Context: an optimization exercise on an open-source flow, tuned for small area and a short achievable clock period. The choices shown serve that exercise and are no tape-out recipe.
At most, simulation tests tie the RTL to the original design; equivalence was not proved.
Not every run is shown, and edits may drop behaviour that the tests do not exercise.
Function not checked in runs 3 to 6: the RTL went through the layout flow alone.
Power figures rest on the tool's default switching activity, not on a simulated workload.

[design/flow/design.v]
module multiplier  #(parameter width = 16)
   ( input    signed  [width-1 : 0] multiplicand,
     input    signed  [width-1 : 0] multiplier,   
     output   signed  [2 * width - 1 : 0] product
   ) ;
   assign  product = multiplicand * multiplier ;
endmodule
module  adder  #(parameter width = 32)  
		( input   signed [width-1 : 0] a ,
		  input   signed [width-1 : 0] b , 
		  output  signed [width-1 : 0] sum
		) ;
    assign   sum = a + b ;
endmodule
module accumulator #(parameter width = 32) 
	(input    clk,
     	 input    ena,
         input    reset,
         input	  signed [width - 1 : 0] acc_in,
   	 output   reg signed [width - 1 : 0] acc_out
	) ;
   always @(posedge clk) begin
      if (reset)  acc_out <= 0 ;
      else if (ena) acc_out <= acc_in ;
   end
endmodule
module mac_demo(input clk, input reset, input ena,
                input signed [15:0] k, input signed [15:0] x,
                output signed [31:0] acc_out);
  reg [31:0] rs, rc;
  wire [31:0] ag = rs & rc, ap = rs ^ rc;
  wire pg1 = ag[1] | (ap[1] & ag[0]);
  wire pp_1 = ap[1] & ap[0];
  wire pg2 = ag[3] | (ap[3] & ag[2]);
  wire pp_2 = ap[3] & ap[2];
  wire pg3 = ag[5] | (ap[5] & ag[4]);
  wire pp_3 = ap[5] & ap[4];
  wire pg4 = ag[7] | (ap[7] & ag[6]);
  wire pp_4 = ap[7] & ap[6];
  wire pg5 = ag[9] | (ap[9] & ag[8]);
  wire pp_5 = ap[9] & ap[8];
  wire pg6 = ag[11] | (ap[11] & ag[10]);
  wire pp_6 = ap[11] & ap[10];
  wire pg7 = ag[13] | (ap[13] & ag[12]);
  wire pp_7 = ap[13] & ap[12];
  wire pg8 = ag[15] | (ap[15] & ag[14]);
  wire pp_8 = ap[15] & ap[14];
  wire pg9 = ag[17] | (ap[17] & ag[16]);
  wire pp_9 = ap[17] & ap[16];
  wire pg10 = ag[19] | (ap[19] & ag[18]);
  wire pp_10 = ap[19] & ap[18];
  wire pg11 = ag[21] | (ap[21] & ag[20]);
  wire pp_11 = ap[21] & ap[20];
  wire pg12 = ag[23] | (ap[23] & ag[22]);
  wire pp_12 = ap[23] & ap[22];
  wire pg13 = ag[25] | (ap[25] & ag[24]);
  wire pp_13 = ap[25] & ap[24];
  wire pg14 = ag[27] | (ap[27] & ag[26]);
  wire pp_14 = ap[27] & ap[26];
  wire pg15 = ag[29] | (ap[29] & ag[28]);
  wire pp_15 = ap[29] & ap[28];
  wire pg16 = ag[31] | (ap[31] & ag[30]);
  wire pp_16 = ap[31] & ap[30];
  wire pg17 = pg2 | (pp_2 & pg1);
  wire pp_17 = pp_2 & pp_1;
  wire pg18 = pg4 | (pp_4 & pg3);
  wire pp_18 = pp_4 & pp_3;
  wire pg19 = pg6 | (pp_6 & pg5);
  wire pp_19 = pp_6 & pp_5;
  wire pg20 = pg8 | (pp_8 & pg7);
  wire pp_20 = pp_8 & pp_7;
  wire pg21 = pg10 | (pp_10 & pg9);
  wire pp_21 = pp_10 & pp_9;
  wire pg22 = pg12 | (pp_12 & pg11);
  wire pp_22 = pp_12 & pp_11;
  wire pg23 = pg14 | (pp_14 & pg13);
  wire pp_23 = pp_14 & pp_13;
  wire pg24 = pg16 | (pp_16 & pg15);
  wire pp_24 = pp_16 & pp_15;
  wire pg25 = pg18 | (pp_18 & pg17);
  wire pp_25 = pp_18 & pp_17;
  wire pg26 = pg20 | (pp_20 & pg19);
  wire pp_26 = pp_20 & pp_19;
  wire pg27 = pg22 | (pp_22 & pg21);
  wire pp_27 = pp_22 & pp_21;
  wire pg28 = pg24 | (pp_24 & pg23);
  wire pp_28 = pp_24 & pp_23;
  wire pg29 = pg26 | (pp_26 & pg25);
  wire pp_29 = pp_26 & pp_25;
  wire pg30 = pg28 | (pp_28 & pg27);
  wire pp_30 = pp_28 & pp_27;
  wire pg31 = pg30 | (pp_30 & pg29);
  wire pp_31 = pp_30 & pp_29;
  wire pg32 = pg27 | (pp_27 & pg29);
  wire pp_32 = pp_27 & pp_29;
  wire pg33 = pg19 | (pp_19 & pg25);
  wire pp_33 = pp_19 & pp_25;
  wire pg34 = pg21 | (pp_21 & pg29);
  wire pp_34 = pp_21 & pp_29;
  wire pg35 = pg23 | (pp_23 & pg32);
  wire pp_35 = pp_23 & pp_32;
  wire pg36 = pg3 | (pp_3 & pg17);
  wire pp_36 = pp_3 & pp_17;
  wire pg37 = pg5 | (pp_5 & pg25);
  wire pp_37 = pp_5 & pp_25;
  wire pg38 = pg7 | (pp_7 & pg33);
  wire pp_38 = pp_7 & pp_33;
  wire pg39 = pg9 | (pp_9 & pg29);
  wire pp_39 = pp_9 & pp_29;
  wire pg40 = pg11 | (pp_11 & pg34);
  wire pp_40 = pp_11 & pp_34;
  wire pg41 = pg13 | (pp_13 & pg32);
  wire pp_41 = pp_13 & pp_32;
  wire pg42 = pg15 | (pp_15 & pg35);
  wire pp_42 = pp_15 & pp_35;
  wire pg43 = ag[2] | (ap[2] & pg1);
  wire pp_43 = ap[2] & pp_1;
  wire pg44 = ag[4] | (ap[4] & pg17);
  wire pp_44 = ap[4] & pp_17;
  wire pg45 = ag[6] | (ap[6] & pg36);
  wire pp_45 = ap[6] & pp_36;
  wire pg46 = ag[8] | (ap[8] & pg25);
  wire pp_46 = ap[8] & pp_25;
  wire pg47 = ag[10] | (ap[10] & pg37);
  wire pp_47 = ap[10] & pp_37;
  wire pg48 = ag[12] | (ap[12] & pg33);
  wire pp_48 = ap[12] & pp_33;
  wire pg49 = ag[14] | (ap[14] & pg38);
  wire pp_49 = ap[14] & pp_38;
  wire pg50 = ag[16] | (ap[16] & pg29);
  wire pp_50 = ap[16] & pp_29;
  wire pg51 = ag[18] | (ap[18] & pg39);
  wire pp_51 = ap[18] & pp_39;
  wire pg52 = ag[20] | (ap[20] & pg34);
  wire pp_52 = ap[20] & pp_34;
  wire pg53 = ag[22] | (ap[22] & pg40);
  wire pp_53 = ap[22] & pp_40;
  wire pg54 = ag[24] | (ap[24] & pg32);
  wire pp_54 = ap[24] & pp_32;
  wire pg55 = ag[26] | (ap[26] & pg41);
  wire pp_55 = ap[26] & pp_41;
  wire pg56 = ag[28] | (ap[28] & pg35);
  wire pp_56 = ap[28] & pp_35;
  wire pg57 = ag[30] | (ap[30] & pg42);
  wire pp_57 = ap[30] & pp_42;
  assign acc_out = ap ^ {pg57, pg42, pg56, pg35, pg55, pg41, pg54, pg32, pg53, pg40, pg52, pg34, pg51, pg39, pg50, pg29, pg49, pg38, pg48, pg33, pg47, pg37, pg46, pg25, pg45, pg36, pg44, pg17, pg43, pg1, ag[0], 1'b0};
  wire en = ena & ~reset;
  wire [31:0] fb = acc_out & {32{~reset}};
  wire [16:0] xe = {x, 1'b0};
  wire [16:0] ke = {k[15], k};
  wire [17:0] ke2 = {ke, 1'b0};
  wire [7:0] ng;
  wire b0_one = (xe[1] ^ xe[0]) & en;
  wire b0_two = ((xe[2] & ~xe[1] & ~xe[0]) | (~xe[2] & xe[1] & xe[0])) & en;
  assign ng[0] = xe[2] & en;
  wire [16:0] pp0 = (({17{b0_one}} & ke) | ({17{b0_two}} & ke2[16:0])) ^ {17{ng[0]}};
  wire b1_one = (xe[3] ^ xe[2]) & en;
  wire b1_two = ((xe[4] & ~xe[3] & ~xe[2]) | (~xe[4] & xe[3] & xe[2])) & en;
  assign ng[1] = xe[4] & en;
  wire [16:0] pp1 = (({17{b1_one}} & ke) | ({17{b1_two}} & ke2[16:0])) ^ {17{ng[1]}};
  wire b2_one = (xe[5] ^ xe[4]) & en;
  wire b2_two = ((xe[6] & ~xe[5] & ~xe[4]) | (~xe[6] & xe[5] & xe[4])) & en;
  assign ng[2] = xe[6] & en;
  wire [16:0] pp2 = (({17{b2_one}} & ke) | ({17{b2_two}} & ke2[16:0])) ^ {17{ng[2]}};
  wire b3_one = (xe[7] ^ xe[6]) & en;
  wire b3_two = ((xe[8] & ~xe[7] & ~xe[6]) | (~xe[8] & xe[7] & xe[6])) & en;
  assign ng[3] = xe[8] & en;
  wire [16:0] pp3 = (({17{b3_one}} & ke) | ({17{b3_two}} & ke2[16:0])) ^ {17{ng[3]}};
  wire b4_one = (xe[9] ^ xe[8]) & en;
  wire b4_two = ((xe[10] & ~xe[9] & ~xe[8]) | (~xe[10] & xe[9] & xe[8])) & en;
  assign ng[4] = xe[10] & en;
  wire [16:0] pp4 = (({17{b4_one}} & ke) | ({17{b4_two}} & ke2[16:0])) ^ {17{ng[4]}};
  wire b5_one = (xe[11] ^ xe[10]) & en;
  wire b5_two = ((xe[12] & ~xe[11] & ~xe[10]) | (~xe[12] & xe[11] & xe[10])) & en;
  assign ng[5] = xe[12] & en;
  wire [16:0] pp5 = (({17{b5_one}} & ke) | ({17{b5_two}} & ke2[16:0])) ^ {17{ng[5]}};
  wire b6_one = (xe[13] ^ xe[12]) & en;
  wire b6_two = ((xe[14] & ~xe[13] & ~xe[12]) | (~xe[14] & xe[13] & xe[12])) & en;
  assign ng[6] = xe[14] & en;
  wire [16:0] pp6 = (({17{b6_one}} & ke) | ({17{b6_two}} & ke2[16:0])) ^ {17{ng[6]}};
  wire b7_one = (xe[15] ^ xe[14]) & en;
  wire b7_two = ((xe[16] & ~xe[15] & ~xe[14]) | (~xe[16] & xe[15] & xe[14])) & en;
  assign ng[7] = xe[16] & en;
  wire [16:0] pp7 = (({17{b7_one}} & ke) | ({17{b7_two}} & ke2[16:0])) ^ {17{ng[7]}};
  wire fs0, fc0;
  fa u_fa0 (.a(ng[0]), .b(fb[0]), .c(pp0[0]), .s(fs0), .co(fc0));
  wire fs1, fc1;
  fa u_fa1 (.a(fb[1]), .b(pp0[1]), .c(fc0), .s(fs1), .co(fc1));
  wire fs2, fc2;
  fa u_fa2 (.a(ng[1]), .b(fb[2]), .c(pp0[2]), .s(fs2), .co(fc2));
  wire fs3, fc3;
  fa u_fa3 (.a(pp1[0]), .b(fs2), .c(fc1), .s(fs3), .co(fc3));
  wire fs4, fc4;
  fa u_fa4 (.a(fb[3]), .b(pp0[3]), .c(pp1[1]), .s(fs4), .co(fc4));
  wire fs5, fc5;
  fa u_fa5 (.a(fc2), .b(fs4), .c(fc3), .s(fs5), .co(fc5));
  wire fs6, fc6;
  fa u_fa6 (.a(ng[2]), .b(fb[4]), .c(pp0[4]), .s(fs6), .co(fc6));
  wire fs7, fc7;
  fa u_fa7 (.a(pp1[2]), .b(pp2[0]), .c(fc4), .s(fs7), .co(fc7));
  wire hs0, hc0;
  ha u_ha0 (.a(fs6), .b(fs7), .s(hs0), .co(hc0));
  wire fs8, fc8;
  fa u_fa8 (.a(fb[5]), .b(pp0[5]), .c(pp1[3]), .s(fs8), .co(fc8));
  wire fs9, fc9;
  fa u_fa9 (.a(pp2[1]), .b(fc6), .c(fs8), .s(fs9), .co(fc9));
  wire fs10, fc10;
  fa u_fa10 (.a(fc7), .b(fs9), .c(hc0), .s(fs10), .co(fc10));
  wire fs11, fc11;
  fa u_fa11 (.a(ng[3]), .b(fb[6]), .c(pp0[6]), .s(fs11), .co(fc11));
  wire fs12, fc12;
  fa u_fa12 (.a(pp1[4]), .b(pp2[2]), .c(pp3[0]), .s(fs12), .co(fc12));
  wire fs13, fc13;
  fa u_fa13 (.a(fc8), .b(fs11), .c(fs12), .s(fs13), .co(fc13));
  wire fs14, fc14;
  fa u_fa14 (.a(fc9), .b(fs13), .c(fc10), .s(fs14), .co(fc14));
  wire fs15, fc15;
  fa u_fa15 (.a(fb[7]), .b(pp0[7]), .c(pp1[5]), .s(fs15), .co(fc15));
  wire fs16, fc16;
  fa u_fa16 (.a(pp2[3]), .b(pp3[1]), .c(fc11), .s(fs16), .co(fc16));
  wire fs17, fc17;
  fa u_fa17 (.a(fc12), .b(fs15), .c(fs16), .s(fs17), .co(fc17));
  wire hs1, hc1;
  ha u_ha1 (.a(fc13), .b(fs17), .s(hs1), .co(hc1));
  wire fs18, fc18;
  fa u_fa18 (.a(ng[4]), .b(fb[8]), .c(pp0[8]), .s(fs18), .co(fc18));
  wire fs19, fc19;
  fa u_fa19 (.a(pp1[6]), .b(pp2[4]), .c(pp3[2]), .s(fs19), .co(fc19));
  wire fs20, fc20;
  fa u_fa20 (.a(pp4[0]), .b(fc15), .c(fs18), .s(fs20), .co(fc20));
  wire fs21, fc21;
  fa u_fa21 (.a(fs19), .b(fc16), .c(fs20), .s(fs21), .co(fc21));
  wire fs22, fc22;
  fa u_fa22 (.a(fc17), .b(fs21), .c(hc1), .s(fs22), .co(fc22));
  wire fs23, fc23;
  fa u_fa23 (.a(fb[9]), .b(pp0[9]), .c(pp1[7]), .s(fs23), .co(fc23));
  wire fs24, fc24;
  fa u_fa24 (.a(pp2[5]), .b(pp3[3]), .c(pp4[1]), .s(fs24), .co(fc24));
  wire fs25, fc25;
  fa u_fa25 (.a(fc18), .b(fc19), .c(fs23), .s(fs25), .co(fc25));
  wire fs26, fc26;
  fa u_fa26 (.a(fs24), .b(fc20), .c(fs25), .s(fs26), .co(fc26));
  wire hs2, hc2;
  ha u_ha2 (.a(fc21), .b(fs26), .s(hs2), .co(hc2));
  wire fs27, fc27;
  fa u_fa27 (.a(ng[5]), .b(fb[10]), .c(pp0[10]), .s(fs27), .co(fc27));
  wire fs28, fc28;
  fa u_fa28 (.a(pp1[8]), .b(pp2[6]), .c(pp3[4]), .s(fs28), .co(fc28));
  wire fs29, fc29;
  fa u_fa29 (.a(pp4[2]), .b(pp5[0]), .c(fc23), .s(fs29), .co(fc29));
  wire fs30, fc30;
  fa u_fa30 (.a(fc24), .b(fs27), .c(fs28), .s(fs30), .co(fc30));
  wire fs31, fc31;
  fa u_fa31 (.a(fs29), .b(fc25), .c(fs30), .s(fs31), .co(fc31));
  wire hs3, hc3;
  ha u_ha3 (.a(fc26), .b(fs31), .s(hs3), .co(hc3));
  wire fs32, fc32;
  fa u_fa32 (.a(fb[11]), .b(pp0[11]), .c(pp1[9]), .s(fs32), .co(fc32));
  wire fs33, fc33;
  fa u_fa33 (.a(pp2[7]), .b(pp3[5]), .c(pp4[3]), .s(fs33), .co(fc33));
  wire fs34, fc34;
  fa u_fa34 (.a(pp5[1]), .b(fc27), .c(fc28), .s(fs34), .co(fc34));
  wire fs35, fc35;
  fa u_fa35 (.a(fs32), .b(fs33), .c(fc29), .s(fs35), .co(fc35));
  wire fs36, fc36;
  fa u_fa36 (.a(fc30), .b(fs34), .c(fs35), .s(fs36), .co(fc36));
  wire hs4, hc4;
  ha u_ha4 (.a(fc31), .b(hc3), .s(hs4), .co(hc4));
  wire fs37, fc37;
  fa u_fa37 (.a(ng[6]), .b(fb[12]), .c(pp0[12]), .s(fs37), .co(fc37));
  wire fs38, fc38;
  fa u_fa38 (.a(pp1[10]), .b(pp2[8]), .c(pp3[6]), .s(fs38), .co(fc38));
  wire fs39, fc39;
  fa u_fa39 (.a(pp4[4]), .b(pp5[2]), .c(pp6[0]), .s(fs39), .co(fc39));
  wire fs40, fc40;
  fa u_fa40 (.a(fc32), .b(fc33), .c(fs37), .s(fs40), .co(fc40));
  wire fs41, fc41;
  fa u_fa41 (.a(fs38), .b(fs39), .c(fc34), .s(fs41), .co(fc41));
  wire fs42, fc42;
  fa u_fa42 (.a(fs40), .b(fc35), .c(fs41), .s(fs42), .co(fc42));
  wire hs5, hc5;
  ha u_ha5 (.a(fc36), .b(fs42), .s(hs5), .co(hc5));
  wire fs43, fc43;
  fa u_fa43 (.a(fb[13]), .b(pp0[13]), .c(pp1[11]), .s(fs43), .co(fc43));
  wire fs44, fc44;
  fa u_fa44 (.a(pp2[9]), .b(pp3[7]), .c(pp4[5]), .s(fs44), .co(fc44));
  wire fs45, fc45;
  fa u_fa45 (.a(pp5[3]), .b(pp6[1]), .c(fc37), .s(fs45), .co(fc45));
  wire fs46, fc46;
  fa u_fa46 (.a(fc38), .b(fc39), .c(fs43), .s(fs46), .co(fc46));
  wire fs47, fc47;
  fa u_fa47 (.a(fs44), .b(fc40), .c(fs45), .s(fs47), .co(fc47));
  wire fs48, fc48;
  fa u_fa48 (.a(fs46), .b(fc41), .c(fs47), .s(fs48), .co(fc48));
  wire hs6, hc6;
  ha u_ha6 (.a(fc42), .b(fs48), .s(hs6), .co(hc6));
  wire fs49, fc49;
  fa u_fa49 (.a(ng[7]), .b(fb[14]), .c(pp0[14]), .s(fs49), .co(fc49));
  wire fs50, fc50;
  fa u_fa50 (.a(pp1[12]), .b(pp2[10]), .c(pp3[8]), .s(fs50), .co(fc50));
  wire fs51, fc51;
  fa u_fa51 (.a(pp4[6]), .b(pp5[4]), .c(pp6[2]), .s(fs51), .co(fc51));
  wire fs52, fc52;
  fa u_fa52 (.a(pp7[0]), .b(fc43), .c(fc44), .s(fs52), .co(fc52));
  wire fs53, fc53;
  fa u_fa53 (.a(fs49), .b(fs50), .c(fs51), .s(fs53), .co(fc53));
  wire fs54, fc54;
  fa u_fa54 (.a(fc45), .b(fc46), .c(fs52), .s(fs54), .co(fc54));
  wire fs55, fc55;
  fa u_fa55 (.a(fs53), .b(fc47), .c(fs54), .s(fs55), .co(fc55));
  wire hs7, hc7;
  ha u_ha7 (.a(fc48), .b(fs55), .s(hs7), .co(hc7));
  wire fs56, fc56;
  fa u_fa56 (.a(fb[15]), .b(pp0[15]), .c(pp1[13]), .s(fs56), .co(fc56));
  wire fs57, fc57;
  fa u_fa57 (.a(pp2[11]), .b(pp3[9]), .c(pp4[7]), .s(fs57), .co(fc57));
  wire fs58, fc58;
  fa u_fa58 (.a(pp5[5]), .b(pp6[3]), .c(pp7[1]), .s(fs58), .co(fc58));
  wire fs59, fc59;
  fa u_fa59 (.a(fc49), .b(fc50), .c(fc51), .s(fs59), .co(fc59));
  wire fs60, fc60;
  fa u_fa60 (.a(fs56), .b(fs57), .c(fs58), .s(fs60), .co(fc60));
  wire fs61, fc61;
  fa u_fa61 (.a(fc52), .b(fc53), .c(fs59), .s(fs61), .co(fc61));
  wire fs62, fc62;
  fa u_fa62 (.a(fs60), .b(fc54), .c(fs61), .s(fs62), .co(fc62));
  wire hs8, hc8;
  ha u_ha8 (.a(fc55), .b(fs62), .s(hs8), .co(hc8));
  wire fs63, fc63;
  assign fs63 = ~(fb[16] ^ ~pp0[16]);
  assign fc63 = fb[16] | ~pp0[16];
  wire fs64, fc64;
  fa u_fa64 (.a(pp1[14]), .b(pp2[12]), .c(pp3[10]), .s(fs64), .co(fc64));
  wire fs65, fc65;
  fa u_fa65 (.a(pp4[8]), .b(pp5[6]), .c(pp6[4]), .s(fs65), .co(fc65));
  wire fs66, fc66;
  fa u_fa66 (.a(pp7[2]), .b(fc56), .c(fc57), .s(fs66), .co(fc66));
  wire fs67, fc67;
  fa u_fa67 (.a(fc58), .b(fs63), .c(fs64), .s(fs67), .co(fc67));
  wire fs68, fc68;
  fa u_fa68 (.a(fs65), .b(fc59), .c(fs66), .s(fs68), .co(fc68));
  wire fs69, fc69;
  fa u_fa69 (.a(fc60), .b(fs67), .c(fc61), .s(fs69), .co(fc69));
  wire fs70, fc70;
  fa u_fa70 (.a(fs68), .b(fs69), .c(fc62), .s(fs70), .co(fc70));
  wire fs71, fc71;
  assign fs71 = ~(fb[17] ^ pp1[15]);
  assign fc71 = fb[17] | pp1[15];
  wire fs72, fc72;
  fa u_fa72 (.a(pp2[13]), .b(pp3[11]), .c(pp4[9]), .s(fs72), .co(fc72));
  wire fs73, fc73;
  fa u_fa73 (.a(pp5[7]), .b(pp6[5]), .c(pp7[3]), .s(fs73), .co(fc73));
  wire fs74, fc74;
  fa u_fa74 (.a(fc63), .b(fc64), .c(fc65), .s(fs74), .co(fc74));
  wire fs75, fc75;
  fa u_fa75 (.a(fs71), .b(fs72), .c(fs73), .s(fs75), .co(fc75));
  wire fs76, fc76;
  fa u_fa76 (.a(fc66), .b(fc67), .c(fs74), .s(fs76), .co(fc76));
  wire fs77, fc77;
  fa u_fa77 (.a(fs75), .b(fc68), .c(fs76), .s(fs77), .co(fc77));
  wire hs9, hc9;
  ha u_ha9 (.a(fc69), .b(fs77), .s(hs9), .co(hc9));
  wire fs78, fc78;
  fa u_fa78 (.a(fb[18]), .b(~pp1[16]), .c(pp2[14]), .s(fs78), .co(fc78));
  wire fs79, fc79;
  fa u_fa79 (.a(pp3[12]), .b(pp4[10]), .c(pp5[8]), .s(fs79), .co(fc79));
  wire fs80, fc80;
  fa u_fa80 (.a(pp6[6]), .b(pp7[4]), .c(fc71), .s(fs80), .co(fc80));
  wire fs81, fc81;
  fa u_fa81 (.a(fc72), .b(fc73), .c(fs78), .s(fs81), .co(fc81));
  wire fs82, fc82;
  fa u_fa82 (.a(fs79), .b(fc74), .c(fs80), .s(fs82), .co(fc82));
  wire fs83, fc83;
  fa u_fa83 (.a(fc75), .b(fs81), .c(fc76), .s(fs83), .co(fc83));
  wire fs84, fc84;
  fa u_fa84 (.a(fs82), .b(fc77), .c(fs83), .s(fs84), .co(fc84));
  wire fs85, fc85;
  assign fs85 = ~(fb[19] ^ pp2[15]);
  assign fc85 = fb[19] | pp2[15];
  wire fs86, fc86;
  fa u_fa86 (.a(pp3[13]), .b(pp4[11]), .c(pp5[9]), .s(fs86), .co(fc86));
  wire fs87, fc87;
  fa u_fa87 (.a(pp6[7]), .b(pp7[5]), .c(fc78), .s(fs87), .co(fc87));
  wire fs88, fc88;
  fa u_fa88 (.a(fc79), .b(fs85), .c(fs86), .s(fs88), .co(fc88));
  wire fs89, fc89;
  fa u_fa89 (.a(fc80), .b(fs87), .c(fc81), .s(fs89), .co(fc89));
  wire fs90, fc90;
  fa u_fa90 (.a(fs88), .b(fc82), .c(fs89), .s(fs90), .co(fc90));
  wire hs10, hc10;
  ha u_ha10 (.a(fc83), .b(fs90), .s(hs10), .co(hc10));
  wire fs91, fc91;
  fa u_fa91 (.a(fb[20]), .b(~pp2[16]), .c(pp3[14]), .s(fs91), .co(fc91));
  wire fs92, fc92;
  fa u_fa92 (.a(pp4[12]), .b(pp5[10]), .c(pp6[8]), .s(fs92), .co(fc92));
  wire fs93, fc93;
  fa u_fa93 (.a(pp7[6]), .b(fc85), .c(fc86), .s(fs93), .co(fc93));
  wire fs94, fc94;
  fa u_fa94 (.a(fs91), .b(fs92), .c(fc87), .s(fs94), .co(fc94));
  wire fs95, fc95;
  fa u_fa95 (.a(fc88), .b(fs93), .c(fs94), .s(fs95), .co(fc95));
  wire fs96, fc96;
  fa u_fa96 (.a(fc89), .b(fs95), .c(fc90), .s(fs96), .co(fc96));
  wire fs97, fc97;
  assign fs97 = ~(fb[21] ^ pp3[15]);
  assign fc97 = fb[21] | pp3[15];
  wire fs98, fc98;
  fa u_fa98 (.a(pp4[13]), .b(pp5[11]), .c(pp6[9]), .s(fs98), .co(fc98));
  wire fs99, fc99;
  fa u_fa99 (.a(pp7[7]), .b(fc91), .c(fc92), .s(fs99), .co(fc99));
  wire fs100, fc100;
  fa u_fa100 (.a(fs97), .b(fs98), .c(fc93), .s(fs100), .co(fc100));
  wire fs101, fc101;
  fa u_fa101 (.a(fs99), .b(fc94), .c(fs100), .s(fs101), .co(fc101));
  wire hs11, hc11;
  ha u_ha11 (.a(fc95), .b(fs101), .s(hs11), .co(hc11));
  wire fs102, fc102;
  fa u_fa102 (.a(fb[22]), .b(~pp3[16]), .c(pp4[14]), .s(fs102), .co(fc102));
  wire fs103, fc103;
  fa u_fa103 (.a(pp5[12]), .b(pp6[10]), .c(pp7[8]), .s(fs103), .co(fc103));
  wire fs104, fc104;
  fa u_fa104 (.a(fc97), .b(fc98), .c(fs102), .s(fs104), .co(fc104));
  wire fs105, fc105;
  fa u_fa105 (.a(fs103), .b(fc99), .c(fs104), .s(fs105), .co(fc105));
  wire fs106, fc106;
  fa u_fa106 (.a(fc100), .b(fs105), .c(fc101), .s(fs106), .co(fc106));
  wire fs107, fc107;
  assign fs107 = ~(fb[23] ^ pp4[15]);
  assign fc107 = fb[23] | pp4[15];
  wire fs108, fc108;
  fa u_fa108 (.a(pp5[13]), .b(pp6[11]), .c(pp7[9]), .s(fs108), .co(fc108));
  wire fs109, fc109;
  fa u_fa109 (.a(fc102), .b(fc103), .c(fs107), .s(fs109), .co(fc109));
  wire fs110, fc110;
  fa u_fa110 (.a(fs108), .b(fc104), .c(fs109), .s(fs110), .co(fc110));
  wire hs12, hc12;
  ha u_ha12 (.a(fc105), .b(fs110), .s(hs12), .co(hc12));
  wire fs111, fc111;
  fa u_fa111 (.a(fb[24]), .b(~pp4[16]), .c(pp5[14]), .s(fs111), .co(fc111));
  wire fs112, fc112;
  fa u_fa112 (.a(pp6[12]), .b(pp7[10]), .c(fc107), .s(fs112), .co(fc112));
  wire fs113, fc113;
  fa u_fa113 (.a(fc108), .b(fs111), .c(fc109), .s(fs113), .co(fc113));
  wire fs114, fc114;
  fa u_fa114 (.a(fs112), .b(fc110), .c(fs113), .s(fs114), .co(fc114));
  wire fs115, fc115;
  assign fs115 = ~(fb[25] ^ pp5[15]);
  assign fc115 = fb[25] | pp5[15];
  wire fs116, fc116;
  fa u_fa116 (.a(pp6[13]), .b(pp7[11]), .c(fc111), .s(fs116), .co(fc116));
  wire fs117, fc117;
  fa u_fa117 (.a(fs115), .b(fc112), .c(fs116), .s(fs117), .co(fc117));
  wire hs13, hc13;
  ha u_ha13 (.a(fc113), .b(fs117), .s(hs13), .co(hc13));
  wire fs118, fc118;
  fa u_fa118 (.a(fb[26]), .b(~pp5[16]), .c(pp6[14]), .s(fs118), .co(fc118));
  wire fs119, fc119;
  fa u_fa119 (.a(pp7[12]), .b(fc115), .c(fs118), .s(fs119), .co(fc119));
  wire fs120, fc120;
  fa u_fa120 (.a(fc116), .b(fs119), .c(fc117), .s(fs120), .co(fc120));
  wire fs121, fc121;
  assign fs121 = ~(fb[27] ^ pp6[15]);
  assign fc121 = fb[27] | pp6[15];
  wire fs122, fc122;
  fa u_fa122 (.a(pp7[13]), .b(fc118), .c(fs121), .s(fs122), .co(fc122));
  wire hs14, hc14;
  ha u_ha14 (.a(fc119), .b(fs122), .s(hs14), .co(hc14));
  wire fs123, fc123;
  fa u_fa123 (.a(fb[28]), .b(~pp6[16]), .c(pp7[14]), .s(fs123), .co(fc123));
  wire fs124, fc124;
  fa u_fa124 (.a(fc121), .b(fs123), .c(fc122), .s(fs124), .co(fc124));
  wire fs125, fc125;
  assign fs125 = ~(fb[29] ^ pp7[15]);
  assign fc125 = fb[29] | pp7[15];
  wire hs15, hc15;
  ha u_ha15 (.a(fc123), .b(fs125), .s(hs15), .co(hc15));
  wire fs126, fc126;
  fa u_fa126 (.a(fb[30]), .b(~pp7[16]), .c(fc125), .s(fs126), .co(fc126));
  wire fs127, fc127;
  assign fs127 = ~(fb[31] ^ fc126);
  assign fc127 = fb[31] | fc126;
  wire [31:0] ns = {fs127, hc15, hs15, hc14, hs14, hc13, hs13, hc12, hs12, hc11, hs11, hc10, hs10, hc9, hs9, hc8, hc7, hc6, hc5, hc4, fs36, hc2, hs2, fs22, hs1, fs14, fs10, hs0, fs5, fs3, fs1, fs0};
  wire [31:0] nc = {1'b0, fs126, fc124, fs124, fc120, fs120, fc114, fs114, fc106, fs106, fc96, fs96, fc84, fs84, fc70, fs70, hs8, hs7, hs6, hs5, hs4, hs3, fc22, 1'b0, fc14, 1'b0, 1'b0, fc5, 1'b0, 1'b0, 1'b0, 1'b0};
  always @(posedge clk) begin
    rs <= ns;
    rc <= nc;
  end
endmodule
module fa(input a, input b, input c, output s, output co);
  assign s = a ^ b ^ c;
  assign co = (a & b) | (a & c) | (b & c);
endmodule
module ha(input a, input b, output s, output co);
  assign s = a ^ b;
  assign co = a & b;
endmodule
[design/flow/run.sh]
#!/bin/bash
# synth_recipe.tcl (not shown) runs the flow's synth.tcl, then flattens the netlist and writes it again
# the make line also repeats each setting of config.mk as NAME=value (left out here)
make -C /OpenROAD-flow-scripts/flow DESIGN_CONFIG=/design/flow/config.mk WORK_HOME=/design/flow/orfs CLKGATE_MAP_FILE= SYNTH_SCRIPT=/design/flow/synth_recipe.tcl finish
[design/flow/config.mk]
export PLATFORM = sky130hd
export DESIGN_NAME = mac_demo
export DESIGN_NICKNAME = mac_demo
export VERILOG_FILES = /design/flow/design.v
export SDC_FILE = /design/flow/constraint.sdc
export NUM_CORES = 4
export LEC_CHECK = 0
export ABC_AREA = 1
export CAP_MARGIN = 20
export CORE_MARGIN = 2
export CORE_UTILIZATION = 60
export SETUP_SLACK_MARGIN = 2.0
export SLEW_MARGIN = 20
export SYNTH_HIERARCHICAL = 1
export SYNTH_MINIMUM_KEEP_SIZE = 0
[design/flow/constraint.sdc]
create_clock -name core_clock -period 7.0 [get_ports {clk}]
set_input_delay 1.4000 -clock core_clock [delete_from_list [all_inputs] [get_ports {clk}]]
set_output_delay 1.4000 -clock core_clock [all_outputs]
set_load 0.01 [all_outputs]
### Gate-type map, run 1

The bar under the picture is 20 um long.
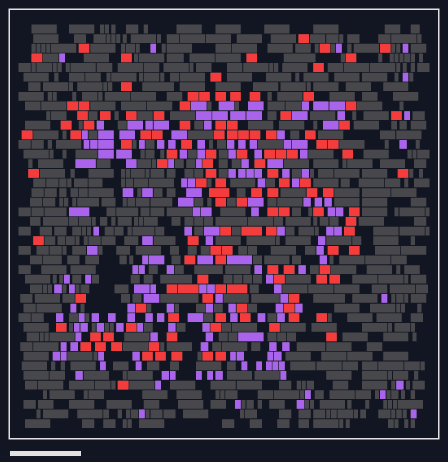
Key: purple = aoi and oai cells [cells 178]; red = xor and xnor cells [cells 129]
most common cell after layout, fill and taps aside: fa_1
Non-Filler Instances: 1142
fraction of area in multi-input gates: 65.38%

### Wire density map, run 1

The bar under the picture is 20 um long. The die is cut into 24 by 24 equal tiles; dark purple is low, yellow is high, scaled to the fullest tile. Values are wire area over tile area, all layers added.
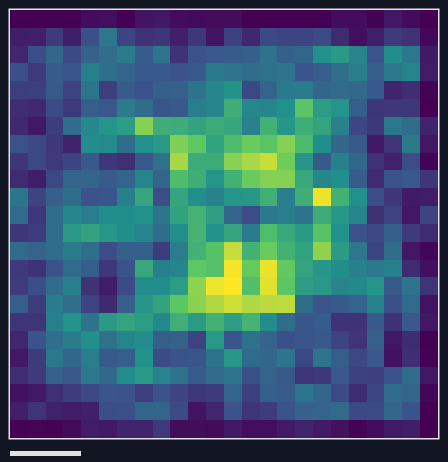
The fullest tile reaches 0.77. 21% of the tiles are over half the peak. The emptiest ninth of the die: bottom right. The densest ninth of the die: middle.
DRT Wirelength: 22710 um
post-DR wirelength/cell: 19.89 um

==> impl_results.md, run 1 <==
- Antenna Violating Nets Remaining: 0
- Most area-consuming cells after synthesis: fa_1 32%, dfxtp_1 14%, xor2_1 13%
- Starting Density: about 60%
- IO Pins: 67
- Status: finished clean
- Vias in the first global route: slightly below 7000
- Finish-stage setup viols: 0
- DR vias: 6722
- CP arrival: 5.15 ns
- Max VDD drop: 0.3747 mV
- Mapped Area: slightly above 0.008 mm2
- Sum Neg Setup Slack: 0 ns
- Synth Area in Adders: a little under 40%
- CTS clk-pin slew, worst paths: 0.07 ns
- CP bufs+invs: 2
- Compound-Gate Fraction of Synth Area: between 10% and 20%
- Hold WS: just under 0.6 ns
- Share of post-route cells with drive strength above 1: roughly a fifth
- Largest net degree at the start of global routing: 26
- Post-layout nets: approximately 1200
- Global-route wire length before repair: between 30000 and 40000 um
- Seq/Total Area, Yosys: between 10 and 15%
- Total CTS buffers: 5
- Initial DRT Pass Iterations: 8
- Synth area leader: fa_1
- PwrDens: between 300 and 400 mW/mm2
- Max cap viols: 0
- Post-synthesis mux area share: less than 1%
- Crit path from: x[5]
- CTS tree: done
### Sequential cells grouped by signal name, run 1

Other cells in grey.
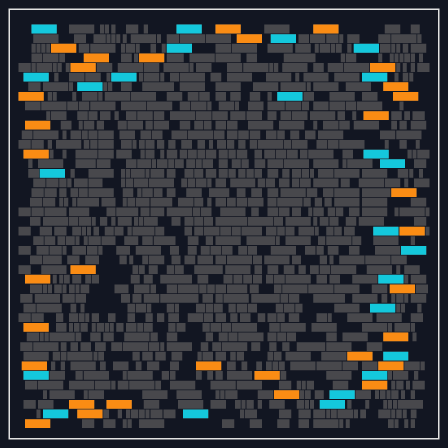
Key: orange = `rs` [flops 32, where spread over the die]; cyan = `rc` [flops 24, where spread over the die]
P_seq: 0.586 mW
fraction of area in registers: 11.15%
Core Util, Final: 75.60%
sequential cell area: 0.001121 mm2

-- run 1: timing repair --
item,in CTS,in global routing
setup endpoints to repair,24,14
setup buffers,56,35
gates resized for setup,28,40
cloned,1,0
pin swaps,16,14
-- run 1: sequential cells by signal, indices dropped and copies added (netlist names) --
| signal | flops |
|---|---|
| rc | 24 |
| rs | 32 |
-- run 1: Yosys stat by module, one instance, submodules excluded --
module | times used | flip-flops and latches
fa | 119 | 0
ha | 16 | 0
mac_demo | 1 | 56
-- run 1: worst min-delay path: cells and delay by family (launching register included) --
family	cells	cell delay, ns
DFF	1	0.33
xor gates and xnor gates	2	0.14
and+or+nand+nor	1	0.07
-- run 1: cells by family after synthesis --
logic type | count (synthesis)
buf+inv | 160
fa+ha+maj | 180
simple gates | 144
xor+xnor | 129
flops | 56
compound gates | 180
mux | 1
-- run 1: cell type report --
type                            count  share of cell area (%)
Timing Repair Buffer              160                   14.98
Clock buffer                        7                   1.519
Clock inverter                      1                  0.2988
Sequential cell                    56                   11.15
Inverter                          107                   4.482
Multi-Input combinational cell    635                   65.38
Tap cell                          176                   2.191
-- run 1: report_power, final --
part / leakage (nW) / switching, mW / internal [mW]
registers: 0.469 / 0.0664 / 0.520
clock network: 0.0901 / 0.125 / 0.189
logic: 4.38 / 1.51 / 1.40
-- run 1: layout by cell type (no fill, tap or decap), drive strengths merged --
master / n
a21o: 1
a21oi: 54
a31oi: 17
buf: 94
bufinv: 1
clkbuf: 7
clkdlybuf4s50: 62
clkinv: 1
clkinvlp: 9
dfxtp: 56
dlygate4sd2: 2
dlymetal6s2s: 2
fa: 130
ha: 50
inv: 97
mux2i: 1
nand2: 76
nand3: 13
nand4: 1
nor2: 42
nor3: 1
o21a: 1
o21ai: 2
o22ai: 105
or2: 12
xnor2: 7
xor2: 122
-- run 1: metrics by stage --
step                      cells  setup slack (ns)
after global placement     1042             1.254
after floorplan             850             2.221
after detailed placement   1042             1.151
after CTS                  1107             2.007
final                      1142             2.041
after global routing       1142             1.947
-- run 1: metal layers --
metal / track usage (%) / share of wire [%]
met5: 0 / 0
met4: 7.485 / 1.8
met2: 51.79 / 47
met3: 6.062 / 8.8
met1: 44.86 / 42
-- run 1: path summary, 6_finish.rpt --
path | to | depth (start not counted) | slack, ns
setup reg to reg | rc[22] | 15 | 2.51
setup / recovery | rc[20] | 12 | 2.04
hold / removal | rs[31] | 3 | 0.58
hold reg to reg | rs[31] | 3 | 0.58
### Routing congestion map, run 1

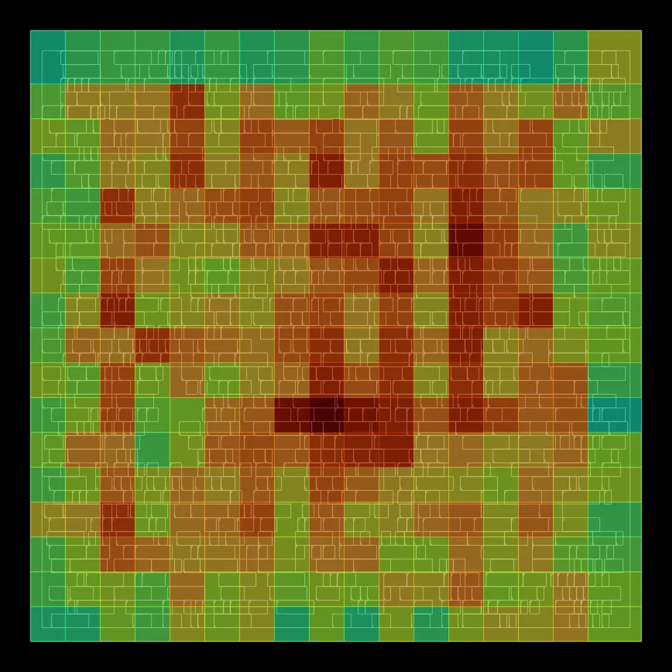

==> run 2: changes to the inputs <==
==> design/flow/flow/run.sh (new file) <==
#!/bin/bash
# The standard layout (standard.sh, unchanged synthesis), except that
# the port buffers are plain buffers and the clock-delay buffer cells are not
# used anywhere. The make output goes to standard.log; ORFS keeps each step's
# log under orfs/logs/.
set -uo pipefail
export BUFFER_PORTS_ARGS="-buffer_cell sky130_fd_sc_hd__buf_2"
export DONT_USE_CELLS="sky130_fd_sc_hd__clkdlybuf4s15_1 sky130_fd_sc_hd__clkdlybuf4s15_2 sky130_fd_sc_hd__clkdlybuf4s18_1 sky130_fd_sc_hd__clkdlybuf4s18_2 sky130_fd_sc_hd__clkdlybuf4s25_1 sky130_fd_sc_hd__clkdlybuf4s25_2 sky130_fd_sc_hd__clkdlybuf4s50_1 sky130_fd_sc_hd__clkdlybuf4s50_2"
bash standard.sh > standard.log 2>&1
==> design/flow/standard.sh (new file) <==
#!/bin/bash
# synth_recipe.tcl (not shown) runs the flow's synth.tcl, then flattens the netlist and writes it again
# the make line also repeats each setting of config.mk as NAME=value (left out here)
make -C /OpenROAD-flow-scripts/flow DESIGN_CONFIG=/design/flow/config.mk WORK_HOME=/design/flow/orfs CLKGATE_MAP_FILE= SYNTH_SCRIPT=/design/flow/synth_recipe.tcl "${@:-finish}"
--- a/design/flow/config.mk
+++ b/design/flow/config.mk
@@ -9,5 +9,5 @@
 export CAP_MARGIN = 20
 export CORE_MARGIN = 2
-export CORE_UTILIZATION = 60
+export CORE_UTILIZATION = 40
 export SETUP_SLACK_MARGIN = 2.0
 export SLEW_MARGIN = 20
removed: design/flow/run.sh
### Routing congestion map, run 2

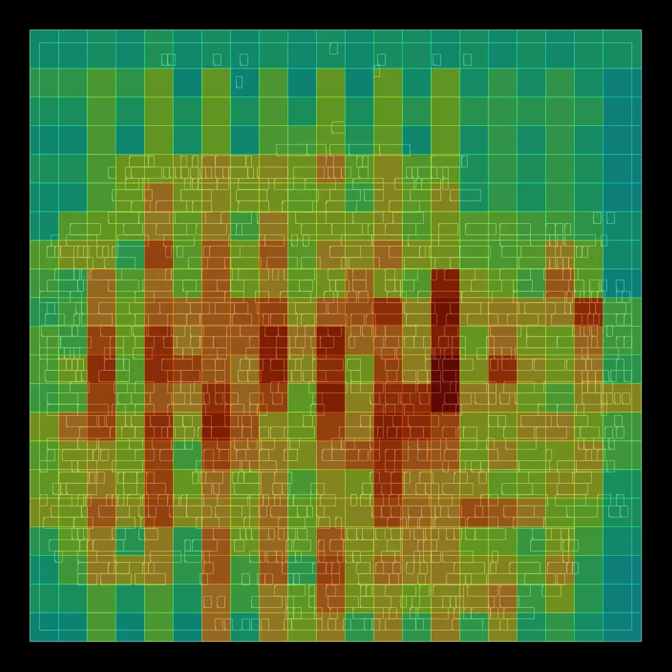
met3 usage: 2.205%
grt met2 use: 32.99%

### A small window of the routed layout, run 2

Region (17, 17) to (57, 57) um. Cells in grey, sequential cells in the stronger grey; small squares are vias.
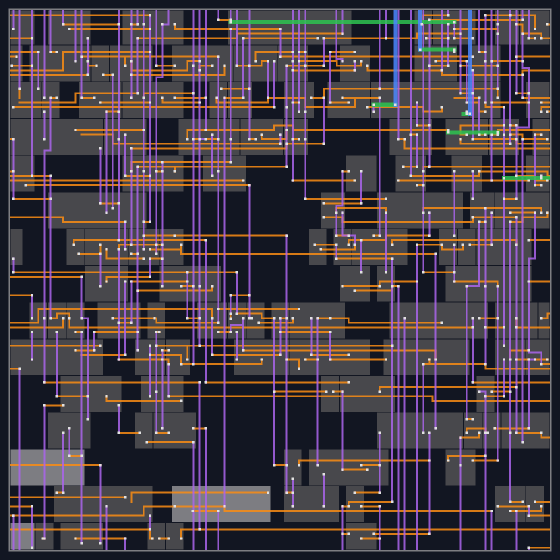
Key: orange = metal 1; purple = metal 2; green = metal 3; blue = metal 4
Most frequent: xor2_1 (19), inv_1 (14), nand2_1 (13). 111 logic cells have their middle in the window. Netlist names of flops here include `rc` (1), `rs` (1). Sequential cells in the window: 2.

==> run 2 against run 1 <==
Against the previous run:
- total power fell by 12%
- combinational power decreased by 14%
- register-to-register slack about the same
- critical path type unchanged
- sequential power shrank 1%
- highest routed layer unchanged
- sequential share of layout area rose by 1.7 points
==> impl_results.md, run 2 <==
- R2r worst-path depth: 14 (-1)
- Max VDD drop: 0.2477 mV (-34%)
- Clk tree area frac: 1.537% (-0.28 points)
- Starting Density: 40.69% (-21 points)
- Slack of the worst reg-to-reg path: 2.50 ns (about the same)
- Status: finished clean
- GRT busiest layer: met2
- DRT Wirelength: 19600 um (-14%)
- Seq cells: 56 (unchanged)
- Core Util, Final: 43.18% (-32 points)
- Clock Power Share: 7.5% (-0.7 points)
- Vias in the first global route: 6270 (-8.4%)
- CTS clk-pin slew, worst paths: 0.07 ns (about the same)
- Largest net degree at the start of global routing: 30 (+15%)
- Comb_multi_in: 634 (-0.16%)
- Most common cell after layout, fill and taps aside: fa_1
- Post-layout nets: 1087 (-7.9%)
- Seq pwr share: 17.3% (+1.9 points)
- Mapped Area: 0.008208 mm2 (unchanged)
- Non-clk buf share: 3.966% (-11 points)
- IO Pins: 67 (unchanged)
- Wire length on met2: 9441 um (-12%)
- Largest class: multi-input gates
- WHS Path Cells: 3 (unchanged)
- Met1 wire length: 8819 um (-7.9%)
- Max cap viols: 0 (unchanged)
- Top Metal Used: met4
- Total CTS buffers: 5 (unchanged)
- Postcts setup bufs: 0 (-100%)
- Sw Share: 47.96% (+3.2 points)
- Fraction of area in multi-input gates: 73.02% (+7.6 points)
- Largest register FFs: 32 (unchanged)
==> run 2: cell types whose count changed in the layout (fill, tap and decap cells not counted), sizes merged <==
| cell | previous run | this run |
|---|---|---|
| inv | 97 | 106 |
| buf | 94 | 68 |
| dlymetal6s2s | 2 | 0 |
| clkinv | 1 | 2 |
| bufinv | 1 | 0 |
| clkbuf | 7 | 6 |
| clkinvlp | 9 | 0 |
| dlygate4sd2 | 2 | 0 |
| nand2 | 76 | 75 |
| clkdlybuf4s50 | 62 | 0 |
==> run 2: power by group through the flow <==
stage	combinational (mW)	sequential [mW]	clock, mW
after CTS	2.61	0.582	0.261
after detailed placement	2.60	0.588	0
after global placement	2.55	0.585	0
after global routing	3.02	0.596	0.276
final	2.51	0.580	0.251
after floorplan	1.86	0.572	0
==> run 2: kinds of logic (layout without fill, tap and decap cells) <==
group / count (synthesis) / in the layout / share of synthesized area [%]
buffers and inverters: 160 / 182 / 9.512
adder cells (fa/ha/maj): 180 / 180 / 39.33
AO/OA/AOI/OAI: 180 / 180 / 14.70
XOR/XNOR: 129 / 129 / 13.77
flip-flops: 56 / 56 / 13.66
multiplexers: 1 / 1 / 0.1220
AND/OR/NAND/NOR: 144 / 144 / 8.918
==> run 2: worst max path at each step <==
stage | to | cells past startpoint | startpoint
global route | rc[16] | 12 | reset
finish | rc[16] | 12 | reset
detailed placement | rc[16] | 12 | reset
floorplan | rc[16] | 13 | reset
global placement | rc[16] | 12 | reset
CTS | rc[16] | 12 | reset
==> run 2: metrics by stage <==
step                      area, um2  std cells  hold slack [ns]  worst slack (ns)  power, mW
final                          8708       1142           0.6046             2.147      3.341
after global routing           8708       1142           0.6518             1.977      3.888
after CTS                      8658       1142           0.6187             2.045      3.452
after detailed placement       8524       1135           0.6047             1.724      3.187
after global placement         8524       1135           0.5906             1.779      3.137
after floorplan                8208        850           0.5879             2.221      2.427
==> run 2: critical path, delay by kind of cell <==
kind                       cells  cell delay, ns
AOI/OAI and AO/OA              1            0.29
xor gates and xnor gates       1            0.20
adders and majority gates      5            2.21
buffers and inverters          3            0.46
and+or+nand+nor                2            0.45
==> run 2: per-module statistics from Yosys, one instance, submodules excluded <==
module | area, um2 | times used | flops+latches
mac_demo | 5625 | 1 | 56
fa | 20.02 | 119 | 0
ha | 12.51 | 16 | 0
==> run 2: what timing repair did <==
action	CTS	global route
endpoints found under the setup margin	0	7
gates resized for setup	0	10
hold buffers	0	0
### Sequential cells grouped by signal name, run 2

Other cells in grey.
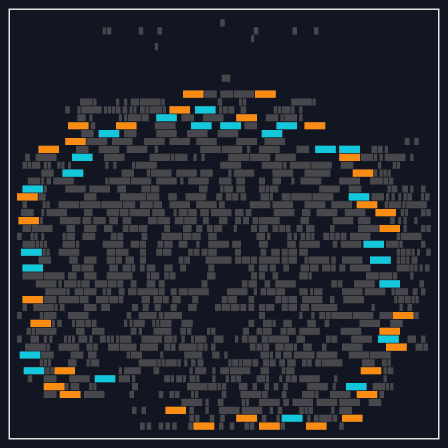

==> run 3: changes to the inputs <==
--- a/design/flow/design.v
+++ b/design/flow/design.v
@@ -151,35 +151,27 @@
   wire [17:0] ke2 = {ke, 1'b0};
   wire [7:0] ng;
-  wire b0_one = (xe[1] ^ xe[0]) & en;
-  wire b0_two = ((xe[2] & ~xe[1] & ~xe[0]) | (~xe[2] & xe[1] & xe[0])) & en;
-  assign ng[0] = xe[2] & en;
+  wire b0_one, b0_two;
+  booth_enc u_enc0 (.ena(ena), .reset(reset), .xs(xe[2:0]), .one(b0_one), .two(b0_two), .ng(ng[0]));
   wire [16:0] pp0 = (({17{b0_one}} & ke) | ({17{b0_two}} & ke2[16:0])) ^ {17{ng[0]}};
-  wire b1_one = (xe[3] ^ xe[2]) & en;
-  wire b1_two = ((xe[4] & ~xe[3] & ~xe[2]) | (~xe[4] & xe[3] & xe[2])) & en;
-  assign ng[1] = xe[4] & en;
+  wire b1_one, b1_two;
+  booth_enc u_enc1 (.ena(ena), .reset(reset), .xs(xe[4:2]), .one(b1_one), .two(b1_two), .ng(ng[1]));
   wire [16:0] pp1 = (({17{b1_one}} & ke) | ({17{b1_two}} & ke2[16:0])) ^ {17{ng[1]}};
-  wire b2_one = (xe[5] ^ xe[4]) & en;
-  wire b2_two = ((xe[6] & ~xe[5] & ~xe[4]) | (~xe[6] & xe[5] & xe[4])) & en;
-  assign ng[2] = xe[6] & en;
+  wire b2_one, b2_two;
+  booth_enc u_enc2 (.ena(ena), .reset(reset), .xs(xe[6:4]), .one(b2_one), .two(b2_two), .ng(ng[2]));
   wire [16:0] pp2 = (({17{b2_one}} & ke) | ({17{b2_two}} & ke2[16:0])) ^ {17{ng[2]}};
-  wire b3_one = (xe[7] ^ xe[6]) & en;
-  wire b3_two = ((xe[8] & ~xe[7] & ~xe[6]) | (~xe[8] & xe[7] & xe[6])) & en;
-  assign ng[3] = xe[8] & en;
+  wire b3_one, b3_two;
+  booth_enc u_enc3 (.ena(ena), .reset(reset), .xs(xe[8:6]), .one(b3_one), .two(b3_two), .ng(ng[3]));
   wire [16:0] pp3 = (({17{b3_one}} & ke) | ({17{b3_two}} & ke2[16:0])) ^ {17{ng[3]}};
-  wire b4_one = (xe[9] ^ xe[8]) & en;
-  wire b4_two = ((xe[10] & ~xe[9] & ~xe[8]) | (~xe[10] & xe[9] & xe[8])) & en;
-  assign ng[4] = xe[10] & en;
+  wire b4_one, b4_two;
+  booth_enc u_enc4 (.ena(ena), .reset(reset), .xs(xe[10:8]), .one(b4_one), .two(b4_two), .ng(ng[4]));
   wire [16:0] pp4 = (({17{b4_one}} & ke) | ({17{b4_two}} & ke2[16:0])) ^ {17{ng[4]}};
-  wire b5_one = (xe[11] ^ xe[10]) & en;
-  wire b5_two = ((xe[12] & ~xe[11] & ~xe[10]) | (~xe[12] & xe[11] & xe[10])) & en;
-  assign ng[5] = xe[12] & en;
+  wire b5_one, b5_two;
+  booth_enc u_enc5 (.ena(ena), .reset(reset), .xs(xe[12:10]), .one(b5_one), .two(b5_two), .ng(ng[5]));
   wire [16:0] pp5 = (({17{b5_one}} & ke) | ({17{b5_two}} & ke2[16:0])) ^ {17{ng[5]}};
-  wire b6_one = (xe[13] ^ xe[12]) & en;
-  wire b6_two = ((xe[14] & ~xe[13] & ~xe[12]) | (~xe[14] & xe[13] & xe[12])) & en;
-  assign ng[6] = xe[14] & en;
+  wire b6_one, b6_two;
+  booth_enc u_enc6 (.ena(ena), .reset(reset), .xs(xe[14:12]), .one(b6_one), .two(b6_two), .ng(ng[6]));
   wire [16:0] pp6 = (({17{b6_one}} & ke) | ({17{b6_two}} & ke2[16:0])) ^ {17{ng[6]}};
-  wire b7_one = (xe[15] ^ xe[14]) & en;
-  wire b7_two = ((xe[16] & ~xe[15] & ~xe[14]) | (~xe[16] & xe[15] & xe[14])) & en;
-  assign ng[7] = xe[16] & en;
+  wire b7_one, b7_two;
+  booth_enc u_enc7 (.ena(ena), .reset(reset), .xs(xe[16:14]), .one(b7_one), .two(b7_two), .ng(ng[7]));
   wire [16:0] pp7 = (({17{b7_one}} & ke) | ({17{b7_two}} & ke2[16:0])) ^ {17{ng[7]}};
   wire fs0, fc0;
@@ -487,4 +479,10 @@
   end
 endmodule
+module booth_enc(input ena, input reset, input [2:0] xs, output one, output two, output ng);
+  wire en = ena & ~reset;
+  assign one = (xs[1] ^ xs[0]) & en;
+  assign two = ((xs[2] & ~xs[1] & ~xs[0]) | (~xs[2] & xs[1] & xs[0])) & en;
+  assign ng = xs[2] & en;
+endmodule
 module fa(input a, input b, input c, output s, output co);
   assign s = a ^ b ^ c;
### Sequential cells grouped by signal name, run 3

Other cells in grey.
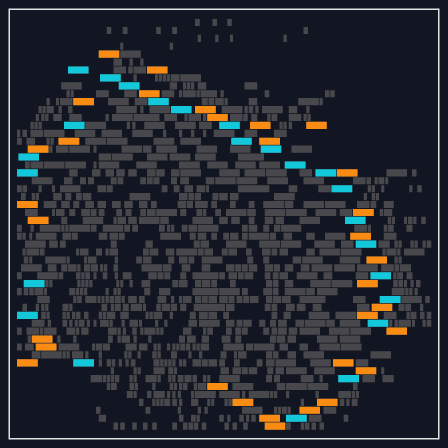
Key: orange = `rs` [flops 32, where spread over the die]; cyan = `rc` [flops 24, where spread over the die]
Core Util, Final: 44.10%
fraction of area in registers: 12.60%
P_seq: 0.580 mW

### A small window of the routed layout, run 3

Region (17, 17) to (57, 57) um. Cells in grey, sequential cells in the stronger grey; small squares are vias.
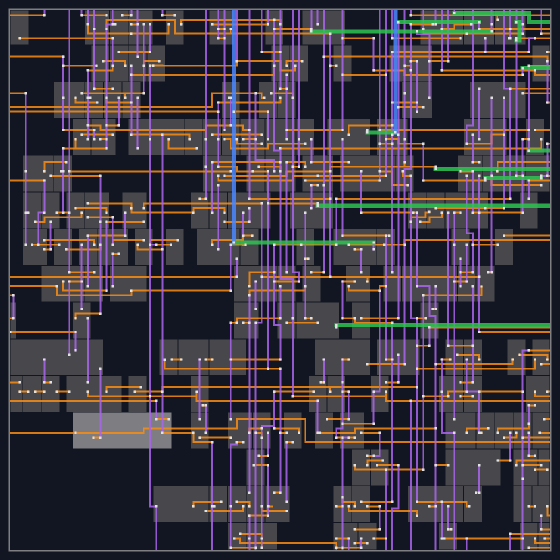
Key: blue = metal 4; orange = metal 1; green = metal 3; purple = metal 2
153 logic cells have their middle in the window. Sequential cells in the window: 1. Netlist names of flops here include `rc` (1). Most frequent: inv_1 (37), nand2_1 (35), xor2_1 (14).

==> run 3 against run 2 <==
Against the previous run:
- via count grew 4.3%
- critical path depth grew 1
- highest routed layer unchanged
- register-to-register slack gained 0.17 ns
- still clean on timing, DRC and antenna
- utilization up 0.92 points
- die area shrank 0.19%
- worst hold slack got worse by 0.030 ns
- maximum frequency rose by 0.58%
- critical path type unchanged
==> impl_results.md, run 3 <==
- Main combinational cell family by area after synthesis: adder cells
- Cells after DPL: 1202 (+5.9%)
- CTS clk-pin slew, worst paths: 0.09 ns (+0.02 ns)
- Status: finished clean
- Post-layout nets: 1154 (+6.2%)
- Largest register FFs: 32 (unchanged)
- DRT iter0 DRCs: ~400
- Port bufs: between 60 and 70
- Placed instance area: 0.008693 mm2 (+2.0%)
- Max cap viols: 0 (unchanged)
- Hold-fix buffer count after cts: 0 (unchanged)
- Most common cell after layout, fill and taps aside: xor2_1
- Post-synthesis simple-gate area fraction: 9.271% (+0.35 points)
- Slew margin rel.: 51.23%
- Fin Clk Skew: 0.02079 ns
- Total CTS buffers: 5 (unchanged)
- Die area: ~0.022 mm2
- XOR/XNOR Fraction of Synth Area: 15.50% (+1.7 points)
- Starting Density: 40.61% (-0.081 points)
- Vias in the first global route: 6488 (+3.5%)
- Final Cell Area: 0.008895 mm2 (+2.1%)
- Max VDD drop: 0.3934 mV (+59%)
- Ant diodes: 0
- Most area-consuming cells after synthesis: fa_1 32%, xor2_1 15%, dfxtp_1 14%
- Non-Filler Instances: 1209 (+5.9%)
- Overflow after GRT: 0
- IO Pins: 67 (unchanged)
- Mapped Area: 0.008192 mm2 (-0.20%)
- Die H: 147.1 um
- DRT Wirelength: 20470 um (+4.5%)
- Largest net degree at the start of global routing: 26 (-13%)
- Post-synthesis mux area share: 0% (-0.12 points)
- Synth Area in Adders: 39.41% (+0.078 points)
==> run 3: what timing repair did <==
item                                    in CTS  in global routing
buffers inserted                             0                  0
endpoints found under the setup margin       8                  9
resized for setup                            1                 17
==> run 3: final cells by class <==
| class | count | area (um2) |
|---|---|---|
| fill | 2045 | 11270 |
| tap | 270 | 337.8 |
| clock buffer | 5 | 125.1 |
| sequential | 56 | 1121 |
| multi-input combinational | 650 | 6284 |
| inverter | 151 | 566.8 |
| timing repair buffer | 75 | 400.4 |
| clock inverter | 2 | 60.06 |
==> run 3: where the power goes <==
part / internal (mW) / switching (mW)
Clock: 0.203 / 0.126
Combinational: 1.14 / 1.51
Sequential: 0.522 / 0.0585
Total: 1.87 / 1.70
==> run 3: cell families after synthesis <==
logic type | count (synthesis)
fa+ha+maj | 180
xor+xnor | 145
flops | 56
other cells | 1
simple gates | 160
compound gates | 162
buf+inv | 206
==> run 3: per-module statistics from Yosys (local to each module, per instance) <==
module | area [um2] | copies in the design | flops+latches
booth_enc | 68.82 | 8 | 0
ha | 12.51 | 16 | 0
mac_demo | 5059 | 1 | 56
fa | 20.02 | 119 | 0
==> run 3: path summary, 6_finish.rpt <==
| check | startpoint | endpoint | slack (ns) | cells after the start |
|---|---|---|---|---|
| worst max-delay path | ena | rc[16] | 2.17 | 13 |
| worst min-delay path | rs[31] | rs[31] | 0.57 | 3 |
| worst max register to register | rs[4] | rc[16] | 2.67 | 14 |
| worst min register to register | rs[31] | rs[31] | 0.57 | 3 |
==> run 3: per-layer routing <==
layer / up-vias / track usage (%) / wire length (um)
met5: - / 0 / 0
met4: 0 / 5.433 / 399
met3: 23 / 3.168 / 1170
met2: 200 / 35.05 / 10290
met1: 3027 / 25.79 / 8611
li1: 2946 / - / -
==> run 3: critical path, stage by stage <==
cell	delay, ns
buf_2	0.27
inv_1	0.12
nor2_4	0.08
nand2_1	0.05
nor2_1	0.11
inv_1	0.25
o22ai_1	0.24
xor2_1	0.24
fa_1	0.48
fa_1	0.40
fa_1	0.43
fa_1	0.52
fa_1	0.41
==> run 3: per-stage QoR <==
stage	hold WS, ns	power, mW	worst slack (ns)
after floorplan	0.5879	2.479	2.308
after global placement	0.5508	3.233	1.583
after detailed placement	0.5624	3.310	1.548
after CTS	0.5821	3.667	2.093
after global routing	0.6249	4.059	1.974
final	0.5745	3.566	2.175
### CTS result over the die, run 3

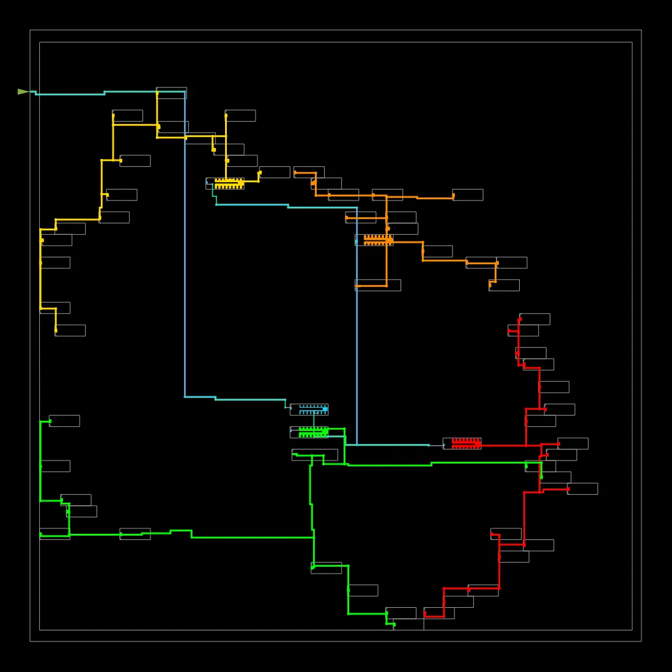

==> run 4: changes to the inputs <==
--- a/design/flow/config.mk
+++ b/design/flow/config.mk
@@ -10,5 +10,5 @@
 export CORE_MARGIN = 2
 export CORE_UTILIZATION = 40
-export SETUP_SLACK_MARGIN = 2.0
+export SETUP_SLACK_MARGIN = 2.5
 export SLEW_MARGIN = 20
 export SYNTH_HIERARCHICAL = 1
### CTS result over the die, run 4

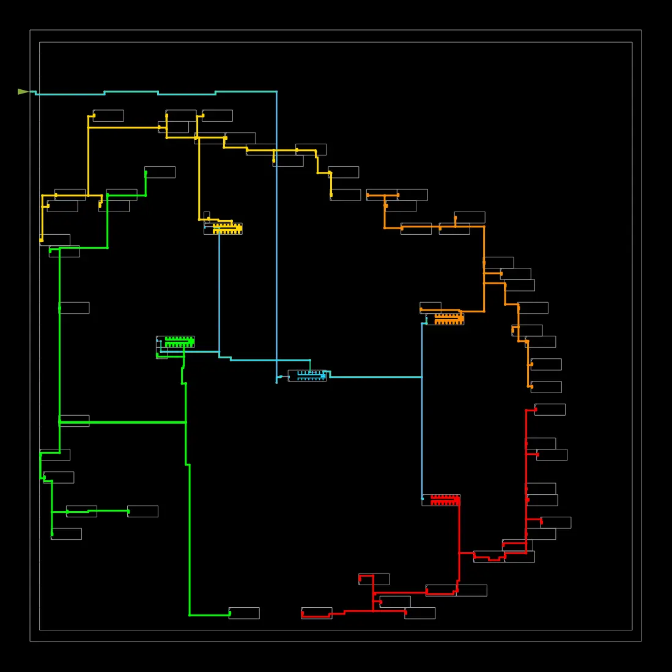
total CTS buffers: 5
Seq cells: 56
CTS root buf: clkbuf_16

### Gate-type map, run 4

The bar under the picture is 50 um long.
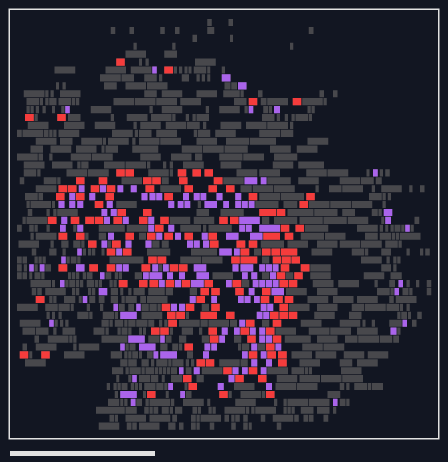
Key: red = xor and xnor cells [cells 145]; purple = aoi and oai cells [cells 160]
Non-Filler Instances: 1248
most common cell after layout, fill and taps aside: xor2_1
fraction of area in multi-input gates: 68.19%

==> run 4 against run 3 <==
Against the previous run:
- still clean
- register-to-register slack improved by 0.08 ns
- synthesized cell count is the same
- die area is the same
- sequential power about the same
- count of clock-buffer cells in the layout grew 2
- via count is 5.2% higher
- global-route usage increased by 0.18 points
- wire length increased by 4.2%
- first-iteration DRC count is 21% higher
- sequential cell count did not move
- synthesized area unchanged
- utilization up 4.0 points
- largest power group unchanged
==> impl_results.md, run 4 <==
- Syn_area_per_cell: 9.002 um2
- Mapped Area: 0.008192 mm2 (unchanged)
- Antenna violations before repair: 0
- Core Util, Final: 48.15% (+4.0 points)
- IO Pins: 67 (unchanged)
- Tmin final: around 4.5 ns
- Finish-stage setup viols: 0
- Largest register FFs: 32 (unchanged)
- Hold-fix buffer count after cts: 0 (unchanged)
- Port bufs: 66 (unchanged)
- Cells after DPL: 1202 (unchanged)
- CTS clk-pin slew, worst paths: 0.09 ns (about the same)
- Seq/Total Area, Yosys: ~14%
- Distinct cell type count after synthesis: 30
- Max VDD drop: 0.3568 mV (-9.3%)
- CP bufs+invs: 4 (+1)
- CTS tree: done
- DRT iter0 DRCs: 478 (+21%)
- Final hold viol count: 0
- Worst stage delay on the critical path: 0.53 ns (about the same)
- Number of synthesized flops with an enable pin: 0
- Global-route wire length before repair: 34770 um
- Fin Clk Skew: 0.01683 ns (-0.003961 ns)
- CP cell instances: buf_12 -> clkinv_4 -> nand2_4 -> a21oi_4 -> clkinvlp_4 -> buf_6 -> o22ai_4 -> xor2_2 -> fa_2 -> fa_1 -> fa_2 -> fa_2 -> fa_1
- Max cap viols: 0 (unchanged)
- Most area-consuming cells after synthesis: fa_1 32%, xor2_1 15%, dfxtp_1 14%
- Crit path max-delay family: adder cells
- Vias in the first global route: 6595 (+1.6%)
- DRT Wirelength: 21330 um (+4.2%)
- Sum Neg Setup Slack: 0 ns
- Post-layout nets: 1192 (+3.3%)
- CP most frequent cell: fa_2
- Synth area leader: fa_1
- Die H: 147.1 um (unchanged)
- Syn-to-layout area delta: 18.54%
- CTS max path bufs: 2
- Commonest non-fill, non-tap cells in the layout: 131 x xor2_1, 117 x inv_1, 113 x fa_1, 107 x o22ai_1, 79 x nand2_1
- Die area: 0.02164 mm2 (unchanged)
- Hold Path Class: reg -> reg
- Ant diodes: 0 (unchanged)
- Share of post-route cells with drive strength above 1: about a quarter
- Ys Warns: 7
- Overflow after GRT: 0 (unchanged)
- Slowest cell on the critical path: fa_1
- Slew margin rel.: 53.11% (+1.9 points)
- Status: finished clean
- Post-DR wirelength/cell: 17.09 um
- Max frequency: 220.8 MHz
- Largest net degree at the start of global routing: 18 (-31%)
- Starting Density: 40.61% (unchanged)
- Most common cell in the synthesized netlist: inv_1
- Tightest Pin Transition: about 0.7 ns
run 4: cell counts after synthesis:
No cell type changed its count.
run 4: worst min-delay path: cells and delay by family, from the launching register on:
kind / cells / cell delay [ns]
flip-flops: 1 / 0.33
AND/OR/NAND/NOR: 1 / 0.07
XOR/XNOR: 2 / 0.12
run 4: power by group:
group | switching [mW] | leakage [nW] | internal, mW
Sequential | 0.0583 | 0.469 | 0.522
Combinational | 1.54 | 4.35 | 1.20
Clock | 0.128 | 0.0701 | 0.143
Total | 1.72 | 4.89 | 1.87
run 4: layer usage:
metal | routed length, um | vias up | GRT usage [%] | share of wire (%)
met1 | 8842 | 3184 | 26.84 | 41
met4 | 673 | 0 | 7.740 | 3.2
met2 | 10580 | 277 | 33.97 | 50
met3 | 1242 | 36 | 2.298 | 5.8
met5 | 0 | - | 0 | 0
li1 | - | 3019 | - | -
run 4: path summary, 6_finish.rpt:
kind	end	slack [ns]	startpoint	depth (start not counted)
setup / recovery	rc[16]	2.47	x[7]	13
hold / removal	rs[31]	0.56	rs[31]	3
setup reg to reg	rc[20]	2.75	rs[4]	14
hold reg to reg	rs[31]	0.56	rs[31]	3
run 4: what timing repair did:
action	in CTS	in global routing
gates resized for setup	39	90
pin swaps	11	31
setup endpoints to repair	35	21
buffers inserted	11	23
hold endpoints to repair	0	0
gates cloned	2	2
run 4: kinds of logic after synthesis:
kind of cell	count (synthesis)	synth area share, %
other	1	0.04578
buffers and inverters	206	10.11
adders and majority gates	180	39.41
DFF	56	13.69
AOI/OAI and AO/OA	162	11.98
and+or+nand+nor	160	9.271
xor gates and xnor gates	145	15.50
run 4: stage by stage:
step	hold slack [ns]	setup WS (ns)	area (um2)	total power, mW
floorplan	0.5879	2.469	8267	2.489
global placement	0.5512	1.635	8726	3.236
detailed placement	0.5528	1.588	8726	3.293
CTS	0.5698	2.507	9151	3.614
global route	0.6317	2.394	9711	4.137
finish	0.5618	2.471	9711	3.593
run 4: final cells by class:
type / count / area [um2]
Inverter: 151 / 626.9
Fill cell: 1928 / 10460
Multi-Input combinational cell: 650 / 6621
Timing Repair inverter: 2 / 15.01
Tap cell: 270 / 337.8
Clock inverter: 1 / 7.507
Clock buffer: 7 / 142.6
Timing Repair Buffer: 111 / 838.3
Sequential cell: 56 / 1121
run 4: per-module statistics from Yosys, one instance, submodules excluded:
module     cells  flops+latches
booth_enc     15              0
mac_demo     655             56
ha             1              0
fa             1              0
### A small window of the routed layout, run 4

Region (17, 17) to (57, 57) um. Cells in grey, sequential cells in the stronger grey; small squares are vias.
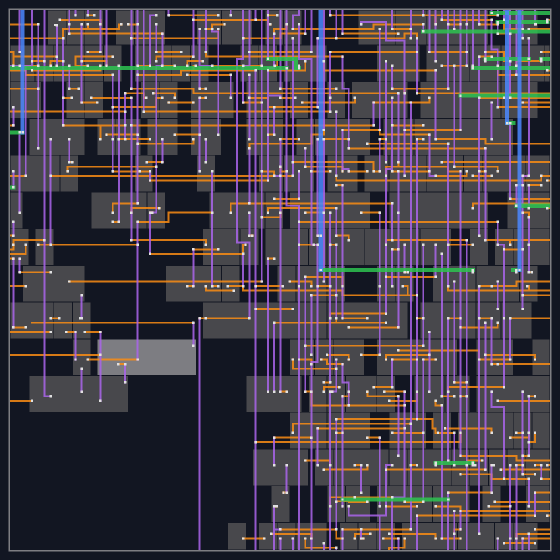

## Run 5: files that changed since run 4, shown whole
==> design/flow/design.v <==
module multiplier  #(parameter width = 16)
   ( input    signed  [width-1 : 0] multiplicand,
     input    signed  [width-1 : 0] multiplier,   
     output   signed  [2 * width - 1 : 0] product
   ) ;
   assign  product = multiplicand * multiplier ;
endmodule
module  adder  #(parameter width = 32)  
		( input   signed [width-1 : 0] a ,
		  input   signed [width-1 : 0] b , 
		  output  signed [width-1 : 0] sum
		) ;
    assign   sum = a + b ;
endmodule
module accumulator #(parameter width = 32) 
	(input    clk,
     	 input    ena,
         input    reset,
         input	  signed [width - 1 : 0] acc_in,
   	 output   reg signed [width - 1 : 0] acc_out
	) ;
   always @(posedge clk) begin
      if (reset)  acc_out <= 0 ;
      else if (ena) acc_out <= acc_in ;
   end
endmodule
module mac_demo(input clk, input reset, input ena,
                input signed [15:0] k, input signed [15:0] x,
                output signed [31:0] acc_out);
  reg [31:0] rs, rc;
  wire [31:0] ag = rs & rc, ap = rs ^ rc;
  wire pg1 = ag[1] | (ap[1] & ag[0]);
  wire pp_1 = ap[1] & ap[0];
  wire pg2 = ag[3] | (ap[3] & ag[2]);
  wire pp_2 = ap[3] & ap[2];
  wire pg3 = ag[5] | (ap[5] & ag[4]);
  wire pp_3 = ap[5] & ap[4];
  wire pg4 = ag[7] | (ap[7] & ag[6]);
  wire pp_4 = ap[7] & ap[6];
  wire pg5 = ag[9] | (ap[9] & ag[8]);
  wire pp_5 = ap[9] & ap[8];
  wire pg6 = ag[11] | (ap[11] & ag[10]);
  wire pp_6 = ap[11] & ap[10];
  wire pg7 = ag[13] | (ap[13] & ag[12]);
  wire pp_7 = ap[13] & ap[12];
  wire pg8 = ag[15] | (ap[15] & ag[14]);
  wire pp_8 = ap[15] & ap[14];
  wire pg9 = ag[17] | (ap[17] & ag[16]);
  wire pp_9 = ap[17] & ap[16];
  wire pg10 = ag[19] | (ap[19] & ag[18]);
  wire pp_10 = ap[19] & ap[18];
  wire pg11 = ag[21] | (ap[21] & ag[20]);
  wire pp_11 = ap[21] & ap[20];
  wire pg12 = ag[23] | (ap[23] & ag[22]);
  wire pp_12 = ap[23] & ap[22];
  wire pg13 = ag[25] | (ap[25] & ag[24]);
  wire pp_13 = ap[25] & ap[24];
  wire pg14 = ag[27] | (ap[27] & ag[26]);
  wire pp_14 = ap[27] & ap[26];
  wire pg15 = ag[29] | (ap[29] & ag[28]);
  wire pp_15 = ap[29] & ap[28];
  wire pg16 = ag[31] | (ap[31] & ag[30]);
  wire pp_16 = ap[31] & ap[30];
  wire pg17 = pg2 | (pp_2 & pg1);
  wire pp_17 = pp_2 & pp_1;
  wire pg18 = pg4 | (pp_4 & pg3);
  wire pp_18 = pp_4 & pp_3;
  wire pg19 = pg6 | (pp_6 & pg5);
  wire pp_19 = pp_6 & pp_5;
  wire pg20 = pg8 | (pp_8 & pg7);
  wire pp_20 = pp_8 & pp_7;
  wire pg21 = pg10 | (pp_10 & pg9);
  wire pp_21 = pp_10 & pp_9;
  wire pg22 = pg12 | (pp_12 & pg11);
  wire pp_22 = pp_12 & pp_11;
  wire pg23 = pg14 | (pp_14 & pg13);
  wire pp_23 = pp_14 & pp_13;
  wire pg24 = pg16 | (pp_16 & pg15);
  wire pp_24 = pp_16 & pp_15;
  wire pg25 = pg18 | (pp_18 & pg17);
  wire pp_25 = pp_18 & pp_17;
  wire pg26 = pg20 | (pp_20 & pg19);
  wire pp_26 = pp_20 & pp_19;
  wire pg27 = pg22 | (pp_22 & pg21);
  wire pp_27 = pp_22 & pp_21;
  wire pg28 = pg24 | (pp_24 & pg23);
  wire pp_28 = pp_24 & pp_23;
  wire pg29 = pg26 | (pp_26 & pg25);
  wire pp_29 = pp_26 & pp_25;
  wire pg30 = pg28 | (pp_28 & pg27);
  wire pp_30 = pp_28 & pp_27;
  wire pg31 = pg30 | (pp_30 & pg29);
  wire pp_31 = pp_30 & pp_29;
  wire pg32 = pg27 | (pp_27 & pg29);
  wire pp_32 = pp_27 & pp_29;
  wire pg33 = pg19 | (pp_19 & pg25);
  wire pp_33 = pp_19 & pp_25;
  wire pg34 = pg21 | (pp_21 & pg29);
  wire pp_34 = pp_21 & pp_29;
  wire pg35 = pg23 | (pp_23 & pg32);
  wire pp_35 = pp_23 & pp_32;
  wire pg36 = pg3 | (pp_3 & pg17);
  wire pp_36 = pp_3 & pp_17;
  wire pg37 = pg5 | (pp_5 & pg25);
  wire pp_37 = pp_5 & pp_25;
  wire pg38 = pg7 | (pp_7 & pg33);
  wire pp_38 = pp_7 & pp_33;
  wire pg39 = pg9 | (pp_9 & pg29);
  wire pp_39 = pp_9 & pp_29;
  wire pg40 = pg11 | (pp_11 & pg34);
  wire pp_40 = pp_11 & pp_34;
  wire pg41 = pg13 | (pp_13 & pg32);
  wire pp_41 = pp_13 & pp_32;
  wire pg42 = pg15 | (pp_15 & pg35);
  wire pp_42 = pp_15 & pp_35;
  wire pg43 = ag[2] | (ap[2] & pg1);
  wire pp_43 = ap[2] & pp_1;
  wire pg44 = ag[4] | (ap[4] & pg17);
  wire pp_44 = ap[4] & pp_17;
  wire pg45 = ag[6] | (ap[6] & pg36);
  wire pp_45 = ap[6] & pp_36;
  wire pg46 = ag[8] | (ap[8] & pg25);
  wire pp_46 = ap[8] & pp_25;
  wire pg47 = ag[10] | (ap[10] & pg37);
  wire pp_47 = ap[10] & pp_37;
  wire pg48 = ag[12] | (ap[12] & pg33);
  wire pp_48 = ap[12] & pp_33;
  wire pg49 = ag[14] | (ap[14] & pg38);
  wire pp_49 = ap[14] & pp_38;
  wire pg50 = ag[16] | (ap[16] & pg29);
  wire pp_50 = ap[16] & pp_29;
  wire pg51 = ag[18] | (ap[18] & pg39);
  wire pp_51 = ap[18] & pp_39;
  wire pg52 = ag[20] | (ap[20] & pg34);
  wire pp_52 = ap[20] & pp_34;
  wire pg53 = ag[22] | (ap[22] & pg40);
  wire pp_53 = ap[22] & pp_40;
  wire pg54 = ag[24] | (ap[24] & pg32);
  wire pp_54 = ap[24] & pp_32;
  wire pg55 = ag[26] | (ap[26] & pg41);
  wire pp_55 = ap[26] & pp_41;
  wire pg56 = ag[28] | (ap[28] & pg35);
  wire pp_56 = ap[28] & pp_35;
  wire pg57 = ag[30] | (ap[30] & pg42);
  wire pp_57 = ap[30] & pp_42;
  assign acc_out = ap ^ {pg57, pg42, pg56, pg35, pg55, pg41, pg54, pg32, pg53, pg40, pg52, pg34, pg51, pg39, pg50, pg29, pg49, pg38, pg48, pg33, pg47, pg37, pg46, pg25, pg45, pg36, pg44, pg17, pg43, pg1, ag[0], 1'b0};
  wire en = ena & ~reset;
  wire [31:0] fb = acc_out & {32{~reset}};
  wire [16:0] xe = {x, 1'b0};
  wire [16:0] ke = {k[15], k};
  wire [17:0] ke2 = {ke, 1'b0};
  wire [7:0] ng;
  wire b0_one = (xe[1] ^ xe[0]) & en;
  wire b0_two = ((xe[2] & ~xe[1] & ~xe[0]) | (~xe[2] & xe[1] & xe[0])) & en;
  assign ng[0] = xe[2];
  wire [16:0] pp0 = (({17{b0_one}} & ke) | ({17{b0_two}} & ke2[16:0])) ^ {17{ng[0]}};
  wire b1_one = (xe[3] ^ xe[2]) & en;
  wire b1_two = ((xe[4] & ~xe[3] & ~xe[2]) | (~xe[4] & xe[3] & xe[2])) & en;
  assign ng[1] = xe[4];
  wire [16:0] pp1 = (({17{b1_one}} & ke) | ({17{b1_two}} & ke2[16:0])) ^ {17{ng[1]}};
  wire b2_one = (xe[5] ^ xe[4]) & en;
  wire b2_two = ((xe[6] & ~xe[5] & ~xe[4]) | (~xe[6] & xe[5] & xe[4])) & en;
  assign ng[2] = xe[6];
  wire [16:0] pp2 = (({17{b2_one}} & ke) | ({17{b2_two}} & ke2[16:0])) ^ {17{ng[2]}};
  wire b3_one = (xe[7] ^ xe[6]) & en;
  wire b3_two = ((xe[8] & ~xe[7] & ~xe[6]) | (~xe[8] & xe[7] & xe[6])) & en;
  assign ng[3] = xe[8];
  wire [16:0] pp3 = (({17{b3_one}} & ke) | ({17{b3_two}} & ke2[16:0])) ^ {17{ng[3]}};
  wire b4_one = (xe[9] ^ xe[8]) & en;
  wire b4_two = ((xe[10] & ~xe[9] & ~xe[8]) | (~xe[10] & xe[9] & xe[8])) & en;
  assign ng[4] = xe[10];
  wire [16:0] pp4 = (({17{b4_one}} & ke) | ({17{b4_two}} & ke2[16:0])) ^ {17{ng[4]}};
  wire b5_one = (xe[11] ^ xe[10]) & en;
  wire b5_two = ((xe[12] & ~xe[11] & ~xe[10]) | (~xe[12] & xe[11] & xe[10])) & en;
  assign ng[5] = xe[12];
  wire [16:0] pp5 = (({17{b5_one}} & ke) | ({17{b5_two}} & ke2[16:0])) ^ {17{ng[5]}};
  wire b6_one = (xe[13] ^ xe[12]) & en;
  wire b6_two = ((xe[14] & ~xe[13] & ~xe[12]) | (~xe[14] & xe[13] & xe[12])) & en;
  assign ng[6] = xe[14];
  wire [16:0] pp6 = (({17{b6_one}} & ke) | ({17{b6_two}} & ke2[16:0])) ^ {17{ng[6]}};
  wire b7_one = (xe[15] ^ xe[14]) & en;
  wire b7_two = ((xe[16] & ~xe[15] & ~xe[14]) | (~xe[16] & xe[15] & xe[14])) & en;
  assign ng[7] = xe[16];
  wire [16:0] pp7 = (({17{b7_one}} & ke) | ({17{b7_two}} & ke2[16:0])) ^ {17{ng[7]}};
  wire [4:0] pk;
  assign pk[0] = k[0];
  assign pk[1] = k[1] ^ (ng[7] & |k[0:0]);
  assign pk[2] = k[2] ^ (ng[7] & |k[1:0]);
  assign pk[3] = k[3] ^ (ng[7] & |k[2:0]);
  assign pk[4] = k[4] ^ (ng[7] & |k[3:0]);
  wire [4:0] pe7 = ({5{b7_one}} & pk) | ({5{b7_two}} & {pk[3:0], 1'b0});
  wire c7 = ng[7] & ~(b7_one & |k[4:0]) & ~(b7_two & |k[3:0]);
  wire hs0, hc0;
  ha u_ha0 (.a(ng[4]), .b(fb[8]), .s(hs0), .co(hc0));
  wire hs1, hc1;
  ha u_ha1 (.a(fb[9]), .b(pp0[9]), .s(hs1), .co(hc1));
  wire fs0, fc0;
  fa u_fa0 (.a(ng[5]), .b(fb[10]), .c(pp0[10]), .s(fs0), .co(fc0));
  wire hs2, hc2;
  ha u_ha2 (.a(pp1[8]), .b(pp2[6]), .s(hs2), .co(hc2));
  wire fs1, fc1;
  fa u_fa1 (.a(fb[11]), .b(pp0[11]), .c(pp1[9]), .s(fs1), .co(fc1));
  wire hs3, hc3;
  ha u_ha3 (.a(pp2[7]), .b(pp3[5]), .s(hs3), .co(hc3));
  wire fs2, fc2;
  fa u_fa2 (.a(ng[6]), .b(fb[12]), .c(pp0[12]), .s(fs2), .co(fc2));
  wire fs3, fc3;
  fa u_fa3 (.a(pp1[10]), .b(pp2[8]), .c(pp3[6]), .s(fs3), .co(fc3));
  wire hs4, hc4;
  ha u_ha4 (.a(pp4[4]), .b(pp5[2]), .s(hs4), .co(hc4));
  wire fs4, fc4;
  fa u_fa4 (.a(fb[13]), .b(pp0[13]), .c(pp1[11]), .s(fs4), .co(fc4));
  wire fs5, fc5;
  fa u_fa5 (.a(pp2[9]), .b(pp3[7]), .c(pp4[5]), .s(fs5), .co(fc5));
  wire hs5, hc5;
  ha u_ha5 (.a(pp5[3]), .b(pp6[1]), .s(hs5), .co(hc5));
  wire fs6, fc6;
  fa u_fa6 (.a(fb[14]), .b(pp0[14]), .c(pp1[12]), .s(fs6), .co(fc6));
  wire fs7, fc7;
  fa u_fa7 (.a(pp2[10]), .b(pp3[8]), .c(pp4[6]), .s(fs7), .co(fc7));
  wire fs8, fc8;
  fa u_fa8 (.a(pp5[4]), .b(pp6[2]), .c(pe7[0]), .s(fs8), .co(fc8));
  wire fs9, fc9;
  fa u_fa9 (.a(fb[15]), .b(pp0[15]), .c(pp1[13]), .s(fs9), .co(fc9));
  wire fs10, fc10;
  fa u_fa10 (.a(pp2[11]), .b(pp3[9]), .c(pp4[7]), .s(fs10), .co(fc10));
  wire fs11, fc11;
  fa u_fa11 (.a(pp5[5]), .b(pp6[3]), .c(pe7[1]), .s(fs11), .co(fc11));
  wire fs12, fc12;
  fa u_fa12 (.a(fb[16]), .b(pp0[16]), .c(pp1[14]), .s(fs12), .co(fc12));
  wire fs13, fc13;
  fa u_fa13 (.a(pp2[12]), .b(pp3[10]), .c(pp4[8]), .s(fs13), .co(fc13));
  wire fs14, fc14;
  fa u_fa14 (.a(pp5[6]), .b(pp6[4]), .c(pe7[2]), .s(fs14), .co(fc14));
  wire fs15, fc15;
  fa u_fa15 (.a(fb[17]), .b(pp0[16]), .c(pp1[15]), .s(fs15), .co(fc15));
  wire fs16, fc16;
  fa u_fa16 (.a(pp2[13]), .b(pp3[11]), .c(pp4[9]), .s(fs16), .co(fc16));
  wire fs17, fc17;
  fa u_fa17 (.a(pp5[7]), .b(pp6[5]), .c(pe7[3]), .s(fs17), .co(fc17));
  wire fs18, fc18;
  fa u_fa18 (.a(fb[18]), .b(~pp0[16]), .c(~pp1[16]), .s(fs18), .co(fc18));
  wire fs19, fc19;
  fa u_fa19 (.a(pp2[14]), .b(pp3[12]), .c(pp4[10]), .s(fs19), .co(fc19));
  wire fs20, fc20;
  fa u_fa20 (.a(pp5[8]), .b(pp6[6]), .c(pe7[4]), .s(fs20), .co(fc20));
  wire fs21, fc21;
  assign fs21 = ~(fb[19] ^ pp2[15]);
  assign fc21 = fb[19] | pp2[15];
  wire fs22, fc22;
  fa u_fa22 (.a(pp3[13]), .b(pp4[11]), .c(pp5[9]), .s(fs22), .co(fc22));
  wire fs23, fc23;
  fa u_fa23 (.a(pp6[7]), .b(pp7[5]), .c(c7), .s(fs23), .co(fc23));
  wire fs24, fc24;
  fa u_fa24 (.a(fb[20]), .b(~pp2[16]), .c(pp3[14]), .s(fs24), .co(fc24));
  wire fs25, fc25;
  fa u_fa25 (.a(pp4[12]), .b(pp5[10]), .c(pp6[8]), .s(fs25), .co(fc25));
  wire fs26, fc26;
  assign fs26 = ~(fb[21] ^ pp3[15]);
  assign fc26 = fb[21] | pp3[15];
  wire hs6, hc6;
  ha u_ha6 (.a(pp4[13]), .b(pp5[11]), .s(hs6), .co(hc6));
  wire fs27, fc27;
  fa u_fa27 (.a(fb[22]), .b(~pp3[16]), .c(pp4[14]), .s(fs27), .co(fc27));
  wire hs7, hc7;
  assign hs7 = ~fb[23];
  assign hc7 = fb[23];
  wire hs8, hc8;
  ha u_ha8 (.a(ng[2]), .b(fb[4]), .s(hs8), .co(hc8));
  wire hs9, hc9;
  ha u_ha9 (.a(fb[5]), .b(pp0[5]), .s(hs9), .co(hc9));
  wire fs28, fc28;
  fa u_fa28 (.a(ng[3]), .b(fb[6]), .c(pp0[6]), .s(fs28), .co(fc28));
  wire hs10, hc10;
  ha u_ha10 (.a(pp1[4]), .b(pp2[2]), .s(hs10), .co(hc10));
  wire fs29, fc29;
  fa u_fa29 (.a(fb[7]), .b(pp0[7]), .c(pp1[5]), .s(fs29), .co(fc29));
  wire hs11, hc11;
  ha u_ha11 (.a(pp2[3]), .b(pp3[1]), .s(hs11), .co(hc11));
  wire fs30, fc30;
  fa u_fa30 (.a(hs0), .b(pp0[8]), .c(pp1[6]), .s(fs30), .co(fc30));
  wire fs31, fc31;
  fa u_fa31 (.a(pp2[4]), .b(pp3[2]), .c(pp4[0]), .s(fs31), .co(fc31));
  wire fs32, fc32;
  fa u_fa32 (.a(hc0), .b(pp1[7]), .c(pp2[5]), .s(fs32), .co(fc32));
  wire fs33, fc33;
  fa u_fa33 (.a(pp3[3]), .b(pp4[1]), .c(hs1), .s(fs33), .co(fc33));
  wire fs34, fc34;
  fa u_fa34 (.a(pp3[4]), .b(pp4[2]), .c(pp5[0]), .s(fs34), .co(fc34));
  wire fs35, fc35;
  fa u_fa35 (.a(hc1), .b(hs2), .c(fs0), .s(fs35), .co(fc35));
  wire fs36, fc36;
  fa u_fa36 (.a(pp4[3]), .b(pp5[1]), .c(hc2), .s(fs36), .co(fc36));
  wire fs37, fc37;
  fa u_fa37 (.a(hs3), .b(fc0), .c(fs1), .s(fs37), .co(fc37));
  wire fs38, fc38;
  fa u_fa38 (.a(pp6[0]), .b(hc3), .c(hs4), .s(fs38), .co(fc38));
  wire fs39, fc39;
  fa u_fa39 (.a(fc1), .b(fs2), .c(fs3), .s(fs39), .co(fc39));
  wire fs40, fc40;
  fa u_fa40 (.a(hc4), .b(hs5), .c(fc2), .s(fs40), .co(fc40));
  wire fs41, fc41;
  fa u_fa41 (.a(fc3), .b(fs4), .c(fs5), .s(fs41), .co(fc41));
  wire fs42, fc42;
  fa u_fa42 (.a(hc5), .b(fc4), .c(fc5), .s(fs42), .co(fc42));
  wire fs43, fc43;
  fa u_fa43 (.a(fs6), .b(fs7), .c(fs8), .s(fs43), .co(fc43));
  wire fs44, fc44;
  fa u_fa44 (.a(fc6), .b(fc7), .c(fc8), .s(fs44), .co(fc44));
  wire fs45, fc45;
  fa u_fa45 (.a(fs9), .b(fs10), .c(fs11), .s(fs45), .co(fc45));
  wire fs46, fc46;
  fa u_fa46 (.a(fc9), .b(fc10), .c(fc11), .s(fs46), .co(fc46));
  wire fs47, fc47;
  fa u_fa47 (.a(fs12), .b(fs13), .c(fs14), .s(fs47), .co(fc47));
  wire fs48, fc48;
  fa u_fa48 (.a(fc12), .b(fc13), .c(fc14), .s(fs48), .co(fc48));
  wire fs49, fc49;
  fa u_fa49 (.a(fs15), .b(fs16), .c(fs17), .s(fs49), .co(fc49));
  wire fs50, fc50;
  fa u_fa50 (.a(fc15), .b(fc16), .c(fc17), .s(fs50), .co(fc50));
  wire fs51, fc51;
  fa u_fa51 (.a(fs18), .b(fs19), .c(fs20), .s(fs51), .co(fc51));
  wire fs52, fc52;
  fa u_fa52 (.a(fc18), .b(fc19), .c(fc20), .s(fs52), .co(fc52));
  wire fs53, fc53;
  fa u_fa53 (.a(fs21), .b(fs22), .c(fs23), .s(fs53), .co(fc53));
  wire fs54, fc54;
  fa u_fa54 (.a(pp7[6]), .b(fc21), .c(fc22), .s(fs54), .co(fc54));
  wire fs55, fc55;
  fa u_fa55 (.a(fc23), .b(fs24), .c(fs25), .s(fs55), .co(fc55));
  wire fs56, fc56;
  fa u_fa56 (.a(pp6[9]), .b(pp7[7]), .c(hs6), .s(fs56), .co(fc56));
  wire fs57, fc57;
  fa u_fa57 (.a(fc24), .b(fc25), .c(fs26), .s(fs57), .co(fc57));
  wire fs58, fc58;
  fa u_fa58 (.a(pp5[12]), .b(pp6[10]), .c(pp7[8]), .s(fs58), .co(fc58));
  wire fs59, fc59;
  fa u_fa59 (.a(hc6), .b(fc26), .c(fs27), .s(fs59), .co(fc59));
  wire fs60, fc60;
  fa u_fa60 (.a(hs7), .b(pp4[15]), .c(pp5[13]), .s(fs60), .co(fc60));
  wire fs61, fc61;
  fa u_fa61 (.a(pp6[11]), .b(pp7[9]), .c(fc27), .s(fs61), .co(fc61));
  wire fs62, fc62;
  fa u_fa62 (.a(fb[24]), .b(hc7), .c(~pp4[16]), .s(fs62), .co(fc62));
  wire fs63, fc63;
  fa u_fa63 (.a(pp5[14]), .b(pp6[12]), .c(pp7[10]), .s(fs63), .co(fc63));
  wire fs64, fc64;
  assign fs64 = ~(fb[25] ^ pp5[15]);
  assign fc64 = fb[25] | pp5[15];
  wire hs12, hc12;
  ha u_ha12 (.a(pp6[13]), .b(pp7[11]), .s(hs12), .co(hc12));
  wire fs65, fc65;
  fa u_fa65 (.a(fb[26]), .b(~pp5[16]), .c(pp6[14]), .s(fs65), .co(fc65));
  wire hs13, hc13;
  assign hs13 = ~fb[27];
  assign hc13 = fb[27];
  wire hs14, hc14;
  ha u_ha14 (.a(ng[1]), .b(fb[2]), .s(hs14), .co(hc14));
  wire hs15, hc15;
  ha u_ha15 (.a(fb[3]), .b(pp0[3]), .s(hs15), .co(hc15));
  wire fs66, fc66;
  fa u_fa66 (.a(hs8), .b(pp0[4]), .c(pp1[2]), .s(fs66), .co(fc66));
  wire fs67, fc67;
  fa u_fa67 (.a(hc8), .b(pp1[3]), .c(pp2[1]), .s(fs67), .co(fc67));
  wire fs68, fc68;
  fa u_fa68 (.a(pp3[0]), .b(hc9), .c(hs10), .s(fs68), .co(fc68));
  wire fs69, fc69;
  fa u_fa69 (.a(hc10), .b(hs11), .c(fc28), .s(fs69), .co(fc69));
  wire fs70, fc70;
  fa u_fa70 (.a(hc11), .b(fc29), .c(fs30), .s(fs70), .co(fc70));
  wire fs71, fc71;
  fa u_fa71 (.a(fc30), .b(fc31), .c(fs32), .s(fs71), .co(fc71));
  wire fs72, fc72;
  fa u_fa72 (.a(fc32), .b(fs34), .c(fc33), .s(fs72), .co(fc72));
  wire fs73, fc73;
  fa u_fa73 (.a(fc34), .b(fs36), .c(fc35), .s(fs73), .co(fc73));
  wire fs74, fc74;
  fa u_fa74 (.a(fc36), .b(fs38), .c(fc37), .s(fs74), .co(fc74));
  wire fs75, fc75;
  fa u_fa75 (.a(fc38), .b(fs40), .c(fc39), .s(fs75), .co(fc75));
  wire fs76, fc76;
  fa u_fa76 (.a(fc40), .b(fs42), .c(fc41), .s(fs76), .co(fc76));
  wire fs77, fc77;
  fa u_fa77 (.a(fc42), .b(fs44), .c(fc43), .s(fs77), .co(fc77));
  wire fs78, fc78;
  fa u_fa78 (.a(fc44), .b(fs46), .c(fc45), .s(fs78), .co(fc78));
  wire fs79, fc79;
  fa u_fa79 (.a(fc46), .b(fs48), .c(fc47), .s(fs79), .co(fc79));
  wire fs80, fc80;
  fa u_fa80 (.a(fc48), .b(fs50), .c(fc49), .s(fs80), .co(fc80));
  wire fs81, fc81;
  fa u_fa81 (.a(fc50), .b(fs52), .c(fc51), .s(fs81), .co(fc81));
  wire fs82, fc82;
  fa u_fa82 (.a(fc52), .b(fs54), .c(fc53), .s(fs82), .co(fc82));
  wire fs83, fc83;
  fa u_fa83 (.a(fs56), .b(fc54), .c(fc55), .s(fs83), .co(fc83));
  wire fs84, fc84;
  fa u_fa84 (.a(fs58), .b(fc56), .c(fc57), .s(fs84), .co(fc84));
  wire fs85, fc85;
  fa u_fa85 (.a(fc58), .b(fs60), .c(fs61), .s(fs85), .co(fc85));
  wire fs86, fc86;
  fa u_fa86 (.a(fc60), .b(fs62), .c(fs63), .s(fs86), .co(fc86));
  wire fs87, fc87;
  fa u_fa87 (.a(hs12), .b(fc62), .c(fc63), .s(fs87), .co(fc87));
  wire fs88, fc88;
  fa u_fa88 (.a(pp7[12]), .b(hc12), .c(fc64), .s(fs88), .co(fc88));
  wire fs89, fc89;
  fa u_fa89 (.a(hs13), .b(pp6[15]), .c(pp7[13]), .s(fs89), .co(fc89));
  wire fs90, fc90;
  fa u_fa90 (.a(fb[28]), .b(hc13), .c(~pp6[16]), .s(fs90), .co(fc90));
  wire hs16, hc16;
  assign hs16 = ~fb[29];
  assign hc16 = fb[29];
  wire hs17, hc17;
  ha u_ha17 (.a(ng[0]), .b(fb[0]), .s(hs17), .co(hc17));
  wire hs18, hc18;
  ha u_ha18 (.a(fb[1]), .b(pp0[1]), .s(hs18), .co(hc18));
  wire fs91, fc91;
  fa u_fa91 (.a(hs14), .b(pp0[2]), .c(pp1[0]), .s(fs91), .co(fc91));
  wire fs92, fc92;
  fa u_fa92 (.a(hc14), .b(pp1[1]), .c(hs15), .s(fs92), .co(fc92));
  wire fs93, fc93;
  fa u_fa93 (.a(pp2[0]), .b(hc15), .c(fs66), .s(fs93), .co(fc93));
  wire fs94, fc94;
  fa u_fa94 (.a(hs9), .b(fc66), .c(fs67), .s(fs94), .co(fc94));
  wire fs95, fc95;
  fa u_fa95 (.a(fc67), .b(fs28), .c(fs68), .s(fs95), .co(fc95));
  wire fs96, fc96;
  fa u_fa96 (.a(fs29), .b(fc68), .c(fs69), .s(fs96), .co(fc96));
  wire fs97, fc97;
  fa u_fa97 (.a(fs31), .b(fc69), .c(fs70), .s(fs97), .co(fc97));
  wire fs98, fc98;
  fa u_fa98 (.a(fs33), .b(fc70), .c(fs71), .s(fs98), .co(fc98));
  wire fs99, fc99;
  fa u_fa99 (.a(fc71), .b(fs35), .c(fs72), .s(fs99), .co(fc99));
  wire fs100, fc100;
  fa u_fa100 (.a(fs37), .b(fc72), .c(fs73), .s(fs100), .co(fc100));
  wire fs101, fc101;
  fa u_fa101 (.a(fs39), .b(fc73), .c(fs74), .s(fs101), .co(fc101));
  wire fs102, fc102;
  fa u_fa102 (.a(fs41), .b(fc74), .c(fs75), .s(fs102), .co(fc102));
  wire fs103, fc103;
  fa u_fa103 (.a(fs43), .b(fc75), .c(fs76), .s(fs103), .co(fc103));
  wire fs104, fc104;
  fa u_fa104 (.a(fs45), .b(fc76), .c(fs77), .s(fs104), .co(fc104));
  wire fs105, fc105;
  fa u_fa105 (.a(fs47), .b(fc77), .c(fs78), .s(fs105), .co(fc105));
  wire fs106, fc106;
  fa u_fa106 (.a(fs49), .b(fc78), .c(fs79), .s(fs106), .co(fc106));
  wire fs107, fc107;
  fa u_fa107 (.a(fs51), .b(fc79), .c(fs80), .s(fs107), .co(fc107));
  wire fs108, fc108;
  fa u_fa108 (.a(fs53), .b(fc80), .c(fs81), .s(fs108), .co(fc108));
  wire fs109, fc109;
  fa u_fa109 (.a(fs55), .b(fc81), .c(fs82), .s(fs109), .co(fc109));
  wire fs110, fc110;
  fa u_fa110 (.a(fs57), .b(fc82), .c(fs83), .s(fs110), .co(fc110));
  wire fs111, fc111;
  fa u_fa111 (.a(fs59), .b(fc83), .c(fs84), .s(fs111), .co(fc111));
  wire fs112, fc112;
  fa u_fa112 (.a(fc59), .b(fc84), .c(fs85), .s(fs112), .co(fc112));
  wire fs113, fc113;
  fa u_fa113 (.a(fc61), .b(fs86), .c(fc85), .s(fs113), .co(fc113));
  wire fs114, fc114;
  fa u_fa114 (.a(fs64), .b(fc86), .c(fs87), .s(fs114), .co(fc114));
  wire fs115, fc115;
  fa u_fa115 (.a(fs65), .b(fc87), .c(fs88), .s(fs115), .co(fc115));
  wire fs116, fc116;
  fa u_fa116 (.a(fc65), .b(fs89), .c(fc88), .s(fs116), .co(fc116));
  wire fs117, fc117;
  fa u_fa117 (.a(pp7[14]), .b(fc89), .c(fs90), .s(fs117), .co(fc117));
  wire fs118, fc118;
  fa u_fa118 (.a(hs16), .b(pp7[15]), .c(fc90), .s(fs118), .co(fc118));
  wire fs119, fc119;
  fa u_fa119 (.a(fb[30]), .b(hc16), .c(~pp7[16]), .s(fs119), .co(fc119));
  wire hs19, hc19;
  assign hs19 = ~fb[31];
  assign hc19 = fb[31];
  wire [31:0] ns = {hs19, fs119, fs118, fs117, fs116, fc114, fs114, fs113, fc111, fc110, fc109, fc108, fc107, fc106, fc105, fc104, fc103, fc102, fc101, fc100, fc99, fc98, fc97, fc96, fc95, fc94, fc93, fc92, fc91, hc18, hc17, hs17};
  wire [31:0] nc = {fc119, fc118, fc117, fc116, fc115, fs115, fc113, fc112, fs112, fs111, fs110, fs109, fs108, fs107, fs106, fs105, fs104, fs103, fs102, fs101, fs100, fs99, fs98, fs97, fs96, fs95, fs94, fs93, fs92, fs91, hs18, pp0[0]};
  always @(posedge clk) begin
    rs <= ns;
    rc <= nc;
  end
endmodule
module fa(input a, input b, input c, output s, output co);
  assign s = a ^ b ^ c;
  assign co = (a & b) | (a & c) | (b & c);
endmodule
module ha(input a, input b, output s, output co);
  assign s = a ^ b;
  assign co = a & b;
endmodule
==> design/flow/config.mk <==
export PLATFORM = sky130hd
export DESIGN_NAME = mac_demo
export DESIGN_NICKNAME = mac_demo
export VERILOG_FILES = /design/flow/design.v
export SDC_FILE = /design/flow/constraint.sdc
export NUM_CORES = 4
export LEC_CHECK = 0
export ABC_AREA = 1
export CAP_MARGIN = 20
export CORE_MARGIN = 2
export CORE_UTILIZATION = 40
export SETUP_SLACK_MARGIN = 2.0
export SLEW_MARGIN = 20
export SYNTH_HIERARCHICAL = 1
export SYNTH_MINIMUM_KEEP_SIZE = 0
### A small window of the routed layout, run 5

Region (17, 17) to (57, 57) um. Cells in grey, sequential cells in the stronger grey; small squares are vias.
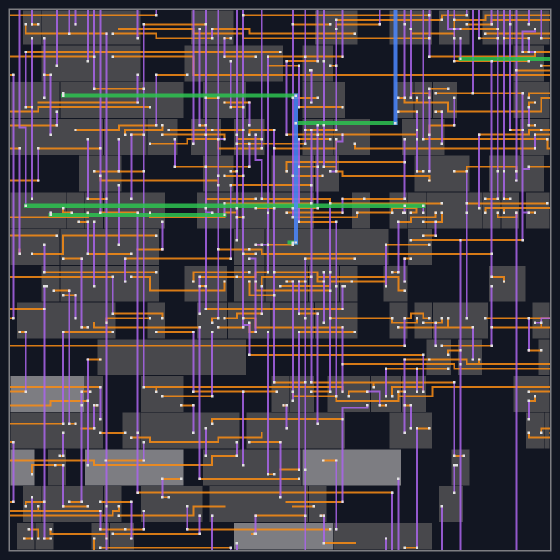
Key: purple = metal 2; orange = metal 1; blue = metal 4; green = metal 3
108 logic cells have their middle in the window. Sequential cells in the window: 4. Most frequent: xor2_1 (20), o22ai_1 (16), fa_1 (15). Netlist names of flops here include `rc` (3), `rs` (1).

### Routing congestion map, run 5

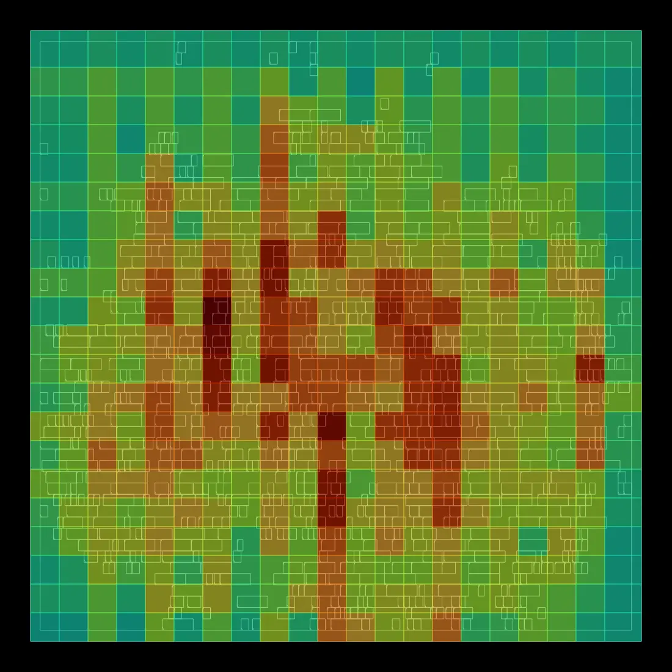
grt met2 use: 33.08%
GR Util All Layers: 19.72%
post-DR wirelength/cell: 17.29 um
GRT busiest layer: met2

==> run 5 against run 4 <==
Against the previous run:
- synthesized cell count fell by 6.3%
- non-clock buffer count shrank 31
- still clean
- final cell count is 6.5% lower
- register-to-register slack got worse by 0.44 ns
- largest power group unchanged
- synthesized area down 0.40%
- wire length decreased by 5.4%
- sequential power is 23% higher
- critical endpoint is now rc[17]
==> impl_results.md, run 5 <==
- Status: finished clean
- Share of post-route cells with drive strength above 1: 14.72% (-11 points)
- CP most frequent cell: fa_1
- Final Cell Area: 0.009094 mm2 (-6.4%)
- CP bufs+invs: 2 (-2)
- Max cap viols: 0 (unchanged)
- Hold WS: 0.5987 ns (+0.03694 ns)
- Seq/Total Area, Yosys: 15.70% (+2.0 points)
- Syn-to-layout area delta: 11.46%
- Main combinational cell family by area after synthesis: adder cells
- Total power: 4.958 mW (+38%)
- Mapped Area: 0.008159 mm2 (-0.40%)
- Place WS: 1.590 ns (+0.002720 ns)
- Die area: 0.02156 mm2 (-0.39%)
- Max VDD drop: 0.3426 mV (-4.0%)
- Commonest non-fill, non-tap cells in the layout: 134 x xor2_1, 133 x fa_1, 109 x o22ai_1, 98 x inv_1, 69 x nand2_1
- Global-route wire length before repair: 33060 um (-4.9%)
- Compound-Gate Fraction of Synth Area: 13.43% (+1.5 points)
- Tightest Pin Transition: 0.8681 ns (+0.1655 ns)
- Placed instance area: 0.008635 mm2 (-1.0%)
- Worst stage delay on the critical path: 0.61 ns (+0.08 ns)
- CTS clk-pin slew, worst paths: 0.05 ns (-0.04 ns)
- Fin Clk Skew: 0.008798 ns (-0.008033 ns)
- Ant diodes: 0 (unchanged)
- Vias in the first global route: 6120 (-7.2%)
- Non-Filler Instances: 1167 (-6.5%)
- Ys Warns: 7 (unchanged)
- DRT iter0 DRCs: 511 (+6.9%)
- Max frequency: 210.1 MHz (-4.8%)
- Crit path max-delay family: adder cells
- Antenna violations before repair: 0 (unchanged)
- Slew margin rel.: 42.12% (-11 points)
- Number of synthesized flops with an enable pin: 0 (unchanged)
- Hold Path Class: reg -> reg
- Most common cell in the synthesized netlist: xor2_1
- DRT Wirelength: 20170 um (-5.4%)
- CTS max path bufs: 2 (unchanged)
- Final hold viol count: 0 (unchanged)
- Syn_area_per_cell: 9.565 um2 (+6.3%)
- Post-synthesis mux area share: 0% (unchanged)
[run 5: cell count changes after synthesis, moves of 12 or more]
cell / previous run / this run
inv_1: 140 / 98
clkbuf_1: 14 / 30
nand2_1: 84 / 70
buf_2: 29 / 13
nand2_2: 13 / 1
a21oi_1: 18 / 35
[run 5: metal layers]
metal / track usage [%] / share of wire (%)
met1: 26.32 / 43
met2: 33.08 / 49
met3: 2.950 / 4.6
met4: 6.456 / 2.6
met5: 0 / 0
[run 5: worst register-to-register path, stage by stage (launching register included)]
cell and delay [ns]:
dfxtp_1 0.31, ha_1 0.14, inv_1 0.05, fa_1 0.41, inv_1 0.08, nand3_1 0.07
nand2_1 0.13, nand2_1 0.07, nand2_1 0.14, inv_1 0.11, o21bai_1 0.19, a31oi_1 0.14
fa_1 0.40, or2_2 0.31, a21oi_2 0.22, fa_1 0.45, fa_1 0.46, fa_1 0.51
fa_1 0.40
[run 5: cells by family after synthesis]
logic type | Yosys count
fa+ha+maj | 181
compound gates | 173
buf+inv | 154
xor+xnor | 142
simple gates | 139
flops | 64
[run 5: cell type report]
| type | instances | area, um2 |
|---|---|---|
| inverter | 102 | 397.9 |
| tap | 270 | 337.8 |
| fill | 1928 | 11010 |
| timing repair buffer | 80 | 435.4 |
| multi-input combinational | 635 | 6248 |
| sequential | 64 | 1281 |
| clock inverter | 7 | 167.7 |
| clock buffer | 9 | 225.2 |
[run 5: per-module statistics from Yosys (local to each module, per instance)]
module    cells  copies in the design
fa            1                   117
ha            1                    16
mac_demo    720                     1
[run 5: worst paths after layout]
| check | cells past startpoint | endpoint | slack [ns] | startpoint |
|---|---|---|---|---|
| setup / recovery | 9 | rc[17] | 2.24 | x[7] |
| setup reg to reg | 18 | rc[16] | 2.31 | rc[0] |
| hold / removal | 3 | rs[31] | 0.60 | rs[31] |
| hold reg to reg | 3 | rs[31] | 0.60 | rs[31] |
[run 5: what timing repair did]
action / 4_1_cts / 5_1_grt
buffers inserted: 0 / 6
resized for setup: 1 / 5
setup endpoints to repair: 6 / 13
[run 5: power breakdown]
group	leakage [nW]	internal (mW)	switching, mW
Sequential	0.539	0.634	0.0821
Clock	0.190	0.421	0.175
Combinational	3.56	1.59	2.05
### Gate-type map, run 5

The bar under the picture is 50 um long.
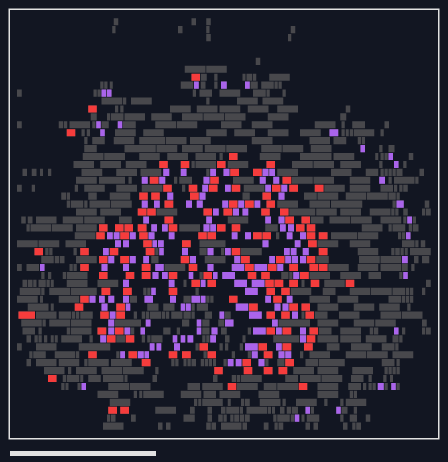

==> run 6: changes to the inputs <==
--- a/design/flow/config.mk
+++ b/design/flow/config.mk
@@ -10,5 +10,5 @@
 export CORE_MARGIN = 2
 export CORE_UTILIZATION = 40
-export SETUP_SLACK_MARGIN = 2.0
+export SETUP_SLACK_MARGIN = 1.5
 export SLEW_MARGIN = 20
 export SYNTH_HIERARCHICAL = 1
### Gate-type map, run 6

The bar under the picture is 50 um long.
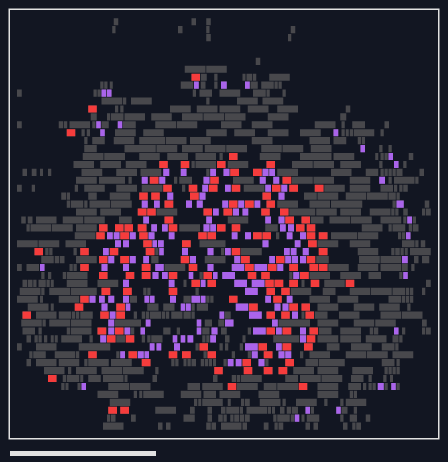
Key: purple = aoi and oai cells [cells 170]; red = xor and xnor cells [cells 142]
Non-Filler Instances: 1161
fraction of area in multi-input gates: 68.99%

### Routing congestion map, run 6

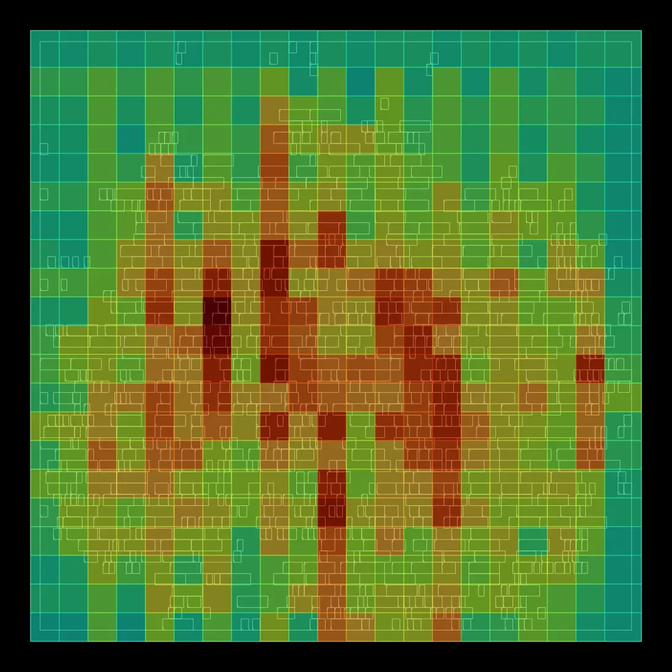
met1 Use GR: 26.32%
met3 usage: 2.950%
post-DR wirelength/cell: 17.40 um
Core Util, Final: 44.92%

==> run 6 against run 5 <==
Against the previous run:
- largest power group unchanged
- highest routed layer unchanged
- count of clock-buffer cells in the layout stayed put
- global-route usage stayed put
- critical path depth is 5 higher
- clock skew is 0.00056 ns lower
- synthesized cell count stayed put
- wire length is 0.13% higher
- final area is 0.69% lower
- final cell count is 0.51% lower
- sequential power hardly changed
- via count is 0.58% higher
- clock power hardly changed
==> impl_results.md, run 6 <==
- Status: finished clean
- Hold Path Class: reg -> reg
- Commonest non-fill, non-tap cells in the layout: 134 x xor2_1, 133 x fa_1, 109 x o22ai_1, 98 x inv_1, 70 x nand2_1
- Share of post-route cells with drive strength above 1: 13.58% (-1.1 points)
- CP bufs+invs: 4 (+2)
- Postcts setup bufs: 0 (unchanged)
- Share of the synthesized area in the top cell type: 32.63%
- Total CTS buffers: 9
- Total power: 4.933 mW (-0.49%)
- Syn_area_per_cell: 9.565 um2 (unchanged)
- Finish-stage setup viols: 0
- GR Util All Layers: 19.72% (unchanged)
- Seq/Total Area, Yosys: 15.70% (unchanged)
- Ys flop type: dfxtp_1
- Wire length on met2: 9995 um (+0.23%)
- Crit start category: input pin
- Crit path max-delay family: adder cells
- Max frequency: 201.4 MHz (-4.1%)
- CTS clk-pin slew, worst paths: 0.05 ns (about the same)
- CTS max path bufs: 2 (unchanged)
- CP most frequent cell: fa_1
- Placed instance area: 0.008635 mm2 (unchanged)
- Final hold viol count: 0 (unchanged)
- P_leak: roughly 4.3 nW
- Max cap viols: 0 (unchanged)
- Slew margin rel.: 44.89% (+2.8 points)
- Critical path depth: 14 (+5)
- Top Metal Used: met4
- Syn-to-layout area delta: 10.69%
- Most common cell in the synthesized netlist: xor2_1
- Met1 wire length: 8636 um (-1.1%)
- R2r worst-path depth: 18 (unchanged)
- Worst stage delay on the critical path: 0.56 ns (-0.05 ns)
- Avg Vias per Cell: about 5.2
- Die area: 0.02156 mm2 (unchanged)
- WHS Path Cells: 3 (unchanged)
- DRT Wirelength: 20200 um (+0.13%)
- Wire length on met3: 1080 um (+16%)
- Number of synthesized flops with an enable pin: 0 (unchanged)
- Antenna violations before repair: 0 (unchanged)
- Mapped Area: 0.008159 mm2 (unchanged)
- CP Class: in -> reg
- Core region area: just over 0.02 mm2
- Max VDD drop: 0.3314 mV (-3.3%)
- Post-cts resize count: 0 (-1)
- Layout fillers: 1935 (+0.36%)
- Global-route wire length before repair: 33060 um (unchanged)
- Tightest Pin Transition: 0.8266 ns (-0.04152 ns)
- Slack of the worst reg-to-reg path: 2.19 ns (-0.12 ns)
- Hold-fix buffer count after cts: 0
- DRT iter0 DRCs: 537 (+5.1%)
- Distinct cell type count after synthesis: 32
- Vias in the first global route: 6120 (unchanged)
- Fin Clk Skew: 0.008240 ns (-0.0005579 ns)
run 6: cell counts after synthesis:
Identical to the previous run, type by type.
run 6: per-module statistics from Yosys (local to each module, per instance):
module,flops+latches,times used,area (um2)
mac_demo,64,1,5617
fa,0,117,20.02
ha,0,16,12.51
run 6: worst paths after layout:
check,from,end
max,reset,rc[17]
min,rs[31],rs[31]
max reg2reg,rc[0],rc[16]
min reg2reg,rs[31],rs[31]
run 6: stage by stage:
step / setup WS, ns / hold slack, ns / util (%)
after floorplan: 2.518 / 0.6345 / -
after global placement: 1.595 / 0.5847 / 42.93
after detailed placement: 1.590 / 0.5903 / 42.95
after CTS: 1.953 / 0.6091 / 44.90
after global routing: 1.829 / 0.6629 / 44.92
final: 2.035 / 0.5987 / 44.92
run 6: final cells by class:
class,count,area [um2],area share [%]
inverter,102,397.9,4.406
timing repair buffer,74,390.4,4.323
tap,270,337.8,3.741
sequential,64,1281,14.19
clock inverter,7,167.7,1.856
multi-input combinational,635,6231,68.99
clock buffer,9,225.2,2.494
run 6: power breakdown:
group	internal [mW]	switching, mW
registers	0.634	0.0818
logic	1.58	2.04
clock network	0.421	0.176
run 6: kinds of logic after synthesis:
kind of cell	after synthesis	synth area share [%]
and+or+nand+nor	139	7.606
AOI/OAI and AO/OA	173	13.43
buffers and inverters	154	8.020
xor gates and xnor gates	142	15.24
DFF	64	15.70
adders and majority gates	181	39.99
run 6: worst reg2reg max path, cell delays in order (launching register included):
cell,delay (ns)
dfxtp_1,0.31
ha_1,0.14
inv_1,0.05
fa_1,0.41
inv_1,0.08
nand3_1,0.07
nand2_1,0.13
nand2_1,0.07
nand2_1,0.14
inv_1,0.11
o21bai_1,0.19
a31oi_1,0.14
fa_1,0.40
or2_2,0.30
a21oi_1,0.30
fa_1,0.48
fa_1,0.47
fa_1,0.51
fa_1,0.40
run 6: layer usage:
metal,GRT usage [%],vias up
met3,2.950,34
met4,6.456,0
met5,0,-
li1,-,2860
met2,33.08,215
met1,26.32,2986
### A small window of the routed layout, run 6

Region (17, 17) to (57, 57) um. Cells in grey, sequential cells in the stronger grey; small squares are vias.
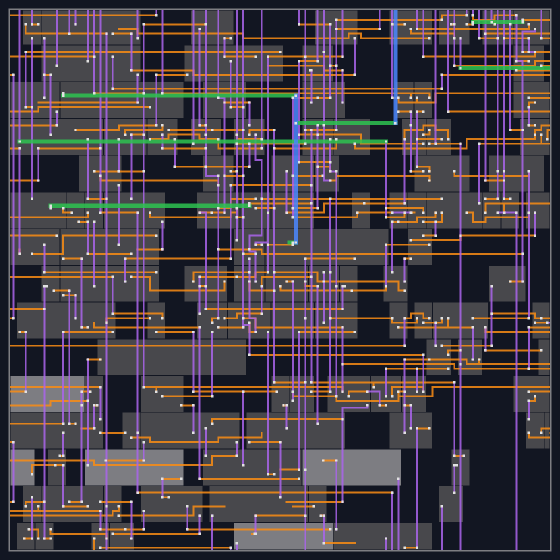

## Run 7: large edit since run 6, in outline
design/flow/design.v: 494 -> 498 lines; modules unchanged: 5
  mac_demo: edited, 460 -> 464 lines
--- a/design/flow/config.mk
+++ b/design/flow/config.mk
@@ -10,5 +10,5 @@
 export CORE_MARGIN = 2
 export CORE_UTILIZATION = 40
-export SETUP_SLACK_MARGIN = 1.5
+export SETUP_SLACK_MARGIN = 3.0
 export SLEW_MARGIN = 20
 export SYNTH_HIERARCHICAL = 1
### A small window of the routed layout, run 7

Region (16, 16) to (56, 56) um. Cells in grey, sequential cells in the stronger grey; small squares are vias.
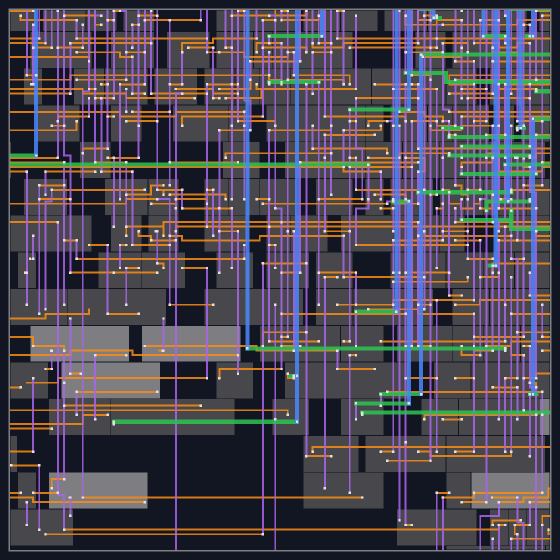
Key: orange = metal 1; purple = metal 2; blue = metal 4; green = metal 3
Netlist names of flops here include `rs` (4), `rc` (1). Sequential cells in the window: 5. 117 logic cells have their middle in the window. Most frequent: buf_4 (23), xor2_1 (17), o22ai_1 (11).

==> run 7 against run 6 <==
Against the previous run:
- still clean
- sequential power is 0.8% lower
- final cell count is 8.5% higher
- total power up 14%
- wire length is 29% higher
- maximum frequency grew 16%
- setup slack better by 0.68 ns
- clock skew decreased by 0.0048 ns
- critical path depth is 2 lower
- synthesized area down 1.5%
- global-route usage is 2.9 points higher
- synthesized cell count fell by 1.4%
- critical path type unchanged
- largest cell class unchanged
- largest power group unchanged
==> impl_results.md, run 7 <==
- Status: finished clean
- Final hold viol count: 0 (unchanged)
- Global-route wire length before repair: 37400 um (+13%)
- Total power: 5.638 mW (+14%)
- CTS clk-pin slew, worst paths: 0.05 ns (about the same)
- DRT iter0 DRCs: 666 (+24%)
- Comb pwr share: 78.8% (+5.4 points)
- Hold WS: 0.6283 ns (+0.02958 ns)
- GRT busiest layer: met2
- Share of post-route cells with drive strength above 1: 48.19% (+35 points)
- Number of synthesized flops with an enable pin: 0 (unchanged)
- Max frequency: 233.3 MHz (+16%)
- Cell Int Power: 3.090 mW (+17%)
- Core Util, Final: 59.67% (+15 points)
- Crit path max-delay family: adder cells
- Top pwr grp: combinational logic
- Slew margin rel.: 50.59% (+5.7 points)
- Critical path depth: 12 (-2)
- Placed instance area: 0.008563 mm2 (-0.83%)
- R2r worst-path depth: 18 (unchanged)
- P_seq: 0.710 mW (-0.8%)
- Share of the synthesized area in the top cell type: 33.39% (+0.75 points)
- Hold Path Class: reg -> reg
- Finish-stage setup viols: 0 (unchanged)
- Post-cts resize count: 161 (+161)
- DRT Wirelength: 26130 um (+29%)
- Worst stage delay on the critical path: 0.54 ns (-0.02 ns)
- Setup ws final: 2.713 ns (+0.6780 ns)
- Antenna violations before repair: 0 (unchanged)
- Max cap viols: 0 (unchanged)
- Met1 Use GR: 28.00% (+1.7 points)
- Avg Vias per Cell: 5.527 (+5.3%)
- Seq pwr share: 12.6% (-1.9 points)
- CTS max path bufs: 2 (unchanged)
- Sw Share: 45.19% (-1.4 points)
- Fin Clk Skew: 0.003448 ns (-0.004792 ns)
- Max VDD drop: 0.4686 mV (+41%)
- Met3 usage: 4.107% (+1.2 points)
- GR Util All Layers: 22.66% (+2.9 points)
- Grt met2 use: 38.21% (+5.1 points)
- Place WS: 1.624 ns (+0.03388 ns)
- Seq/Total Area, Yosys: 14.95% (-0.75 points)
- Comb pwr: 4.44 mW (+23%)
### Gate-type map, run 7

The bar under the picture is 50 um long.
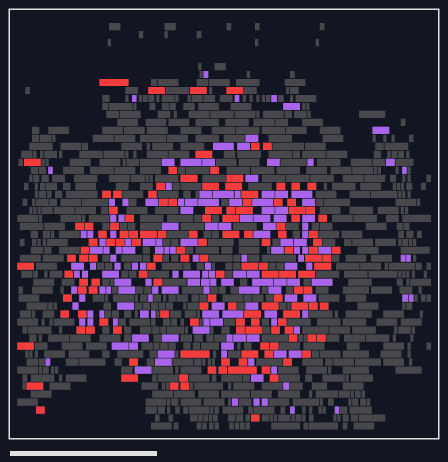
Key: purple = aoi and oai cells [cells 163]; red = xor and xnor cells [cells 142]
Non-Filler Instances: 1260
fraction of area in multi-input gates: 65.66%

==> run 7: cell count changes in the layout (fill, tap and decap cells not counted), moves of 17 or more <==
cell / previous run / this run
buf_6: 0 / 20
o22ai_2: 10 / 50
inv_1: 98 / 65
a21oi_1: 35 / 16
fa_1: 133 / 80
xor2_2: 0 / 26
clkinvlp_4: 0 / 17
fa_2: 0 / 54
o22ai_1: 109 / 59
xor2_1: 134 / 106
buf_4: 8 / 93
nand2_1: 70 / 47
==> run 7: path summary, 6_finish.rpt <==
check,start,to,slack [ns]
max,reset,rc[19],2.71
max reg2reg,rs[7],rc[23],2.93
min reg2reg,rs[31],rs[31],0.63
min,rs[31],rs[31],0.63
==> run 7: routing by layer <==
| metal | vias to the layer above | share of wire [%] |
|---|---|---|
| li1 | 3037 | - |
| met1 | 3470 | 38 |
| met2 | 347 | 49 |
| met3 | 110 | 7.1 |
| met4 | 0 | 5.4 |
| met5 | - | 0 |
==> run 7: logic make-up (layout without fill, tap and decap cells) <==
kind of cell / after synthesis / in the layout / synth area share, %
AOI/OAI and AO/OA: 164 / 167 / 13.05
xor gates and xnor gates: 142 / 142 / 15.48
DFF: 60 / 60 / 14.95
other: 0 / 1 / 0
buffers and inverters: 150 / 297 / 8.159
and+or+nand+nor: 147 / 150 / 8.128
adders and majority gates: 178 / 178 / 40.24
==> run 7: final cells by class <==
type | count | area [um2]
fill | 1519 | 7900
multi-input combinational | 637 | 7676
timing repair buffer | 186 | 1699
sequential | 60 | 1207
inverter | 94 | 437.9
tap | 265 | 331.6
clock buffer | 12 | 246.5
clock inverter | 4 | 72.57
timing repair inverter | 1 | 16.27
antenna | 1 | 2.502
==> run 7: Yosys stat by module (local to each module, per instance) <==
module	cell area, um2	flip-flops and latches	cells inside	copies in the design
fa	20.02	0	1	121
ha	12.51	0	1	14
mac_demo	5438	60	706	1
==> run 7: worst register-to-register path, cell delays in order (launching register included) <==
cell	delay [ns]
dfxtp_2	0.33
ha_4	0.29
nand2_4	0.05
nor2_1	0.09
nand2_1	0.08
nand2_2	0.13
nand2_2	0.10
nand3_4	0.13
inv_4	0.06
nor2_4	0.10
nor2_4	0.05
nor2_2	0.09
nor2_2	0.05
fa_2	0.54
nor2_2	0.05
fa_2	0.40
fa_1	0.45
fa_2	0.55
fa_2	0.42

==> gallery <==
Routing congestion map.
picture 1
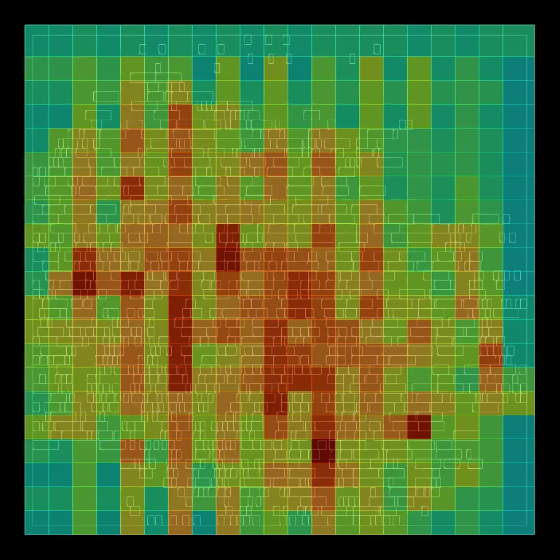
picture 2
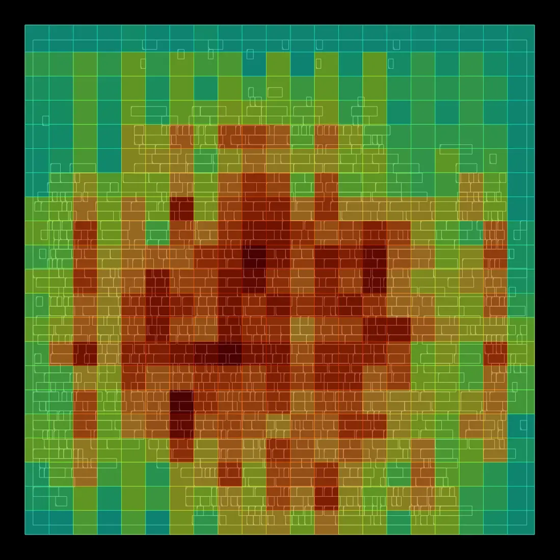
picture 1: run 3
picture 2: run 7
The one with the most wire per cell is picture 2.
The one with the highest utilization is picture 2.

==> port drivers added, routing unchanged <==
No port has a modelled driver above. Below, the same layouts with a new extraction and two added sets of constraints.
Step 1 assumes that a clkbuf_16 drives the clock port and a buf_2 every other input.
Step 2 also shifts input and output timing later by t, the mid clock arrival at the registers, as if the neighbouring blocks saw the same clock.
Three values: ideal ports, drivers, drivers and shift; two values: the first two.
run | shift t [ns] | slack for setup (ns) | latest minus earliest clock arrival (ns) | worst data-port slew with drivers (ns) | pins driven straight from the clock port
run 1 | 0.347 | 2.041 / 2.054 / 1.706 | 0.004 / 0.003 | 0.04 | 1
run 2 | 0.351 | 2.147 / 2.175 / 1.823 | 0.009 / 0.009 | 0.04 | 1
run 3 | 0.354 | 2.175 / 2.196 / 1.842 | 0.020 / 0.021 | 0.04 | 1
run 4 | 0.354 | 2.471 / 2.419 / 2.064 | 0.017 / 0.017 | 0.16 | 1
run 5 | 0.388 | 2.240 / 2.242 / 1.854 | 0.008 / 0.009 | 0.04 | 1
run 6 | 0.389 | 2.035 / 2.054 / 1.665 | 0.008 / 0.008 | 0.04 | 1
run 7 | 0.391 | 2.713 / 2.607 / 2.216 | 0.004 / 0.003 | 0.20 | 1
After both steps every run listed still meets setup and hold. The setup slack of run 7, which loses most, moves by -0.106 ns with the drivers and by -0.497 ns with both steps.
